This is an optimization exercise on Yosys and OpenROAD, whose aim is small area, not a production implementation.
Where RTL was checked, it was by simulation tests only, not by an equivalence proof against the original.
Some runs may be left out. An edit can pass the tests and still lose a function that they never use.
The RTL of run 6 was laid out without a check of its function.

==> flow/design.v <==
module CRC32_D8(
	input	wire							sys_clk,
	input	wire	[7:0]					data,
	input	wire							shift,				 
	input	wire							crc_en,
	output	reg		[31:0]					crc_q,
	output	wire	[31:0]					crc_nx
);
	function [31:0] step1;
		input [31:0] c;
		input b;
	begin
		step1 = { c[30:0], 1'b0 } ^ ( ( c[31] ^ b ) ? 32'h04C1_1DB7 : 32'h0 );
	end
	endfunction
	wire	[7:0]							x = shift ? 8'h00 : crc_q[31:24] ^ { data[0], data[1], data[2], data[3], data[4], data[5], data[6], data[7] };
	wire	[31:0]							t = step1( step1( step1( step1( step1( step1( step1( step1( { x, 24'h0 }, 1'b0 ), 1'b0 ), 1'b0 ), 1'b0 ), 1'b0 ), 1'b0 ), 1'b0 ), 1'b0 );
assign		crc_nx	=	{ crc_q[23:0], { 8 { shift } } } ^ t;
always @ ( posedge sys_clk ) begin
	if ( crc_en ) begin
		crc_q <= crc_nx;
	end
end
endmodule
module CRC32_D2(
	input	wire							sys_clk,
	input	wire	[1:0]					dibit,
	input	wire							shift,
	output	reg		[31:0]					crc_q,
	output	wire	[31:0]					crc_nx
);
	function [31:0] step1;
		input [31:0] c;
		input b;
	begin
		step1 = { c[30:0], 1'b0 } ^ ( ( c[31] ^ b ) ? 32'h04C1_1DB7 : 32'h0 );
	end
	endfunction
	wire	[1:0]							x = shift ? 2'b00 : crc_q[31:30] ^ { dibit[0], dibit[1] };
	wire	[31:0]							t = step1( step1( { x, 30'h0 }, 1'b0 ), 1'b0 );
assign		crc_nx	=	{ crc_q[29:0], shift, shift } ^ t;
always @ ( posedge sys_clk ) begin
	crc_q <= crc_nx;
end
endmodule
module	rmii2gmii (
	input	wire						sys_rst_n,
	input	wire						rmii_clk,
	input	wire						rmii_rxdv,
	input	wire	[1:0]				rmii_rxdata,
	output	reg							rmii_txen,
	output	wire	[1:0]				rmii_txdata,
	output	wire						rmii_rst,
	output	reg							gmii_rxdv,
	output	reg		[7:0]				gmii_rxdata,
	input	wire						gmii_txen,
	input	wire	[7:0]				gmii_txdata,
	output	wire						gmii_txbusy,
	output	wire	[1:0]				tx_phase
);
	reg									rmii_true_rxdv;
	reg		[1:0]						rmii_true_rxdata;
	reg		[1:0]						rx_data_cnt;
	reg		[1:0]						tx_data_cnt;
	reg		[7:0]						tx_data_r;
	wire								force0	= rmii_rxdv && !rmii_true_rxdv;
	wire								tx_go	= gmii_txen && !gmii_txbusy;
assign		rmii_rst		= 1'b1;
assign		gmii_txbusy		= |tx_data_cnt;
assign		tx_phase		= tx_data_cnt;
always @ ( posedge rmii_clk or negedge sys_rst_n ) begin
	if ( !sys_rst_n ) begin
		rmii_true_rxdv <= 1'b0;
	end else if ( !rmii_rxdv ) begin
		rmii_true_rxdv <= 1'b0;
	end else if ( rmii_rxdata != 2'b0 ) begin
		rmii_true_rxdv <= 1'b1;
	end
end
always @ ( posedge rmii_clk ) begin
	rmii_true_rxdata <= rmii_rxdata;
end
always @ ( posedge rmii_clk or negedge sys_rst_n ) begin
	if ( !sys_rst_n ) begin
		rx_data_cnt <= 2'd0;
	end else if ( rmii_true_rxdv ) begin
		rx_data_cnt <= rx_data_cnt + 2'd1;
	end
end
always @ ( posedge rmii_clk or negedge sys_rst_n ) begin
	if ( !sys_rst_n ) begin
		gmii_rxdv <= 1'b0;
	end else begin
		gmii_rxdv <= force0 || ( rx_data_cnt == 2'd3 );
	end
end
always @ ( posedge rmii_clk ) begin
	if ( force0 ) begin
		gmii_rxdata <= 8'h0;
	end else begin
		case ( rx_data_cnt )
			2'd0: gmii_rxdata[1:0] <= rmii_true_rxdata;
			2'd1: gmii_rxdata[3:2] <= rmii_true_rxdata;
			2'd2: gmii_rxdata[5:4] <= rmii_true_rxdata;
			2'd3: gmii_rxdata[7:6] <= rmii_true_rxdata;
		endcase
	end
end
always @ ( posedge rmii_clk or negedge sys_rst_n ) begin
	if ( !sys_rst_n ) begin
		tx_data_cnt <= 2'd0;
	end else if ( tx_go ) begin
		tx_data_cnt <= 2'd1;
	end else if ( gmii_txbusy ) begin
		tx_data_cnt <= tx_data_cnt + 2'd1;
	end
end
always @ ( posedge rmii_clk or negedge sys_rst_n ) begin
	if ( !sys_rst_n ) begin
		rmii_txen <= 1'b0;
	end else if ( !gmii_txbusy ) begin
		rmii_txen <= gmii_txen;
	end
end
always @ ( posedge rmii_clk or negedge sys_rst_n ) begin
	if ( !sys_rst_n ) begin
		tx_data_r <= 8'h0;
	end else if ( tx_go ) begin
		tx_data_r <= gmii_txdata;
	end
end
assign	rmii_txdata	=	( tx_data_cnt == 2'd1 ) ? tx_data_r[1:0] :
						( tx_data_cnt == 2'd2 ) ? tx_data_r[3:2] :
						( tx_data_cnt == 2'd3 ) ? tx_data_r[5:4] : tx_data_r[7:6];
endmodule
module eth_arp_gmii (
	input	wire							sys_clk,
	input	wire							sys_rst_n,
	input	wire							gmii_rxdv,
	input	wire	[7:0]					gmii_rxdata,
	input	wire							gmii_txbusy,
	input	wire	[1:0]					tx_phase,
	output	reg		[7:0]					gmii_txdata,
	output	reg								arp_working
);
	parameter		BOARD_MAC_ADDR			= 48'h00_11_22_33_44_55;
	parameter		BOARD_IP_ADDR			= 32'hA9_FE_01_17;
	localparam	[47:0]	ARP_HEAD	= 48'h0001_0800_0604;
	reg		[6:0]							rx_pos;
	reg		[6:0]							rx_pos_next;
	reg										m1;						 
	reg										arp_req;				 
	reg										crc_last;				 
	reg										arp_req_true;
	reg										arp_resp;
	reg		[47:0]							mac_src;
	reg		[31:0]							ip_src;
	wire									rxdv = gmii_rxdv;
	wire	[7:0]							rxd = gmii_rxdata;
always @ ( * ) begin
	if ( rx_pos <= 7'd6 ) begin
		rx_pos_next = !rxdv ? rx_pos : ( rxd == 8'h55 ) ? rx_pos + 7'd1 : 7'd0;
	end else begin
		case ( rx_pos )
			7'd7:	rx_pos_next = !rxdv ? rx_pos : ( rxd == 8'hD5 ) ? 7'd8 : 7'd0;
			7'd14:	rx_pos_next = ( m1 || arp_req ) ? 7'd15 : 7'd0;
			7'd22:	rx_pos_next = !rxdv ? rx_pos : ( m1 && rxd == 8'h06 ) ? 7'd23 : 7'd0;
			7'd29:	rx_pos_next = m1 ? 7'd30 : 7'd0;
			7'd31:	rx_pos_next = !rxdv ? rx_pos : ( m1 && rxd == 8'h01 ) ? 7'd32 : 7'd0;
			7'd73:	rx_pos_next = !rxdv ? rx_pos : 7'd0;
			default:	rx_pos_next = ( rx_pos > 7'd73 ) ? 7'd0 : !rxdv ? rx_pos : rx_pos + 7'd1;
		endcase
	end
end
always @ ( posedge sys_clk or negedge sys_rst_n ) begin
	if ( !sys_rst_n ) begin
		rx_pos <= 7'd0;
	end else begin
		rx_pos <= rx_pos_next;
	end
end
always @ ( posedge sys_clk ) begin
	if ( rxdv ) begin
		case ( rx_pos )
			7'd8:	begin m1 <= rxd == 8'hFF; arp_req <= rxd == BOARD_MAC_ADDR[47:40]; end
			7'd9:	begin m1 <= m1 && rxd == 8'hFF; arp_req <= arp_req && rxd == BOARD_MAC_ADDR[39:32]; end
			7'd10:	begin m1 <= m1 && rxd == 8'hFF; arp_req <= arp_req && rxd == BOARD_MAC_ADDR[31:24]; end
			7'd11:	begin m1 <= m1 && rxd == 8'hFF; arp_req <= arp_req && rxd == BOARD_MAC_ADDR[23:16]; end
			7'd12:	begin m1 <= m1 && rxd == 8'hFF; arp_req <= arp_req && rxd == BOARD_MAC_ADDR[15:8]; end
			7'd13:	begin m1 <= m1 && rxd == 8'hFF; arp_req <= arp_req && rxd == BOARD_MAC_ADDR[7:0]; end
			7'd21:	m1 <= rxd == 8'h08;
			7'd23:	m1 <= rxd == 8'h00;
			7'd24:	m1 <= m1 && rxd == 8'h01;
			7'd25:	m1 <= m1 && rxd == 8'h08;
			7'd26:	m1 <= m1 && rxd == 8'h00;
			7'd27:	m1 <= m1 && rxd == 8'h06;
			7'd28:	m1 <= m1 && rxd == 8'h04;
			7'd30:	m1 <= rxd == 8'h00;
			7'd48:	arp_req <= rxd == BOARD_IP_ADDR[31:24];
			7'd49:	arp_req <= arp_req && rxd == BOARD_IP_ADDR[23:16];
			7'd50:	arp_req <= arp_req && rxd == BOARD_IP_ADDR[15:8];
			7'd51:	arp_req <= arp_req && rxd == BOARD_IP_ADDR[7:0];
			default: ;
		endcase
	end
end
always @ ( posedge sys_clk ) begin
	if ( rx_pos >= 7'd15 && rx_pos <= 7'd20 && rxdv ) begin
		mac_src <= { mac_src[39:0], rxd };
	end
	if ( rx_pos >= 7'd38 && rx_pos <= 7'd41 && rxdv ) begin
		ip_src <= { ip_src[23:0], rxd };
	end
end
	wire	[31:0]							rx_crc_q;
	wire	[31:0]							rx_crc_nx;
CRC32_D8									u1_rx_CRC32_D8 (
	.sys_clk								( sys_clk		),
	.data									( rxd			),
	.shift									( rx_pos <= 7'd6	),
	.crc_en									( rx_pos != 7'd7 && rxdv ),
	.crc_q									( rx_crc_q		),
	.crc_nx									( rx_crc_nx		)
);
always @ ( posedge sys_clk or negedge sys_rst_n ) begin
	if ( !sys_rst_n ) begin
		crc_last <= 1'b0;
		arp_req_true <= 1'b0;
		arp_resp <= 1'b0;
	end else begin
		crc_last <= rx_pos == 7'd73 && rxdv && arp_req;
		arp_req_true <= crc_last && rx_crc_q == 32'hC704_DD7B;
		arp_resp <= arp_req_true;
	end
end
	reg										tx_act;
	reg		[6:0]							tx_pos;
	reg		[47:0]							tx_des_mac;
	reg		[31:0]							tx_des_ip;
	wire									tx_go = arp_working && !gmii_txbusy;
always @ ( posedge sys_clk or negedge sys_rst_n ) begin
	if ( !sys_rst_n ) begin
		tx_act <= 1'b0;
		arp_working <= 1'b0;
	end else begin
		if ( !tx_act ) begin
			tx_act <= arp_resp;
		end else if ( tx_pos == 7'd71 && tx_go ) begin
			tx_act <= 1'b0;
		end
		arp_working <= tx_act;
	end
end
always @ ( posedge sys_clk ) begin
	if ( !tx_act ) begin
		tx_pos <= 7'd0;
	end else if ( tx_go ) begin
		tx_pos <= tx_pos + 7'd1;
	end
end
always @ ( posedge sys_clk ) begin
	if ( arp_resp ) begin
		tx_des_mac <= mac_src;
		tx_des_ip <= ip_src;
	end
end
	wire	[31:0]							tx_crc_q;
	wire	[31:0]							tx_crc_nx;
	wire									tx_crc_shift = tx_pos < 7'd8 || tx_pos >= 7'd68;
CRC32_D2									u2_tx_CRC32_D2 (
	.sys_clk								( sys_clk		),
	.dibit									( tx_phase == 2'd1 ? gmii_txdata[1:0] : tx_phase == 2'd2 ? gmii_txdata[3:2] :
											  tx_phase == 2'd3 ? gmii_txdata[5:4] : gmii_txdata[7:6] ),
	.shift									( tx_crc_shift	),
	.crc_q									( tx_crc_q		),
	.crc_nx									( tx_crc_nx		)
);
	wire	[7:0]							tx_crc_byte = ~{ tx_crc_nx[24], tx_crc_nx[25], tx_crc_nx[26], tx_crc_nx[27],
															 tx_crc_nx[28], tx_crc_nx[29], tx_crc_nx[30], tx_crc_nx[31] };
	reg		[7:0]							tx_byte;
always @ ( * ) begin
	case ( tx_pos )
		7'd6:	tx_byte = 8'hD5;
		7'd7, 7'd39:	tx_byte = tx_des_mac[47:40];
		7'd8, 7'd40:	tx_byte = tx_des_mac[39:32];
		7'd9, 7'd41:	tx_byte = tx_des_mac[31:24];
		7'd10, 7'd42:	tx_byte = tx_des_mac[23:16];
		7'd11, 7'd43:	tx_byte = tx_des_mac[15:8];
		7'd12, 7'd44:	tx_byte = tx_des_mac[7:0];
		7'd13, 7'd29:	tx_byte = BOARD_MAC_ADDR[47:40];
		7'd14, 7'd30:	tx_byte = BOARD_MAC_ADDR[39:32];
		7'd15, 7'd31:	tx_byte = BOARD_MAC_ADDR[31:24];
		7'd16, 7'd32:	tx_byte = BOARD_MAC_ADDR[23:16];
		7'd17, 7'd33:	tx_byte = BOARD_MAC_ADDR[15:8];
		7'd18, 7'd34:	tx_byte = BOARD_MAC_ADDR[7:0];
		7'd19, 7'd23:	tx_byte = 8'h08;
		7'd20, 7'd25:	tx_byte = 8'h06;
		7'd22:	tx_byte = 8'h01;
		7'd26:	tx_byte = 8'h04;
		7'd28:	tx_byte = 8'h02;
		7'd35:	tx_byte = BOARD_IP_ADDR[31:24];
		7'd36:	tx_byte = BOARD_IP_ADDR[23:16];
		7'd37:	tx_byte = BOARD_IP_ADDR[15:8];
		7'd38:	tx_byte = BOARD_IP_ADDR[7:0];
		7'd45:	tx_byte = tx_des_ip[31:24];
		7'd46:	tx_byte = tx_des_ip[23:16];
		7'd47:	tx_byte = tx_des_ip[15:8];
		7'd48:	tx_byte = tx_des_ip[7:0];
		7'd67, 7'd68, 7'd69, 7'd70:	tx_byte = tx_crc_byte;
		default:	tx_byte = 8'h00;
	endcase
end
	wire									tx_load = tx_go && !( tx_pos < 7'd6 || ( tx_pos >= 7'd50 && tx_pos < 7'd67 ) );
always @ ( posedge sys_clk ) begin
	if ( !tx_act ) begin
		gmii_txdata <= arp_resp ? 8'h55 : 8'h00;
	end else if ( tx_load ) begin
		gmii_txdata <= tx_byte;
	end
end
endmodule
module udp_gmii_rx (
	input	wire							sys_clk,
	input	wire							sys_rst_n,
	input	wire							gmii_rxdv,
	input	wire	[7:0]					gmii_rxdata,
	output	reg								udp_rxstart,
	output	reg								udp_rxend,
	output	reg								udp_rxdv,
	output	reg		[7:0]					udp_rxdata,
	output	reg		[15:0]					udp_rxamount,
	output	reg		[15:0]					udp_rxnum,
	output	reg		[47:0]					pc_mac_addr,
	output	reg		[31:0]					pc_ip_addr,
	output	reg		[15:0]					pc_port,
	output	reg								pc_valid			 
);
	parameter		BOARD_MAC_ADDR			= 48'h00_11_22_33_44_55;
	parameter		BOARD_IP_ADDR			= 32'hA9_FE_01_17;
	localparam		IDLE		= 5'd0,
					SFD			= 5'd1,
					MAC_ADDR	= 5'd2,
					TYPE		= 5'd3,
					IP_TYPE		= 5'd4,
					IP_LEN		= 5'd5,
					IP_ID		= 5'd6,
					IP_SPLIT	= 5'd7,
					IP_TTL		= 5'd8,
					IP_PROTOCOL	= 5'd9,
					IP_CHECK	= 5'd10,
					IP_ADDR		= 5'd11,
					IP_FILL		= 5'd12,
					UDP_PORT	= 5'd13,
					UDP_LEN		= 5'd14,
					UDP_CHECK	= 5'd15,
					DATA		= 5'd16,
					CRC			= 5'd17;
	reg		[4:0]							state;
	reg		[4:0]							next;
	reg		[3:0]							cnt;				 
	reg		[5:0]							cnt_network;
	reg										m;					 
	reg		[47:0]							src_mac;
	reg		[31:0]							src_ip;
	reg		[15:0]							port_len;			 
	reg		[3:0]							ihl;
	reg		[15:0]							data_rem;			 
	reg										mf;
	reg										udp_continue;
	wire									rxdv = gmii_rxdv;
	wire	[7:0]							rxd = gmii_rxdata;
	wire	[5:0]							ip_header_len = { ihl, 2'b00 };
	reg										data_passed;
	wire									data_at_last = data_rem == 16'd0;
	wire									data_reached = data_at_last || data_passed;
	wire									in_payload = state == DATA || state == UDP_PORT || state == UDP_LEN || state == UDP_CHECK;
	wire									num_ok = ( udp_rxamount >= 16'hFFF8 ) || ( udp_rxnum < udp_rxamount );
	reg		[7:0]							mac_byte;
	reg		[7:0]							ip_byte;
always @ ( * ) begin
	case ( cnt[2:0] )
		3'd0: mac_byte = BOARD_MAC_ADDR[47:40];
		3'd1: mac_byte = BOARD_MAC_ADDR[39:32];
		3'd2: mac_byte = BOARD_MAC_ADDR[31:24];
		3'd3: mac_byte = BOARD_MAC_ADDR[23:16];
		3'd4: mac_byte = BOARD_MAC_ADDR[15:8];
		default: mac_byte = BOARD_MAC_ADDR[7:0];
	endcase
	case ( cnt[1:0] )
		2'd0: ip_byte = BOARD_IP_ADDR[31:24];
		2'd1: ip_byte = BOARD_IP_ADDR[23:16];
		2'd2: ip_byte = BOARD_IP_ADDR[15:8];
		default: ip_byte = BOARD_IP_ADDR[7:0];
	endcase
end
always @ ( * ) begin
	next = state;
	case ( state )
		IDLE:			if ( cnt == 4'd6 && rxdv && rxd == 8'h55 ) next = SFD;
		SFD:			if ( rxdv ) next = ( rxd == 8'hD5 ) ? MAC_ADDR : IDLE;
		MAC_ADDR:		if ( cnt == 4'd11 && rxdv ) next = m ? TYPE : IDLE;
		TYPE:			if ( cnt[0] && rxdv ) next = ( m && rxd == 8'h00 ) ? IP_TYPE : IDLE;
		IP_TYPE:		if ( cnt[0] && rxdv ) next = m ? IP_LEN : IDLE;
		IP_LEN:			if ( cnt[0] && rxdv ) next = IP_ID;
		IP_ID:			if ( cnt[0] && rxdv ) next = IP_SPLIT;
		IP_SPLIT:		if ( cnt[0] && rxdv ) next = IP_TTL;
		IP_TTL:			if ( rxdv ) next = IP_PROTOCOL;
		IP_PROTOCOL:	if ( rxdv ) next = ( rxd == 8'd17 ) ? IP_CHECK : IDLE;
		IP_CHECK:		if ( cnt[0] && rxdv ) next = IP_ADDR;
		IP_ADDR:		if ( cnt == 4'd7 && rxdv ) next = !udp_continue ? UDP_PORT : ( cnt_network < ip_header_len - 1 ) ? IP_FILL : DATA;
		IP_FILL:		next = ( cnt_network >= ip_header_len - 1 && rxdv ) ? ( udp_continue ? DATA : UDP_PORT ) : IP_ADDR;
		UDP_PORT:		if ( !m ) next = IDLE; else if ( cnt[1:0] == 2'd3 && rxdv ) next = UDP_LEN;
		UDP_LEN:		if ( cnt[0] && rxdv ) next = UDP_CHECK;
		UDP_CHECK:		if ( cnt[0] && rxdv ) next = DATA;
		DATA:			if ( data_reached && rxdv && cnt_network >= 6'd45 ) next = CRC;
		CRC:			if ( cnt[1:0] == 2'd3 && rxdv ) next = IDLE;
		default:		next = IDLE;
	endcase
end
always @ ( posedge sys_clk or negedge sys_rst_n ) begin
	if ( !sys_rst_n ) begin
		state <= IDLE;
	end else begin
		state <= next;
	end
end
always @ ( posedge sys_clk or negedge sys_rst_n ) begin
	if ( !sys_rst_n ) begin
		cnt <= 4'd0;
	end else if ( next != state ) begin
		cnt <= 4'd0;
	end else if ( state == IDLE && rxdv && rxd != 8'h55 ) begin
		cnt <= 4'd0;
	end else if ( rxdv && !( state == DATA && cnt[0] ) ) begin
		cnt <= cnt + 4'd1;				 
	end
end
always @ ( posedge sys_clk ) begin
	if ( state == IDLE || state == SFD || state == MAC_ADDR || state == TYPE || state == CRC ) begin
		cnt_network <= 6'd0;
	end else if ( cnt_network == 6'd63 ) begin
		cnt_network <= 6'd63;
	end else if ( rxdv ) begin
		cnt_network <= cnt_network + 6'd1;
	end
end
always @ ( posedge sys_clk ) begin
	if ( in_payload ) begin
		if ( rxdv && data_at_last ) begin
			data_passed <= 1'b1;
		end
	end else begin
		data_passed <= 1'b0;
	end
end
always @ ( posedge sys_clk ) begin
	if ( state == IP_LEN && rxdv ) begin
		if ( !cnt[0] ) begin
			data_rem[15:8] <= rxd;
		end else begin
			data_rem <= { data_rem[15:8], rxd } - ip_header_len - 16'd1;
		end
	end else if ( in_payload && rxdv ) begin
		data_rem <= data_rem - 16'd1;
	end
end
always @ ( posedge sys_clk ) begin
	if ( rxdv ) begin
		case ( state )
			MAC_ADDR:	if ( cnt < 4'd6 ) m <= ( cnt == 4'd0 || m ) && rxd == mac_byte;
			TYPE:		m <= rxd == 8'h08;
			IP_TYPE:	m <= rxd[7:4] == 4'h4;
			IP_ADDR:	if ( cnt[2] ) m <= ( cnt[1:0] == 2'd0 || m ) && rxd == ip_byte;
			default: ;
		endcase
	end
end
always @ ( posedge sys_clk ) begin
	if ( rxdv ) begin
		if ( state == MAC_ADDR && cnt >= 4'd6 ) begin
			src_mac <= { src_mac[39:0], rxd };
		end
		if ( state == IP_ADDR && !cnt[2] ) begin
			src_ip <= { src_ip[23:0], rxd };
		end
		if ( ( state == UDP_PORT && !cnt[1] ) || state == UDP_LEN ) begin
			port_len <= { port_len[7:0], rxd };
		end
		if ( state == IP_TYPE && !cnt[0] ) begin
			ihl <= rxd[3:0];
		end
		if ( state == IP_SPLIT && !cnt[0] ) begin
			mf <= rxd[5];
		end
	end
end
	wire									pc_refresh = state == UDP_LEN && !cnt[0] && rxdv;
always @ ( posedge sys_clk or negedge sys_rst_n ) begin
	if ( !sys_rst_n ) begin
		pc_valid <= 1'b0;
	end else if ( pc_refresh ) begin
		pc_valid <= 1'b1;
	end
end
always @ ( posedge sys_clk ) begin
	if ( pc_refresh ) begin
		pc_mac_addr <= src_mac;
		pc_ip_addr <= src_ip;
		pc_port <= port_len;
	end
end
always @ ( posedge sys_clk or negedge sys_rst_n ) begin
	if ( !sys_rst_n ) begin
		udp_rxdata <= 8'h0;
		udp_rxstart <= 1'b0;
		udp_rxend <= 1'b0;
		udp_rxdv <= 1'b0;
		udp_rxamount <= 16'd0;
		udp_rxnum <= 16'd0;
		udp_continue <= 1'b0;
	end else begin
		if ( state == DATA ) begin
			udp_rxdata <= rxd;
		end
		udp_rxstart <= !udp_continue && state == DATA && !cnt[0] && rxdv;
		udp_rxend <= !mf && state == DATA && data_at_last && rxdv;
		udp_rxdv <= state == DATA && rxdv && num_ok;
		if ( state == UDP_CHECK ) begin
			udp_rxamount <= port_len - 16'd8;
		end
		if ( udp_rxstart ) begin
			udp_rxnum <= 16'd1;
		end else if ( state == CRC && !num_ok ) begin
			udp_rxnum <= 16'd0;
		end else if ( state == DATA && rxdv && num_ok ) begin
			udp_rxnum <= udp_rxnum + 16'd1;
		end
		if ( state == CRC ) begin
			udp_continue <= mf;
		end
	end
end
endmodule
module udp_gmii_tx(
	input	wire							sys_clk,
	input	wire							sys_rst_n,
	input	wire							gmii_txbusy,
	input	wire	[1:0]					tx_phase,
	output	wire							gmii_txen,
	output	reg		[7:0]					gmii_txdata,
	input	wire							udp_txstart,
	input	wire	[15:0]					udp_txamount,
	input	wire	[7:0]					udp_txdata,
	output	wire							udp_txreq,
	output	reg								udp_txbusy,
	input	wire	[47:0]					pc_mac_r,
	input	wire	[31:0]					pc_ip_r,
	input	wire	[15:0]					pc_port_r,
	input	wire							pc_valid
);
	wire	[47:0]							pc_mac_addr = pc_mac_r;
	wire	[31:0]							pc_ip_addr = pc_ip_r;
	wire	[15:0]							pc_port = pc_port_r;
	parameter		BOARD_MAC_ADDR			= 48'h00_11_22_33_44_55;
	parameter		BOARD_IP_ADDR			= 32'hA9_FE_01_17;
	localparam		IDLE		= 3'd0,
					HDR			= 3'd1,
					DATA		= 3'd2,
					CRC			= 3'd3,
					WAIT		= 3'd4;
	reg		[2:0]							state;
	reg		[2:0]							next;
	reg		[10:0]							cnt;				 
	reg		[15:0]							ip_id;
	reg		[15:0]							ip_checksum;
	reg		[15:0]							udp_rest;
	reg										udp_continue;
	reg										mf;
	reg		[12:0]							offset;
	wire									go = gmii_txen && !gmii_txbusy;
	wire									start = udp_txstart && !udp_txbusy;
	wire									rest_big = udp_rest > 16'd1480;
	wire	[15:0]							ip_data_len = rest_big ? 16'd1500 : udp_rest + 16'd20;
	wire	[15:0]							cnt_next = { 5'd0, cnt } + 16'd1;
	wire									rest_reached = cnt_next >= udp_rest;
	wire									data_end = rest_big ? ( cnt >= 11'd1479 ) : ( udp_rest < 16'd26 ) ? ( cnt >= 11'd25 ) : rest_reached;
assign		gmii_txen		=	state != IDLE && state != WAIT;
assign		udp_txreq		=	( ( state == HDR && ( cnt[5:0] == 6'd41 && udp_continue || cnt[5:0] == 6'd49 ) ) ||
								  ( state == DATA && ( udp_rest == 16'd0 || !rest_reached ) && cnt < 11'd1479 ) ) && go;
always @ ( * ) begin
	next = state;
	case ( state )
		IDLE:			if ( start || udp_continue ) next = HDR;
		HDR:			if ( ( cnt[5:0] == 6'd41 && udp_continue || cnt[5:0] == 6'd49 ) && go ) next = DATA;
		DATA:			if ( data_end && go ) next = CRC;
		CRC:			if ( cnt[1:0] == 2'd3 && go ) next = WAIT;
		WAIT:			if ( cnt[4:0] == 5'd31 ) next = IDLE;
		default:		next = IDLE;
	endcase
end
always @ ( posedge sys_clk or negedge sys_rst_n ) begin
	if ( !sys_rst_n ) begin
		state <= IDLE;
	end else begin
		state <= next;
	end
end
always @ ( posedge sys_clk ) begin
	if ( next != state ) begin
		cnt <= ( state == HDR && !udp_continue ) ? 11'd8 : 11'd0;
	end else if ( go || state == WAIT ) begin
		cnt <= cnt + 11'd1;
	end
end
always @ ( posedge sys_clk or negedge sys_rst_n ) begin
	if ( !sys_rst_n ) begin
		udp_txbusy <= 1'b0;
		ip_id <= 16'd0;
		udp_continue <= 1'b0;
	end else begin
		if ( udp_txstart ) begin
			udp_txbusy <= 1'b1;
		end else if ( state == IDLE && !udp_continue ) begin
			udp_txbusy <= 1'b0;
		end
		if ( start ) begin
			ip_id <= ip_id + 16'd1;
		end
		if ( state == DATA ) begin
			udp_continue <= rest_big;
		end
	end
end
	wire									sum_first = state == HDR && cnt[5:3] == 3'd0;
	wire	[17:0]							sum = ( sum_first ? ( rest_big ? 16'h3603 : 16'h303B ) : ip_checksum ) +
												  ( sum_first ? ( rest_big ? 16'h0 : udp_rest ) : pc_valid ? pc_ip_addr[31:16] : 16'h0 ) +
												  ( sum_first ? ip_id : pc_valid ? pc_ip_addr[15:0] : 16'h0 );
	wire	[16:0]							sum1 = sum[17:16] + sum[15:0];
always @ ( posedge sys_clk ) begin
	if ( start ) begin
		udp_rest <= udp_txamount + 16'd8;
	end else if ( state == CRC && cnt[1:0] == 2'd0 && go && rest_big ) begin
		udp_rest <= udp_rest - 16'd1480;
	end
	if ( state == HDR && cnt[5:0] == 6'd21 && go ) begin
		mf <= rest_big;
		offset <= udp_continue ? offset + 13'd185 : 13'd0;
	end
	if ( ( state == HDR && cnt[5:0] == 6'd29 || sum_first ) && go ) begin
		ip_checksum <= sum1[15:0] + sum1[16];
	end
end
	wire	[31:0]							crc_q;
	wire	[31:0]							crc_nx;
CRC32_D2									u1_CRC32_D2 (
	.sys_clk								( sys_clk		),
	.dibit									( tx_phase == 2'd1 ? gmii_txdata[1:0] : tx_phase == 2'd2 ? gmii_txdata[3:2] :
											  tx_phase == 2'd3 ? gmii_txdata[5:4] : gmii_txdata[7:6] ),
	.shift									( sum_first || state == CRC	),
	.crc_q									( crc_q			),
	.crc_nx									( crc_nx		)
);
	reg		[7:0]							tx_byte;
always @ ( * ) begin
	tx_byte = 8'h00;
	case ( state )
		HDR: begin
			case ( cnt[5:0] )
				6'd6:	tx_byte = 8'hD5;
				6'd7:	tx_byte = pc_mac_addr[47:40];
				6'd8:	tx_byte = pc_mac_addr[39:32];
				6'd9:	tx_byte = pc_mac_addr[31:24];
				6'd10:	tx_byte = pc_mac_addr[23:16];
				6'd11:	tx_byte = pc_mac_addr[15:8];
				6'd12:	tx_byte = pc_mac_addr[7:0];
				6'd13:	tx_byte = BOARD_MAC_ADDR[47:40];
				6'd14:	tx_byte = BOARD_MAC_ADDR[39:32];
				6'd15:	tx_byte = BOARD_MAC_ADDR[31:24];
				6'd16:	tx_byte = BOARD_MAC_ADDR[23:16];
				6'd17:	tx_byte = BOARD_MAC_ADDR[15:8];
				6'd18:	tx_byte = BOARD_MAC_ADDR[7:0];
				6'd19:	tx_byte = 8'h08;
				6'd21:	tx_byte = 8'h45;
				6'd23:	tx_byte = ip_data_len[15:8];
				6'd24:	tx_byte = ip_data_len[7:0];
				6'd25:	tx_byte = ip_id[15:8];
				6'd26:	tx_byte = ip_id[7:0];
				6'd27:	tx_byte = { 2'b00, mf, offset[12:8] };
				6'd28:	tx_byte = offset[7:0];
				6'd29:	tx_byte = 8'h40;
				6'd30:	tx_byte = 8'd17;
				6'd31:	tx_byte = ~ip_checksum[15:8];
				6'd32:	tx_byte = ~ip_checksum[7:0];
				6'd33:	tx_byte = BOARD_IP_ADDR[31:24];
				6'd34:	tx_byte = BOARD_IP_ADDR[23:16];
				6'd35:	tx_byte = BOARD_IP_ADDR[15:8];
				6'd36:	tx_byte = BOARD_IP_ADDR[7:0];
				6'd37:	tx_byte = pc_ip_addr[31:24];
				6'd38:	tx_byte = pc_ip_addr[23:16];
				6'd39:	tx_byte = pc_ip_addr[15:8];
				6'd40:	tx_byte = pc_ip_addr[7:0];
				6'd41:	tx_byte = udp_continue ? udp_txdata : pc_port[15:8];
				6'd42:	tx_byte = pc_port[7:0];
				6'd43:	tx_byte = pc_port[15:8];
				6'd44:	tx_byte = pc_port[7:0];
				6'd45:	tx_byte = udp_rest[15:8];
				6'd46:	tx_byte = udp_rest[7:0];
				6'd49:	tx_byte = udp_txdata;
				default:	tx_byte = 8'h00;
			endcase
		end
		DATA, CRC:		tx_byte = ( state == DATA && !data_end ) ? udp_txdata : ( state == CRC && cnt[1:0] == 2'd3 ) ? 8'h00 :
									  ~{ crc_nx[24], crc_nx[25], crc_nx[26], crc_nx[27], crc_nx[28], crc_nx[29], crc_nx[30], crc_nx[31] };
		default: ;
	endcase
end
	wire									pc_sel = ( state == HDR && ( ( cnt[5:0] >= 6'd7 && cnt[5:0] <= 6'd12 ) ||
																		 ( cnt[5:0] >= 6'd37 && cnt[5:0] <= 6'd40 ) ||
																		 ( cnt[5:0] >= 6'd41 && cnt[5:0] <= 6'd44 && !udp_continue ) ) );
	wire	[7:0]							tx_byte_v = ( pc_sel && !pc_valid ) ? 8'h00 : tx_byte;
	wire									tx_load = go && !( state == HDR && cnt[5:0] < 6'd6 );
always @ ( posedge sys_clk ) begin
	if ( state == IDLE ) begin
		gmii_txdata <= ( udp_txstart || udp_continue ) ? 8'h55 : 8'h00;
	end else if ( state == WAIT ) begin
		gmii_txdata <= 8'h00;
	end else if ( tx_load ) begin
		gmii_txdata <= tx_byte_v;
	end
end
endmodule
module eth_rmii(
	input	wire						sys_rst_n,
	input	wire						rmii_clk,
	input	wire						rmii_rxdv,
	input	wire	[1:0]				rmii_rxdata,
	output	wire						rmii_txen,
	output	wire	[1:0]				rmii_txdata,
	output	wire						rmii_rst,
	output	wire						udp_rxstart,
	output	wire						udp_rxend,
	output	wire						udp_rxdv,
	output	wire	[7:0]				udp_rxdata,
	output	wire	[15:0]				udp_rxamount,
	output	wire	[15:0]				udp_rxnum,
	input	wire						udp_txstart,
	input	wire	[15:0]				udp_txamount,
	input	wire	[7:0]				udp_txdata,
	output	wire						udp_txreq,
	output	wire						udp_txbusy
);
	wire								gmii_rxdv;
	wire	[7:0]						gmii_rxdata;
	wire								gmii_txen;
	wire	[7:0]						gmii_txdata;
	wire								gmii_txbusy;
	wire	[1:0]						tx_phase;
	wire	[7:0]						arp_gmii_txdata;
	wire								arp_working;
	wire								udp_gmii_txen;
	wire	[7:0]						udp_gmii_txdata;
	wire	[47:0]						pc_mac_addr;
	wire	[31:0]						pc_ip_addr;
	wire	[15:0]						pc_port;
	wire								pc_valid;
rmii2gmii								u1_rmii2gmii (
	.sys_rst_n							( sys_rst_n			),
	.rmii_clk							( rmii_clk			),
	.rmii_rxdv							( rmii_rxdv			),
	.rmii_rxdata						( rmii_rxdata		),
	.rmii_txen							( rmii_txen			),
	.rmii_txdata						( rmii_txdata		),
	.rmii_rst							( rmii_rst			),
	.gmii_rxdv							( gmii_rxdv			),
	.gmii_rxdata						( gmii_rxdata		),
	.gmii_txen							( gmii_txen			),
	.gmii_txdata						( gmii_txdata		),
	.gmii_txbusy						( gmii_txbusy		),
	.tx_phase							( tx_phase			)
);
eth_arp_gmii							u2_eth_arp_gmii (
	.sys_clk							( rmii_clk			),
	.sys_rst_n							( sys_rst_n			),
	.gmii_rxdv							( gmii_rxdv			),
	.gmii_rxdata						( gmii_rxdata		),
	.gmii_txbusy						( gmii_txbusy		),
	.tx_phase							( tx_phase			),
	.gmii_txdata						( arp_gmii_txdata	),
	.arp_working						( arp_working		)
);
udp_gmii_rx								u3_udp_gmii_rx (
	.sys_clk							( rmii_clk			),
	.sys_rst_n							( sys_rst_n			),
	.gmii_rxdv							( gmii_rxdv			),
	.gmii_rxdata						( gmii_rxdata		),
	.udp_rxstart						( udp_rxstart		),
	.udp_rxend							( udp_rxend			),
	.udp_rxdv							( udp_rxdv			),
	.udp_rxdata							( udp_rxdata		),
	.udp_rxamount						( udp_rxamount		),
	.udp_rxnum							( udp_rxnum			),
	.pc_mac_addr						( pc_mac_addr		),
	.pc_ip_addr							( pc_ip_addr		),
	.pc_port							( pc_port			),
	.pc_valid							( pc_valid			)
);
udp_gmii_tx								u4_udp_gmii_tx (
	.sys_clk							( rmii_clk			),
	.sys_rst_n							( sys_rst_n			),
	.gmii_txbusy						( gmii_txbusy		),
	.tx_phase							( tx_phase			),
	.gmii_txen							( udp_gmii_txen		),
	.gmii_txdata						( udp_gmii_txdata	),
	.udp_txstart						( udp_txstart		),
	.udp_txamount						( udp_txamount		),
	.udp_txdata							( udp_txdata		),
	.udp_txreq							( udp_txreq			),
	.udp_txbusy							( udp_txbusy		),
	.pc_mac_r							( pc_mac_addr		),
	.pc_ip_r							( pc_ip_addr		),
	.pc_port_r							( pc_port			),
	.pc_valid							( pc_valid			)
);
assign		gmii_txdata		=	arp_working ? arp_gmii_txdata :
								udp_txbusy ? udp_gmii_txdata : 8'h0;
assign		gmii_txen		=	arp_working || ( udp_txbusy && udp_gmii_txen );
endmodule
==> flow/flow/run.sh <==
#!/bin/bash
# Layout flow: the standard flow (standard.sh) with three changes.
#  1. Synthesis maps the logic for area: no full/half adder cell extraction
#     (ADDER_MAP_FILE empty) and ABC's default mapping script instead of the
#     ORFS speed script. Every step before ABC is the standard one, so the
#     registers are the standard synthesis's, with the same names and cells.
#  2. The port buffers use the smallest buffer cell.
# Each tool's full output goes to standard.log in this folder (plus ORFS's own logs).
set -euo pipefail
HERE=$(pwd)
sed -e 's#^\(\s*\)log_cmd abc {\*}$abc_args#\1log_cmd abc {*}$lib_args {*}$lib_dont_use_args#' \
  "$FLOW_HOME/scripts/synth.tcl" > "$HERE/synth_area.tcl"
grep -q 'log_cmd abc {\*}$lib_args {\*}$lib_dont_use_args' "$HERE/synth_area.tcl"
sed -e "s#source \$::env(SCRIPTS_DIR)/synth.tcl#source $HERE/synth_area.tcl#" synth_recipe.tcl > "$HERE/synth_recipe_area.tcl"
grep -q "source $HERE/synth_area.tcl" "$HERE/synth_recipe_area.tcl"
sed -e "s#SYNTH_SCRIPT=[^ ]*#SYNTH_SCRIPT=$HERE/synth_recipe_area.tcl#" standard.sh > "$HERE/standard_area.sh"
grep -q "SYNTH_SCRIPT=$HERE/synth_recipe_area.tcl" "$HERE/standard_area.sh"
export ADDER_MAP_FILE=
export BUFFER_PORTS_ARGS="-buffer_cell sky130_fd_sc_hd__buf_1"
bash "$HERE/standard_area.sh" > standard.log 2>&1
==> flow/standard.sh <==
#!/bin/bash
# synth_recipe.tcl (not shown) runs the flow's synth.tcl, then flattens the netlist and writes it again
# the make line also repeats each setting of config.mk as NAME=value (left out here)
make -C /OpenROAD-flow-scripts/flow DESIGN_CONFIG=/design/flow/config.mk WORK_HOME=/design/flow/orfs CLKGATE_MAP_FILE= SYNTH_SCRIPT=/design/flow/synth_recipe.tcl "${@:-finish}"
==> flow/config.mk <==
export PLATFORM = sky130hd
export DESIGN_NAME = eth_rmii
export DESIGN_NICKNAME = eth_rmii
export VERILOG_FILES = /design/flow/design.v
export SDC_FILE = /design/flow/constraint.sdc
export NUM_CORES = 4
export LEC_CHECK = 0
export CAP_MARGIN = 20
export CORE_MARGIN = 2
export CORE_UTILIZATION = 75
export CTS_BUF_LIST = sky130_fd_sc_hd__clkbuf_16
export CTS_CLUSTER_DIAMETER = 100
export CTS_CLUSTER_SIZE = 24
export SLEW_MARGIN = 20
==> flow/constraint.sdc <==
create_clock -name core_clock -period 10.0 [get_ports {rmii_clk}]
set_input_delay 2.0000 -clock core_clock [delete_from_list [all_inputs] [get_ports {rmii_clk}]]
set_output_delay 2.0000 -clock core_clock [all_outputs]
set_load 0.01 [all_outputs]
run_1/layer_met2.png
The bar under the picture is 50 µm long.
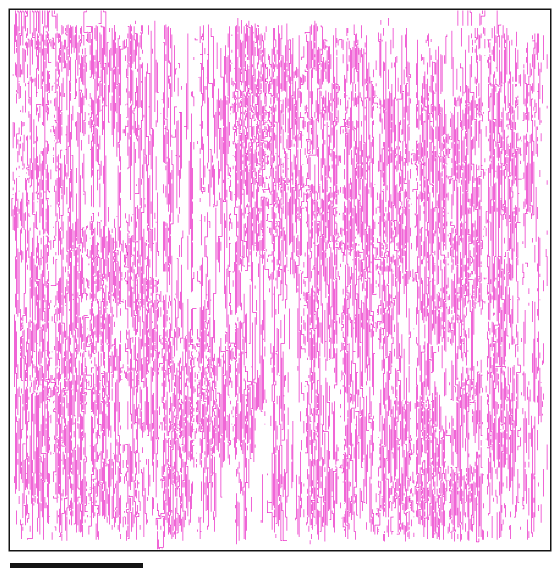
- main direction: vertical
- share of all routed wire: 47%
- longest straight run: 67.1 µm
- nets with wire on the layer: 2435
- wire length on this layer: 39.8 mm

run_1/sizes.png
The bar under the picture is 50 µm long.
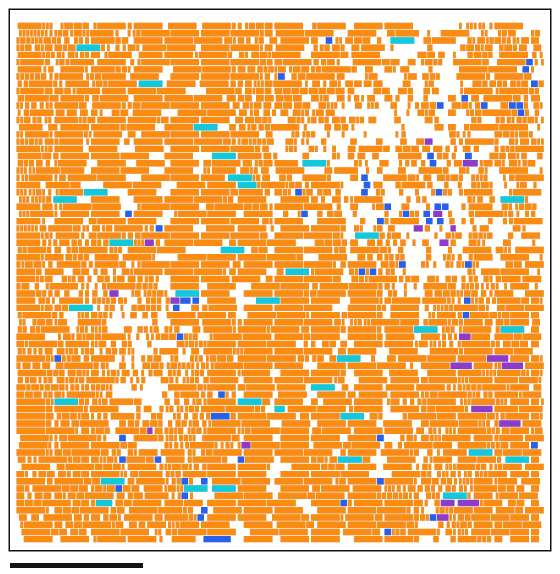
- blue: _3 and _4 cells (cells 60; share 2.2%; most used buf_4)
- cyan: _6 and larger (cells 34; share 1.3%; most used clkbuf_16)
- orange: _0 and _1 cells (cells 2586; share 96%; most used edfxtp_1)
- purple: _2 cells (cells 20; share 0.74%)

==> summary.md, run 1 <==
| Metric | Value |
|---|---|
| Fmax | a little over 100 MHz |
| RSZ-0062 raised after global routing | false |
| Reg2Reg Depth | 30 |
| Most frequent cells in the layout | 481 x edfxtp_1, 277 x nand2_1, 203 x nor2_1, 157 x o21ai_0, 139 x xnor2_1 |
| #FFs+latches synth | between 600 and 700 |
| Yosys warning count | 6 |
| CTS Buf Count | 31 |
| Post-CTS setup buffers | 0 |
| Status | timing/DRC/antenna clean |
| Async set or reset register ratio after synthesis | 15.2% |
| Final WS setup | between 300 and 400 ps |
| Setup_tns | 0 ps |
| Initial antenna violation count | 1 |
| FF-to-FF End | u4_udp_gmii_tx.ip_checksum[15] |
| Top delay family on crit path | adder cells |
| Slowest cell on crit path | a2111oi_1 |
| M1 WL | 30300 µm |
| GR Util met3 | around 7.9% |
| Clock-pin slew on the worst setup and hold paths | ~110 ps |
| Post-Synth Adder-Cell Area | less than 1% |
| 1st-pass router iterations | 9 |
| Final min period | around 9700 ps |
| Crit path depth | 30 |
| Dominant class by area | sequential cells |
| Final std cells w/o fill | about 3200 |
| Min-delay src | u2_eth_arp_gmii.u2_tx_CRC32_D2.crc_q[19] |
| Layout cell share with drive strength beyond 1 | under 10% |
| Residual DRC | 0 |
run_1/placement_by_type.png
The bar under the picture is 50 µm long. Fill, decap, tap and diode cells in gray.
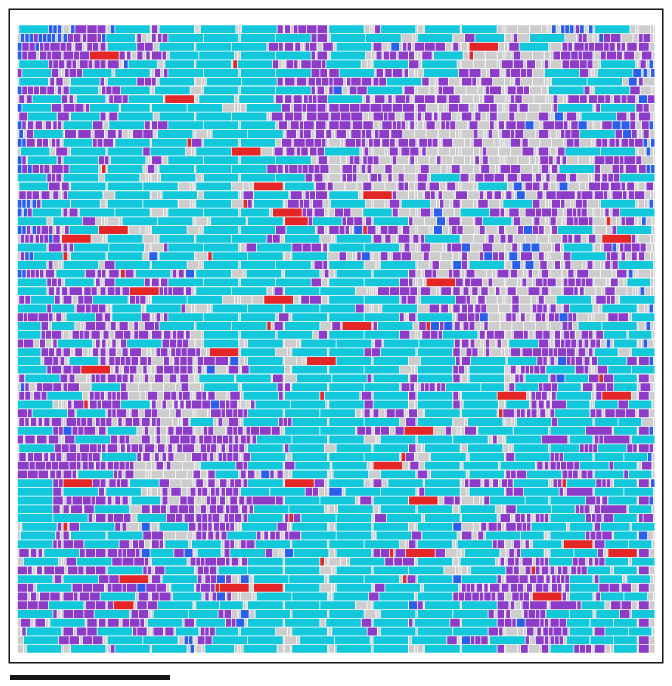
- cyan: sequential cells (cells 671; share of their area 60%)
- blue: remaining buffers and delay cells (cells 134; share of their area 2.3%)
- purple: combinational and other logic (cells 1837; share of their area 35%)
- red: clock drivers and dummy loads (cells 58; share of their area 2.9%)
fin util: 82.6%
Seq/total area: 58.4%
post-route cell area: 32100 µm²
Placeable Area: 38900 µm²
row cnt: 72

--- run 2 (diff from run 1) ---
--- a/flow/config.mk
+++ b/flow/config.mk
@@ -7,8 +7,9 @@
 export LEC_CHECK = 0
 export CAP_MARGIN = 20
 export CORE_MARGIN = 2
-export CORE_UTILIZATION = 75
+export CORE_UTILIZATION = 70
 export CTS_BUF_LIST = sky130_fd_sc_hd__clkbuf_16
 export CTS_CLUSTER_DIAMETER = 100
 export CTS_CLUSTER_SIZE = 24
+export PLACE_DENSITY = 0.8
 export SLEW_MARGIN = 20
run_2/placement_by_type.png
The bar under the picture is 50 µm long. Fill, decap, tap and diode cells in gray.
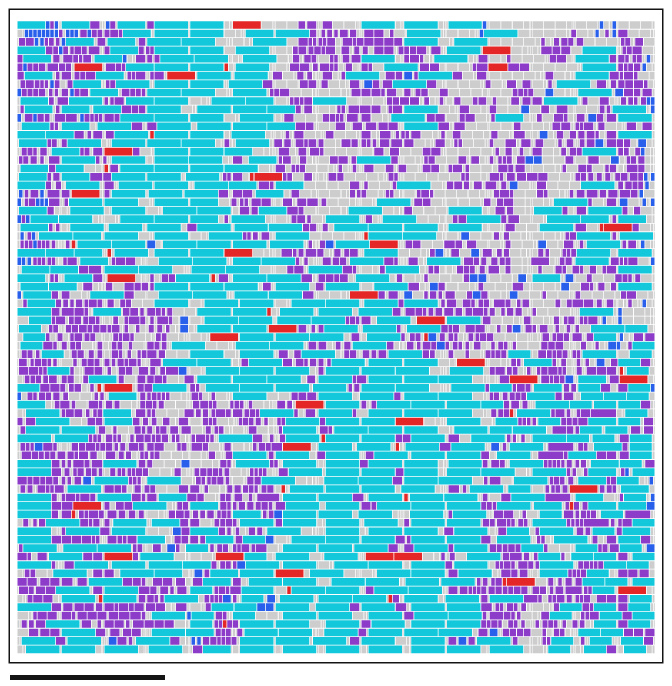
- blue: remaining buffers and delay cells (cells 133; share of their area 2.3%)
- red: clock drivers and dummy loads (cells 57; share of their area 2.8%)
- cyan: sequential cells (cells 671; share of their area 60%)
- purple: combinational and other logic (cells 1837; share of their area 35%)

run_2/layer_met1.png
The bar under the picture is 50 µm long. Supply wires on this layer in gray.
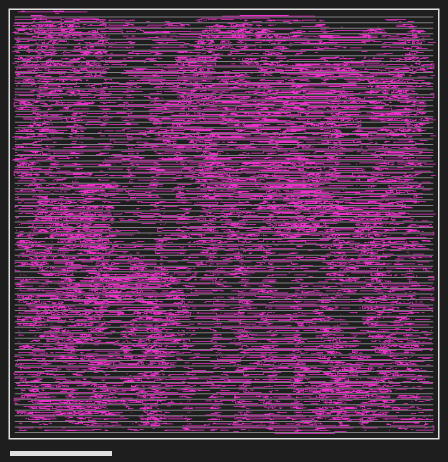
- main direction: horizontal
- longest straight run: 59.6 µm

==> summary.md, run 2 <==
| Metric | Value |
|---|---|
| Post-CTS setup buffers | 0 |
| CTS Buf Count | 31 |
| Total congestion overflow | 0 |
| GR Util met3 | under 10% |
| Number of nets in the layout | 2704 |
| Min-delay src | u2_eth_arp_gmii.u2_tx_CRC32_D2.crc_q[18] |
| Fin util | 76.6% |
| Post-Synth Adder-Cell Area | 0.807% |
| 1st-pass router iterations | 10 |
| Residual DRC | 0 |
| #FFs+latches synth | around 670 |
| Post-route cell area | roughly 32000 µm² |
| Final WS setup | a little under 700 ps |
| Dominant class by area | sequential cells |
| Layout cell share with drive strength beyond 1 | 4.19% |
| Fmax | roughly 110 MHz |
| Slowest cell on crit path | a2111oi_0 |
| Clock-pin slew on the worst setup and hold paths | 100 ps |
| Crit Path Max Fanout | 14 |
| Drt first-iter violations | 3552 |
| Placeable Area | about 42000 µm² |
| Final std cells w/o fill | 3238 |
| Seq/total area | 58.4% |
| M1 WL | approximately 32000 µm |
| Yosys warning count | 6 |
| Multi-input gate area in the final layout | 10900 µm² |
| Largest net degree at the start of global routing | 82 |
| Crit path depth | 31 |
| Status | timing/DRC/antenna clean |
| Top delay family on crit path | adder cells |
| FF-to-FF End | u4_udp_gmii_tx.ip_checksum[15] |
| Initial antenna violation count | 2 |
| Most frequent cells in the layout | 481 x edfxtp_1, 277 x nand2_1, 203 x nor2_1, 157 x o21ai_0, 139 x xnor2_1 |
| RSZ-0062 raised after global routing | false |
| Row cnt | between 70 and 80 |
| Setup_tns | 0 ps |
| ClkCell Share | about 2.8% |
| Reg2Reg Depth | 31 |
| Async set or reset register ratio after synthesis | roughly 15% |
| Area after DPL | between 30000 and 40000 µm² |
| Most common cell after layout, fill and taps aside | edfxtp_1 |
| Largest area contributor in the netlist | edfxtp_1 |
run_2/layer_met2.png
The bar under the picture is 50 µm long.
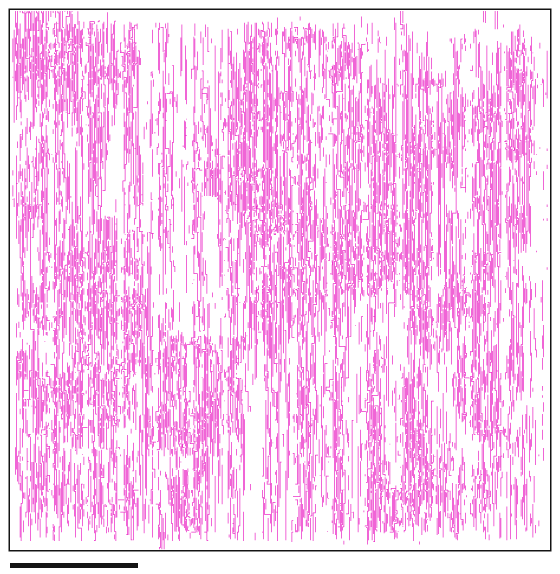
- longest straight run: 68.0 µm
- share of all routed wire: 46%
- main direction: vertical
- nets with wire on the layer: 2432
- wire length on this layer: 38.2 mm

--- run 3 (diff from run 2) ---
--- a/flow/config.mk
+++ b/flow/config.mk
@@ -11,5 +11,4 @@
 export CTS_BUF_LIST = sky130_fd_sc_hd__clkbuf_16
 export CTS_CLUSTER_DIAMETER = 100
 export CTS_CLUSTER_SIZE = 24
-export PLACE_DENSITY = 0.8
 export SLEW_MARGIN = 20
run_3/layer_met2.png
The bar under the picture is 50 µm long.
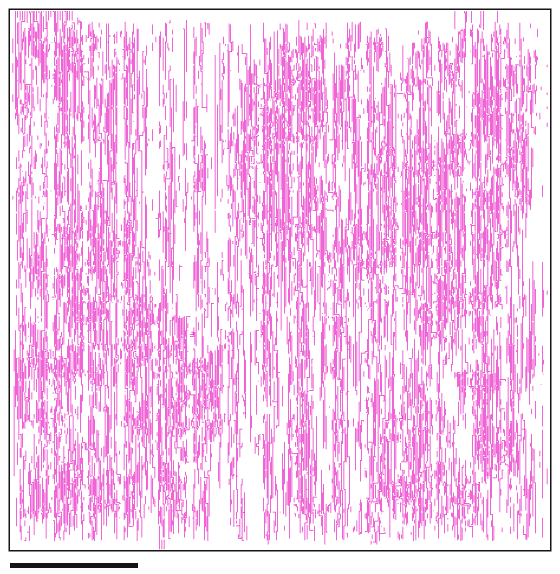
- main direction: vertical
- wire length on this layer: 38.1 mm
- nets with wire on the layer: 2420
WL final: 82800 µm
met2 usage in global routing: 59.5%
Via Count: 22600

run_3/routing.png
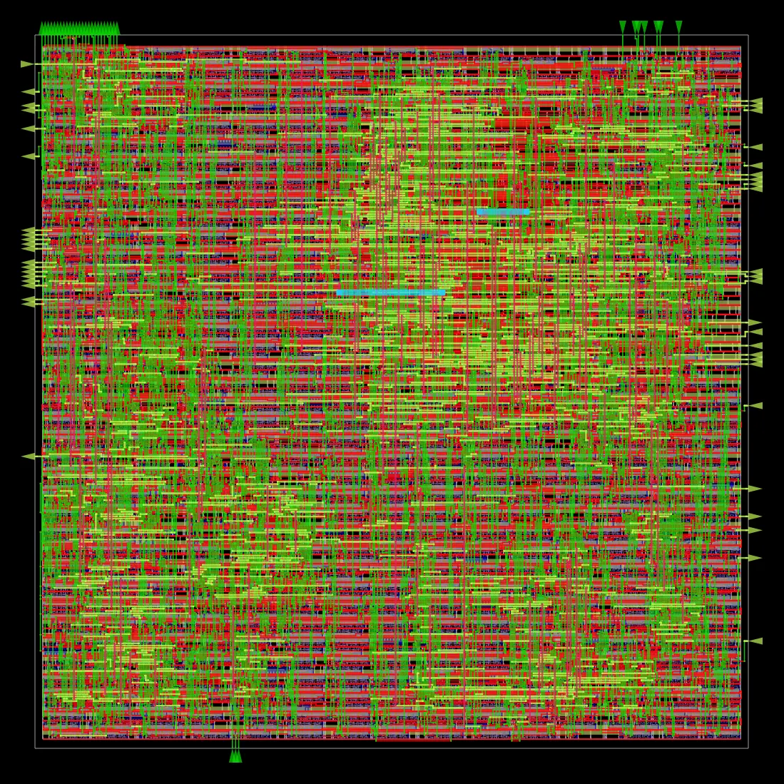
Tot GR Track Use: 37.6%
WL/cell: 25.5 µm
WL met3: 9390 µm
routed wl met2: 38100 µm
uppermost layer routed: met5

==> summary.md, run 3 <==
| Metric | Value |
|---|---|
| Reg2Reg Depth | 30 |
| Placeable Area | approximately 42000 µm² |
| Largest net degree at the start of global routing | roughly 80 |
| Slowest cell on crit path | a2111oi_0 |
| Post-route cell area | between 30000 and 40000 µm² |
| Post-CTS setup buffers | 0 |
| Clock-pin slew on the worst setup and hold paths | roughly 100 ps |
| Total congestion overflow | 0 |
| Number of nets in the layout | 2709 |
| Status | timing/DRC/antenna clean |
| GR Util met3 | between 6 and 7% |
| FF-to-FF End | u4_udp_gmii_tx.ip_checksum[15] |
| Final std cells w/o fill | between 3000 and 4000 |
| ClkCell Share | under 10% |
| Top cell type's share of synthesized area | roughly half |
| Largest stage delay on the critical path | between 500 and 600 ps |
| Final min period | slightly above 9000 ps |
| Most frequent cells in the layout | 481 x edfxtp_1, 277 x nand2_1, 203 x nor2_1, 157 x o21ai_0, 139 x xnor2_1 |
| 1st-pass router iterations | 7 |
| CTS Buf Count | 34 |
| Setup_tns | 0 ps |
| Mean Syn Cell Area | about 12 µm² |
| M1 WL | between 30000 and 40000 µm |
| Initial antenna violation count | 2 |
| Top delay family on crit path | adder cells |
| CP most frequent cell | maj3_1 |
| Final WS setup | around 730 ps |
| Area after DPL | around 31000 µm² |
| N_diodes | 0 |
| Seq/total area | roughly three fifths |
| Clock skew | ~27 ps |
| Layout cell share with drive strength beyond 1 | between 4 and 5% |
| Drt first-iter violations | 3214 |
| Largest area contributor in the netlist | edfxtp_1 |
| Multi-input gate area in the final layout | about 11000 µm² |
| Async set or reset register ratio after synthesis | 15.2% |
| Dominant class by area | sequential cells |
| Crit path depth | 30 |
| Min-delay src | u4_udp_gmii_tx.u1_CRC32_D2.crc_q[13] |
| #FFs+latches synth | around 670 |
| Post-synthesis mux area share | less than 1% |
| Clk root buf | clkbuf_16 |
| Yosys warning count | 6 |
| Residual DRC | 0 |
| Hold_buf cts | 0 |
| Crit Path Max Fanout | 5 |
| RSZ-0062 raised after global routing | false |
| Fmax | ~110 MHz |
| Most common cell after layout, fill and taps aside | edfxtp_1 |
run_3/placement_by_type.png
The bar under the picture is 50 µm long. Fill, decap, tap and diode cells in gray.
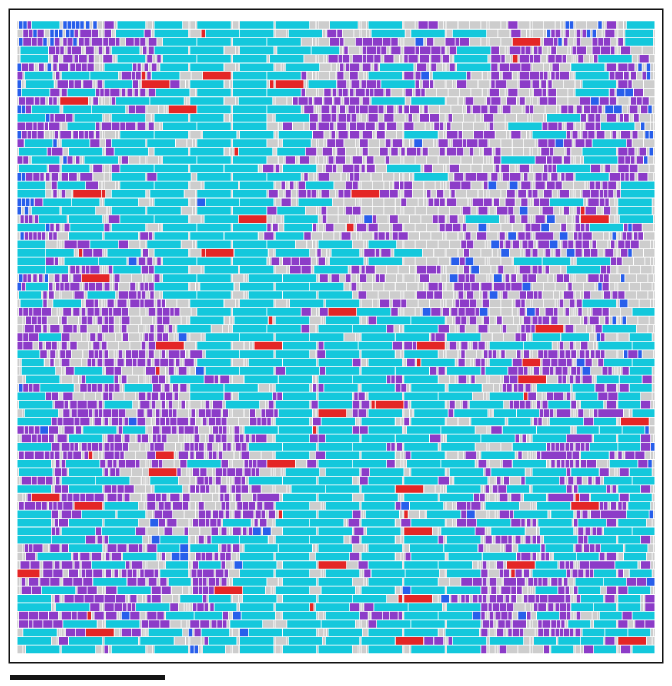
- red: clock drivers and dummy loads (cells 62; share of their area 3.2%)
- purple: combinational and other logic (cells 1837; share of their area 35%)
- cyan: sequential cells (cells 671; share of their area 59%)
- blue: remaining buffers and delay cells (cells 135; share of their area 2.3%)
row cnt: 75
fin util: 76.9%

--- run 4 (diff from run 3) ---
--- a/flow/config.mk
+++ b/flow/config.mk
@@ -10,5 +10,6 @@
 export CORE_UTILIZATION = 70
 export CTS_BUF_LIST = sky130_fd_sc_hd__clkbuf_16
 export CTS_CLUSTER_DIAMETER = 100
-export CTS_CLUSTER_SIZE = 24
+export CTS_CLUSTER_SIZE = 27
+export PLACE_DENSITY = 0.8
 export SLEW_MARGIN = 20
run_4/routing.png
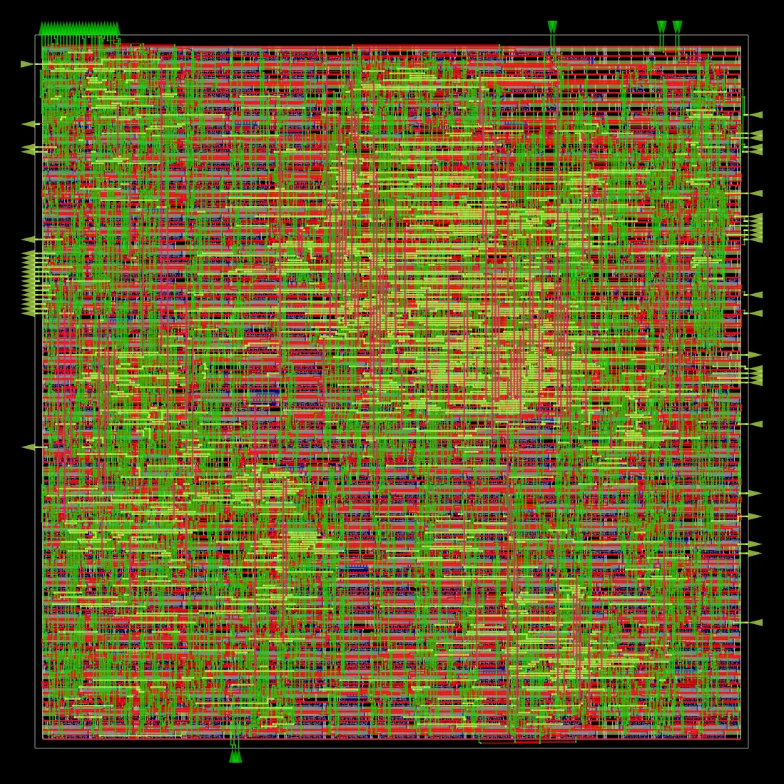
WL/cell: 25.6 µm
Via Count: 22500
M1 WL: 31500 µm
routed wl met2: 38600 µm
WL final: 82700 µm

run_4/sizes.png
The bar under the picture is 50 µm long.
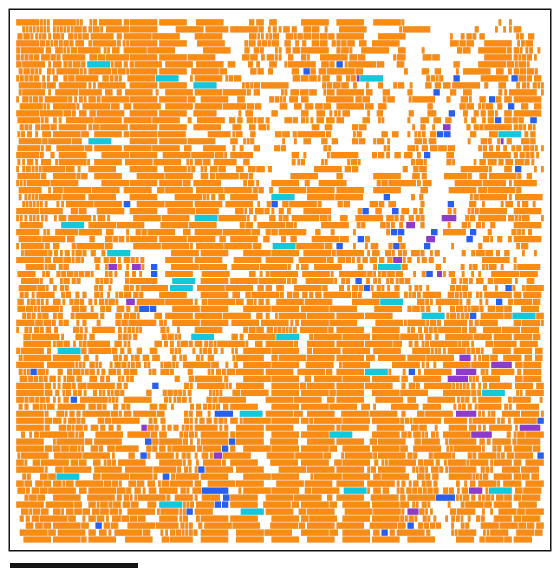
- purple: _2 cells (cells 22; share 0.82%)
- blue: _3 and _4 cells (cells 61; share 2.3%; most used buf_4)
- orange: _0 and _1 cells (cells 2581; share 96%; most used edfxtp_1)
- cyan: _6 and larger (cells 29; share 1.1%; most used clkbuf_16)
Final WS setup: 678 ps
Area growth, synth to finish: 7.73%
post-route cell area: 32100 µm²
Non-CTS buffers: 133

==> summary.md, run 4 <==
| Metric | Value |
|---|---|
| Tot GR Track Use | approximately 37% |
| Final std cells w/o fill | 3233 |
| RSZ-0062 raised after global routing | false |
| Drt first-iter violations | 3582 |
| Min-delay src | u4_udp_gmii_tx.u1_CRC32_D2.crc_q[12] |
| 1st-pass router iterations | 6 |
| Top delay family on crit path | adder cells |
| FF-to-FF End | u4_udp_gmii_tx.ip_checksum[15] |
| Fin util | between 70% and 80% |
| Post-CTS setup buffers | 0 |
| ClkCell Share | under 10% |
| WL met3 | slightly above 9000 µm |
| Crit path depth | 31 |
| Seq/total area | ~60% |
| Largest net degree at the start of global routing | 82 |
| N_diodes | 1 |
| Post-synthesis mux area share | less than 1% |
| Total congestion overflow | 0 |
| Status | timing/DRC/antenna clean |
| Mean Syn Cell Area | between 10 and 15 µm² |
| Clk root buf | clkbuf_16 |
| Largest area contributor in the netlist | edfxtp_1 |
| Placeable Area | 41900 µm² |
| Top cell type's share of synthesized area | 48.5% |
| Multi-input gate area in the final layout | around 11000 µm² |
| Setup_tns | 0 ps |
| Most frequent cells in the layout | 481 x edfxtp_1, 277 x nand2_1, 203 x nor2_1, 157 x o21ai_0, 139 x xnor2_1 |
| Post-Synth Adder-Cell Area | less than 1% |
| CTS Buf Count | 28 |
| Met2 usage in global routing | between 60 and 70% |
| Async set or reset register ratio after synthesis | 15.2% |
run_4/layer_met1.png
The bar under the picture is 50 µm long. Supply wires on this layer in gray.
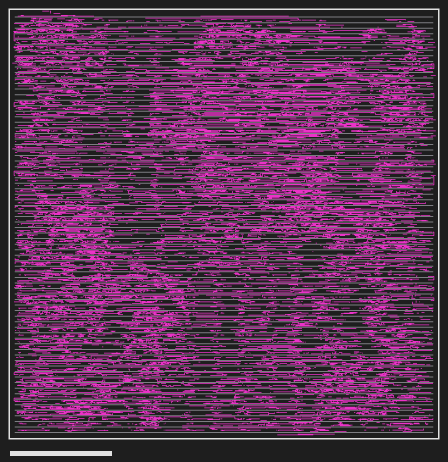
- nets with wire on the layer: 2603
- wire length on this layer: 31.5 mm
GR Layer Usage met1: 51.9%

--- run 5 (diff from run 4) ---
--- a/flow/config.mk
+++ b/flow/config.mk
@@ -11,5 +11,4 @@
 export CTS_BUF_LIST = sky130_fd_sc_hd__clkbuf_16
 export CTS_CLUSTER_DIAMETER = 100
 export CTS_CLUSTER_SIZE = 27
-export PLACE_DENSITY = 0.8
 export SLEW_MARGIN = 20
run_5/placement_by_type.png
The bar under the picture is 50 µm long. Fill, decap, tap and diode cells in gray.
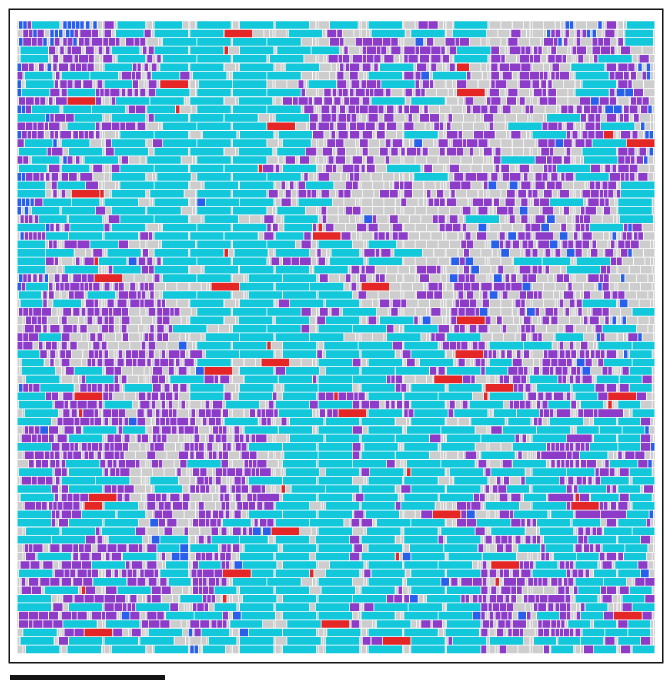
- cyan: sequential cells (cells 671; share of their area 60%)
- purple: combinational and other logic (cells 1837; share of their area 35%)
- red: clock drivers and dummy loads (cells 53; share of their area 2.7%)
- blue: remaining buffers and delay cells (cells 135; share of their area 2.3%)

run_5/layer_met1.png
The bar under the picture is 50 µm long. Supply wires on this layer in gray.
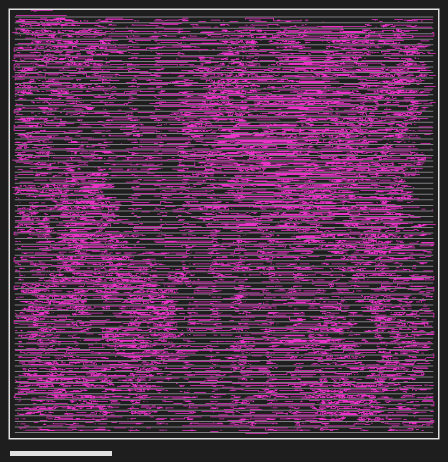
- wire length on this layer: 31.3 mm
- main direction: horizontal
- longest straight run: 48.3 µm
- nets with wire on the layer: 2598
- share of all routed wire: 38%

==> summary.md, run 5 <==
| Metric | Value |
|---|---|
| Area after DPL | 31200 µm² |
| Fin util | around three quarters |
| Residual DRC | 0 |
| N_diodes | 2 |
| Clock-pin slew on the worst setup and hold paths | 100 ps |
| Multi-input gate area in the final layout | about 11000 µm² |
| CP most frequent cell | maj3_1 |
| Final std cells w/o fill | ~3200 |
| Crit Path Max Fanout | 5 |
| Top cell type's share of synthesized area | around half |
| Layout cell share with drive strength beyond 1 | between 4 and 5% |
| CTS Buf Count | 29 |
| WL/cell | around 25 µm |
| Uppermost layer routed | met5 |
| Final min period | 9310 ps |
| Slowest cell on crit path | a2111oi_0 |
| Most common cell after layout, fill and taps aside | edfxtp_1 |
| Status | timing/DRC/antenna clean |
| Routed wl met2 | approximately 38000 µm |
| Total congestion overflow | 0 |
| Post-Synth Adder-Cell Area | less than 1% |
| Post-route cell area | between 30000 and 40000 µm² |
| Dominant class by area | sequential cells |
| RSZ-0062 raised after global routing | false |
| Seq/total area | between 50% and 60% |
| Drt first-iter violations | approximately 3400 |
| Min-delay src | u2_eth_arp_gmii.u2_tx_CRC32_D2.crc_q[18] |
| Reg2Reg Depth | 30 |
| Number of nets in the layout | around 2700 |
| Largest net degree at the start of global routing | about 80 |
| Initial antenna violation count | 3 |
| Most frequent cells in the layout | 481 x edfxtp_1, 277 x nand2_1, 203 x nor2_1, 157 x o21ai_0, 139 x xnor2_1 |
| Placeable Area | approximately 42000 µm² |
| ClkCell Share | roughly 2.7% |
| Yosys warning count | 6 |
| M1 WL | ~31000 µm |
| Area growth, synth to finish | 7.91% |
| Clock skew | between 20 and 30 ps |
| WL met3 | 9140 µm |
| 1st-pass router iterations | 9 |
| Top delay family on crit path | adder cells |
| Final WS setup | between 600 and 700 ps |
| Clk root buf | clkbuf_16 |
| Largest stage delay on the critical path | 570 ps |
| Largest area contributor in the netlist | edfxtp_1 |
| GR Layer Usage met1 | between 50% and 60% |
| FF-to-FF End | u4_udp_gmii_tx.ip_checksum[15] |
| Non-CTS buffers | between 100 and 150 |
| Crit path depth | 30 |
| Row cnt | 75 |
run_5/layer_met2.png
The bar under the picture is 50 µm long.
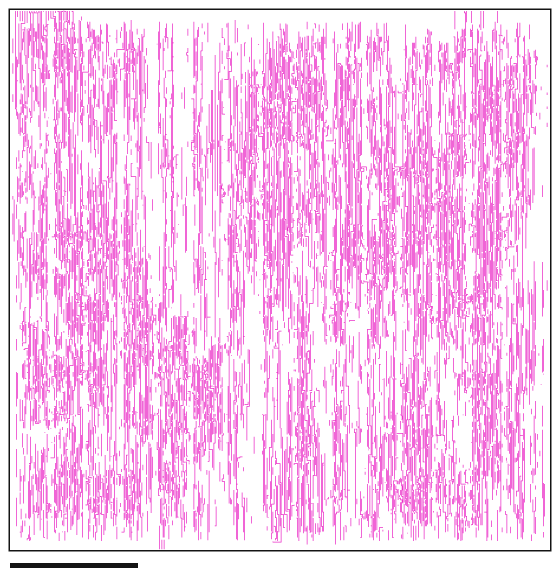
- longest straight run: 64.3 µm
- main direction: vertical
- wire length on this layer: 37.7 mm
met2 usage in global routing: 58.7%
WL final: 81500 µm
Via Count: 22400

==> run 6: too many edits to list; what changed since run 5 <==
flow/design.v: 827 -> 2777 lines; modules unchanged: 0
  CRC32_D8: edited, 24 -> 75 lines
  rmii2gmii: edited, 90 -> 119 lines
  eth_arp_gmii: edited, 186 -> 1054 lines
  udp_gmii_rx: edited, 222 -> 701 lines
  udp_gmii_tx: edited, 188 -> 725 lines
  eth_rmii: edited, 96 -> 103 lines
  removed: CRC32_D2
==> module rmii2gmii as of run 6 <==
module	rmii2gmii (
	input	wire						sys_rst_n,
	input	wire						rmii_clk,						 
	input	wire						rmii_rxdv,
	input	wire	[1:0]				rmii_rxdata,
	output	reg							rmii_txen,
	output	wire	[1:0]				rmii_txdata,
	output	wire						rmii_rst,
	output	wire						gmii_clk,
	output	reg							gmii_rxdv,
	output	reg		[7:0]				gmii_rxdata,
	input	wire						gmii_txen,
	input	wire	[7:0]				gmii_txdata,
	output	reg							gmii_txbusy
);
	reg									rmii_true_rxdv;
	reg		[1:0]						rmii_true_rxdata;
	reg		[1:0]						rx_data_cnt;
	reg		[1:0]						tx_data_cnt;
	reg		[7:0]						tx_data_r;
assign		gmii_clk					= rmii_clk;
assign		rmii_rst					= 1'b1;
always @ ( posedge rmii_clk or negedge sys_rst_n ) begin
	if ( !sys_rst_n ) begin
		rmii_true_rxdv <= 1'b0;
	end else if ( !rmii_rxdv ) begin
		rmii_true_rxdv <= 1'b0;
	end else if ( rmii_rxdata == 2'b0 ) begin							 
		rmii_true_rxdv <= rmii_true_rxdv;
	end else begin
		rmii_true_rxdv <= 1'b1;
	end
end
always @ ( posedge rmii_clk ) begin
	rmii_true_rxdata <= rmii_rxdata;
end
always @ ( posedge rmii_clk or negedge sys_rst_n ) begin
	if ( !sys_rst_n ) begin
		rx_data_cnt <= 2'd0;
	end else if ( rmii_true_rxdv ) begin
		rx_data_cnt <= rx_data_cnt + 2'd1;
	end else begin
		rx_data_cnt <= rx_data_cnt;
	end
end
always @ ( posedge rmii_clk or negedge sys_rst_n ) begin
	if ( !sys_rst_n ) begin
		gmii_rxdv <= 1'b0;
	end else if ( rmii_rxdv && !rmii_true_rxdv ) begin					 
		gmii_rxdv <= 1'b1;
	end else if ( rx_data_cnt == 2'd3 ) begin
		gmii_rxdv <= 1'b1;
	end else begin
		gmii_rxdv <= 1'b0;
	end
end
always @ ( posedge rmii_clk or negedge sys_rst_n ) begin
	if ( !sys_rst_n ) begin
		gmii_rxdata <= 8'h0;
	end else if ( rmii_rxdv && !rmii_true_rxdv ) begin
		gmii_rxdata <= 8'h0;
	end else if ( rx_data_cnt == 2'd0 ) begin
		gmii_rxdata <= { gmii_rxdata[7:2], rmii_true_rxdata };
	end else if ( rx_data_cnt == 2'd1 ) begin
		gmii_rxdata <= { gmii_rxdata[7:4], rmii_true_rxdata, gmii_rxdata[1:0] };
	end else if ( rx_data_cnt == 2'd2 ) begin
		gmii_rxdata <= { gmii_rxdata[7:6], rmii_true_rxdata, gmii_rxdata[3:0] };
	end else if ( rx_data_cnt == 2'd3 ) begin
		gmii_rxdata <= { rmii_true_rxdata, gmii_rxdata[5:0] };
	end else begin
		gmii_rxdata <= gmii_rxdata;
	end
end
always @ ( posedge rmii_clk or negedge sys_rst_n ) begin
	if ( !sys_rst_n ) begin
		tx_data_cnt <= 2'd0;
	end else if ( gmii_txen && !gmii_txbusy ) begin
		tx_data_cnt <= 2'd1;
	end else if ( tx_data_cnt >= 2'd1 ) begin
		tx_data_cnt <= tx_data_cnt + 2'd1;
	end else begin
		tx_data_cnt <= tx_data_cnt;
	end
end
always @ ( posedge rmii_clk or negedge sys_rst_n ) begin
	if ( !sys_rst_n ) begin
		gmii_txbusy <= 1'b0;
	end else if ( gmii_txen && !gmii_txbusy ) begin
		gmii_txbusy <= 1'b1;
	end else if ( tx_data_cnt == 2'd3 ) begin
		gmii_txbusy <= 1'b0;
	end else begin
		gmii_txbusy <= gmii_txbusy;
	end
end
always @ ( posedge rmii_clk or negedge sys_rst_n ) begin
	if ( !sys_rst_n ) begin
		rmii_txen <= 1'b0;
	end else if ( gmii_txen && !gmii_txbusy ) begin
		rmii_txen <= 1'b1;
	end else if ( !gmii_txbusy ) begin
		rmii_txen <= 1'b0;
	end else begin
		rmii_txen <= rmii_txen;
	end
end
always @ ( posedge rmii_clk or negedge sys_rst_n ) begin
	if ( !sys_rst_n ) begin
		tx_data_r <= 8'h0;
	end else if ( gmii_txen && !gmii_txbusy ) begin
		tx_data_r <= gmii_txdata;
	end else begin
		tx_data_r <= tx_data_r;
	end
end
assign	rmii_txdata	=	( tx_data_cnt == 2'd1 ) ? tx_data_r[1:0] :
						( tx_data_cnt == 2'd2 ) ? tx_data_r[3:2] :
						( tx_data_cnt == 2'd3 ) ? tx_data_r[5:4] : tx_data_r[7:6];
endmodule
==> module eth_rmii as of run 6 <==
module eth_rmii(
	input	wire						sys_rst_n,
	input	wire						rmii_clk,						 
	input	wire						rmii_rxdv,
	input	wire	[1:0]				rmii_rxdata,
	output	wire						rmii_txen,
	output	wire	[1:0]				rmii_txdata,
	output	wire						rmii_rst,
	output	wire						udp_rxstart,
	output	wire						udp_rxend,
	output	wire						udp_rxdv,
	output	wire	[7:0]				udp_rxdata,
	output	wire	[15:0]				udp_rxamount,					 
	output	wire	[15:0]				udp_rxnum,						 
	input	wire						udp_txstart,
	input	wire	[15:0]				udp_txamount,
	input	wire	[7:0]				udp_txdata,
	output	wire						udp_txreq,						 
	output	wire						udp_txbusy
);
	wire								gmii_clk;
	wire								gmii_rxdv;
	wire	[7:0]						gmii_rxdata;
	wire								gmii_txen;
	wire	[7:0]						gmii_txdata;
	wire								gmii_txbusy;
	wire								arp_gmii_txen;
	wire	[7:0]						arp_gmii_txdata;
	wire								arp_working;
	wire								arp_pc_refresh;
	wire	[47:0]						arp_pc_mac;
	wire	[31:0]						arp_pc_ip;
	wire								udp_gmii_txen;
	wire	[7:0]						udp_gmii_txdata;
	wire	[47:0]						pc_mac_addr;
	wire	[31:0]						pc_ip_addr;
	wire	[15:0]						pc_port;
	wire	[15:0]						board_port;
rmii2gmii								u1_rmii2gmii (
	.sys_rst_n							( sys_rst_n			),
	.rmii_clk							( rmii_clk			),
	.rmii_rxdv							( rmii_rxdv			),
	.rmii_rxdata						( rmii_rxdata		),
	.rmii_txen							( rmii_txen			),
	.rmii_txdata						( rmii_txdata		),
	.rmii_rst							( rmii_rst			),
	.gmii_clk							( gmii_clk			),
	.gmii_rxdv							( gmii_rxdv			),
	.gmii_rxdata						( gmii_rxdata		),
	.gmii_txen							( gmii_txen			),
	.gmii_txdata						( gmii_txdata		),
	.gmii_txbusy						( gmii_txbusy		)
);
eth_arp_gmii							u2_eth_arp_gmii (
	.sys_clk							( gmii_clk			),
	.sys_rst_n							( sys_rst_n			),
	.gmii_rxdv							( gmii_rxdv			),
	.gmii_rxdata						( gmii_rxdata		),
	.gmii_txbusy						( gmii_txbusy		),
	.gmii_txen							( arp_gmii_txen		),
	.gmii_txdata						( arp_gmii_txdata	),
	.arp_working						( arp_working		),
	.pc_refresh							( arp_pc_refresh	),
	.pc_mac_addr						( arp_pc_mac		),
	.pc_ip_addr							( arp_pc_ip			)
);
udp_gmii_rx								u3_udp_gmii_rx (
	.sys_clk							( gmii_clk			),
	.sys_rst_n							( sys_rst_n			),
	.gmii_rxdv							( gmii_rxdv			),
	.gmii_rxdata						( gmii_rxdata		),
	.udp_rxstart						( udp_rxstart		),
	.udp_rxend							( udp_rxend			),
	.udp_rxdv							( udp_rxdv			),
	.udp_rxdata							( udp_rxdata		),
	.udp_rxamount						( udp_rxamount		),
	.udp_rxnum							( udp_rxnum			),
	.pc_mac_addr						( pc_mac_addr		),
	.pc_ip_addr							( pc_ip_addr		),
	.pc_port							( pc_port			),
	.board_port							( board_port		)
);
udp_gmii_tx								u4_udp_gmii_tx (
	.sys_clk							( gmii_clk			),
	.sys_rst_n							( sys_rst_n			),
	.gmii_txbusy						( gmii_txbusy		),
	.gmii_txen							( udp_gmii_txen		),
	.gmii_txdata						( udp_gmii_txdata	),
	.udp_txstart						( udp_txstart		),
	.udp_txamount						( udp_txamount		),
	.udp_txdata							( udp_txdata		),
	.udp_txreq							( udp_txreq			),
	.udp_txbusy							( udp_txbusy		),
	.pc_mac_addr						( pc_mac_addr		),
	.pc_ip_addr							( pc_ip_addr		),
	.pc_port							( pc_port			),
	.board_port							( board_port		)
);
assign		gmii_txdata		=	arp_working ? arp_gmii_txdata :
								udp_txbusy ? udp_gmii_txdata : 8'h0;
assign		gmii_txen		=	arp_working ? arp_gmii_txen :
								udp_txbusy ? udp_gmii_txen : 1'b0;		
endmodule
==> flow/run.sh (new file) <==
#!/bin/bash
# synth_recipe.tcl (not shown) runs the flow's synth.tcl, then flattens the netlist and writes it again
# the make line also repeats each setting of config.mk as NAME=value (left out here)
make -C /OpenROAD-flow-scripts/flow DESIGN_CONFIG=/design/flow/config.mk WORK_HOME=/design/flow/orfs CLKGATE_MAP_FILE= SYNTH_SCRIPT=/design/flow/synth_recipe.tcl finish
--- a/flow/config.mk
+++ b/flow/config.mk
@@ -8,7 +8,4 @@
 export CAP_MARGIN = 20
 export CORE_MARGIN = 2
-export CORE_UTILIZATION = 70
-export CTS_BUF_LIST = sky130_fd_sc_hd__clkbuf_16
-export CTS_CLUSTER_DIAMETER = 100
-export CTS_CLUSTER_SIZE = 27
+export CORE_UTILIZATION = 40
 export SLEW_MARGIN = 20
removed: flow/flow/run.sh
removed: flow/standard.sh
run_6/routing.png
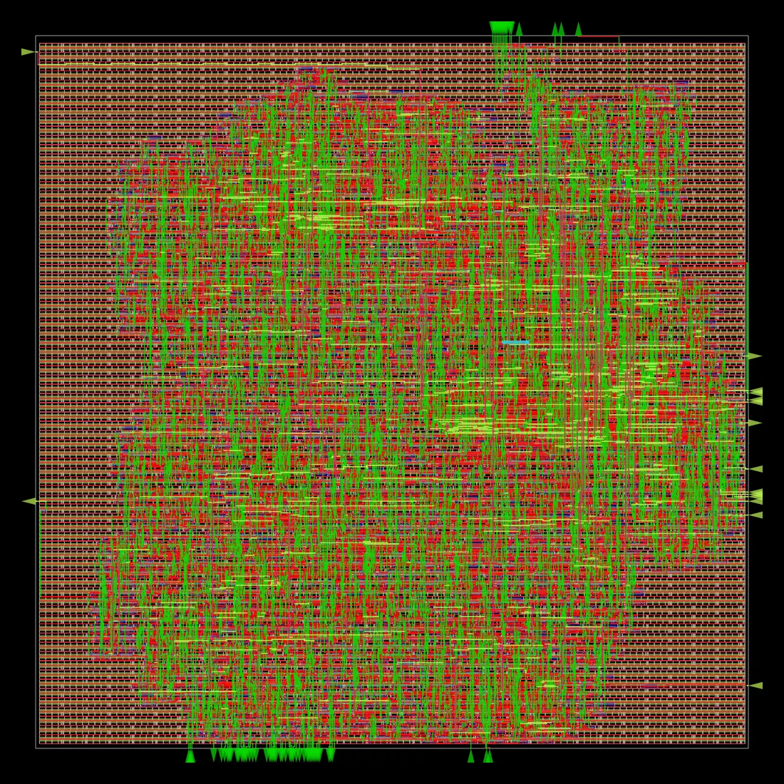
WL final: 182000 µm
Tot GR Track Use: 20.6%
routed wl met2: 85300 µm

run_6/placement_by_type.png
The bar under the picture is 100 µm long. Fill, decap, tap and diode cells in gray.
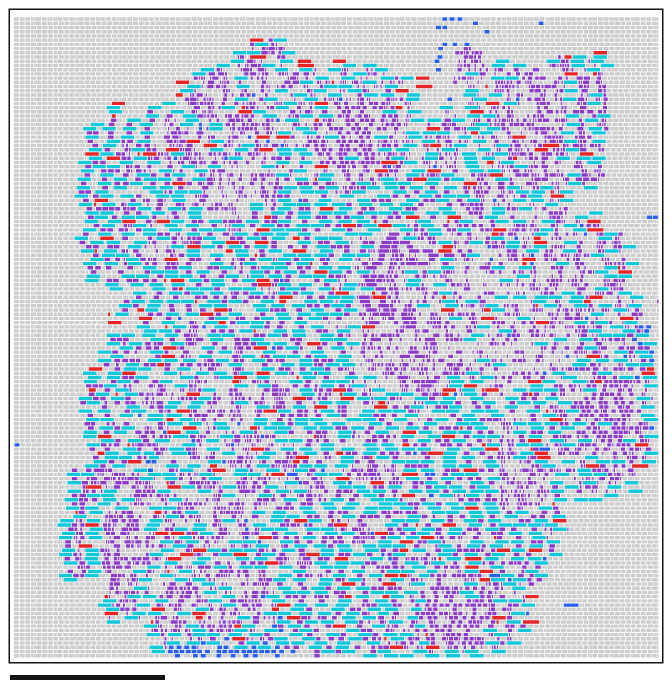
- purple: combinational and other logic (cells 4777; share of their area 46%)
- red: clock drivers and dummy loads (cells 269; share of their area 6.8%)
- cyan: sequential cells (cells 1338; share of their area 45%)
- blue: remaining buffers and delay cells (cells 137; share of their area 1.7%)

==> summary.md, run 6 <==
| Metric | Value |
|---|---|
| Most frequent cells in the layout | 1209 x dfrtp_1, 770 x mux2_2, 585 x nand2_1, 510 x nor2_1, 446 x xnor2_1 |
| Yosys warning count | 5 |
| Fin util | between 40% and 50% |
| Total congestion overflow | 0 |
| Post-synthesis mux area share | roughly an eighth |
| Uppermost layer routed | met5 |
| Post-Synth Adder-Cell Area | 5.62% |
| Number of nets in the layout | between 6000 and 7000 |
| Met2 usage in global routing | between 30% and 40% |
| CTS Buf Count | 150 |
| Multi-input gate area in the final layout | about 34000 µm² |
| Slowest cell on crit path | or4_1 |
| Largest net degree at the start of global routing | 164 |
| Clk root buf | clkbuf_16 |
| Placeable Area | between 150000 and 200000 µm² |
| Reg2Reg Depth | 16 |
| Area growth, synth to finish | 11.7% |
| Crit Path Max Fanout | 10 |
| GR Util met3 | about 2.9% |
| Top cell type's share of synthesized area | around 44% |
| FF-to-FF End | u4_udp_gmii_tx.gmii_txdata[5] |
| Clock-pin slew on the worst setup and hold paths | roughly 60 ps |
| Final std cells w/o fill | slightly below 9000 |
| Drt first-iter violations | 3360 |
| Area after DPL | between 70000 and 80000 µm² |
| Row cnt | 152 |
| Via Count | about 48000 |
| 1st-pass router iterations | 5 |
| Status | timing/DRC/antenna clean |
| Most common cell after layout, fill and taps aside | dfrtp_1 |
| Largest stage delay on the critical path | around 660 ps |
| #FFs+latches synth | roughly 1300 |
| RSZ-0062 raised after global routing | false |
| WL met3 | approximately 7400 µm |
| Layout cell share with drive strength beyond 1 | between 10% and 20% |
| Final min period | approximately 6500 ps |
| Dominant class by area | multi-input gates |
| Residual DRC | 0 |
| Crit path depth | 8 |
| Clock skew | ~35 ps |
| M1 WL | about 83000 µm |
| Post-route cell area | approximately 78000 µm² |
| Final WS setup | between 3000 and 4000 ps |
| Seq/total area | 43.3% |
| Mean Syn Cell Area | approximately 11 µm² |
run_6/layer_met2.png
The bar under the picture is 100 µm long.
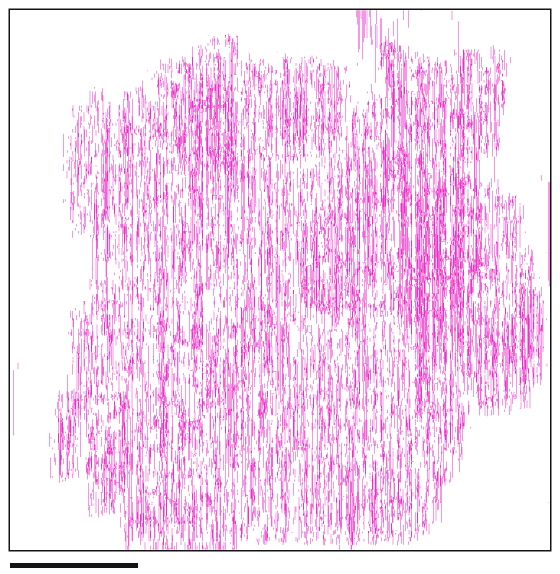
- nets with wire on the layer: 5632
- share of all routed wire: 47%
- longest straight run: 124 µm
- main direction: vertical

[port drivers added, routing unchanged]
Ports are ideal in the flow. The routed layouts listed here were re-timed in OpenROAD. Step 1: set_driving_cell puts a clkbuf_16 on rmii_clk and a buf_2 on each other input, an assumption about the parent block. Step 2 times the ports against the registers' clock, not the clock port: input delays grow and output delays shrink by t, the midpoint of the rising clock arrivals with the driver on. a / b / c = ideal / step 1 / step 2; a / b = the first two.
run	t, ns	setup WS [ns]	worst slew at a driven data input, ns
run 1	0.689	0.342 / 0.342 / 0.342	0.04
run 2	0.671	0.693 / 0.693 / 0.693	0.04
run 3	0.644	0.735 / 0.735 / 0.735	0.05
run 4	0.675	0.678 / 0.678 / 0.678	0.04
run 5	0.672	0.689 / 0.689 / 0.689	0.05
run 6	0.861	3.526 / 3.443 / 4.304	0.11
After both steps every run listed still meets setup and hold.
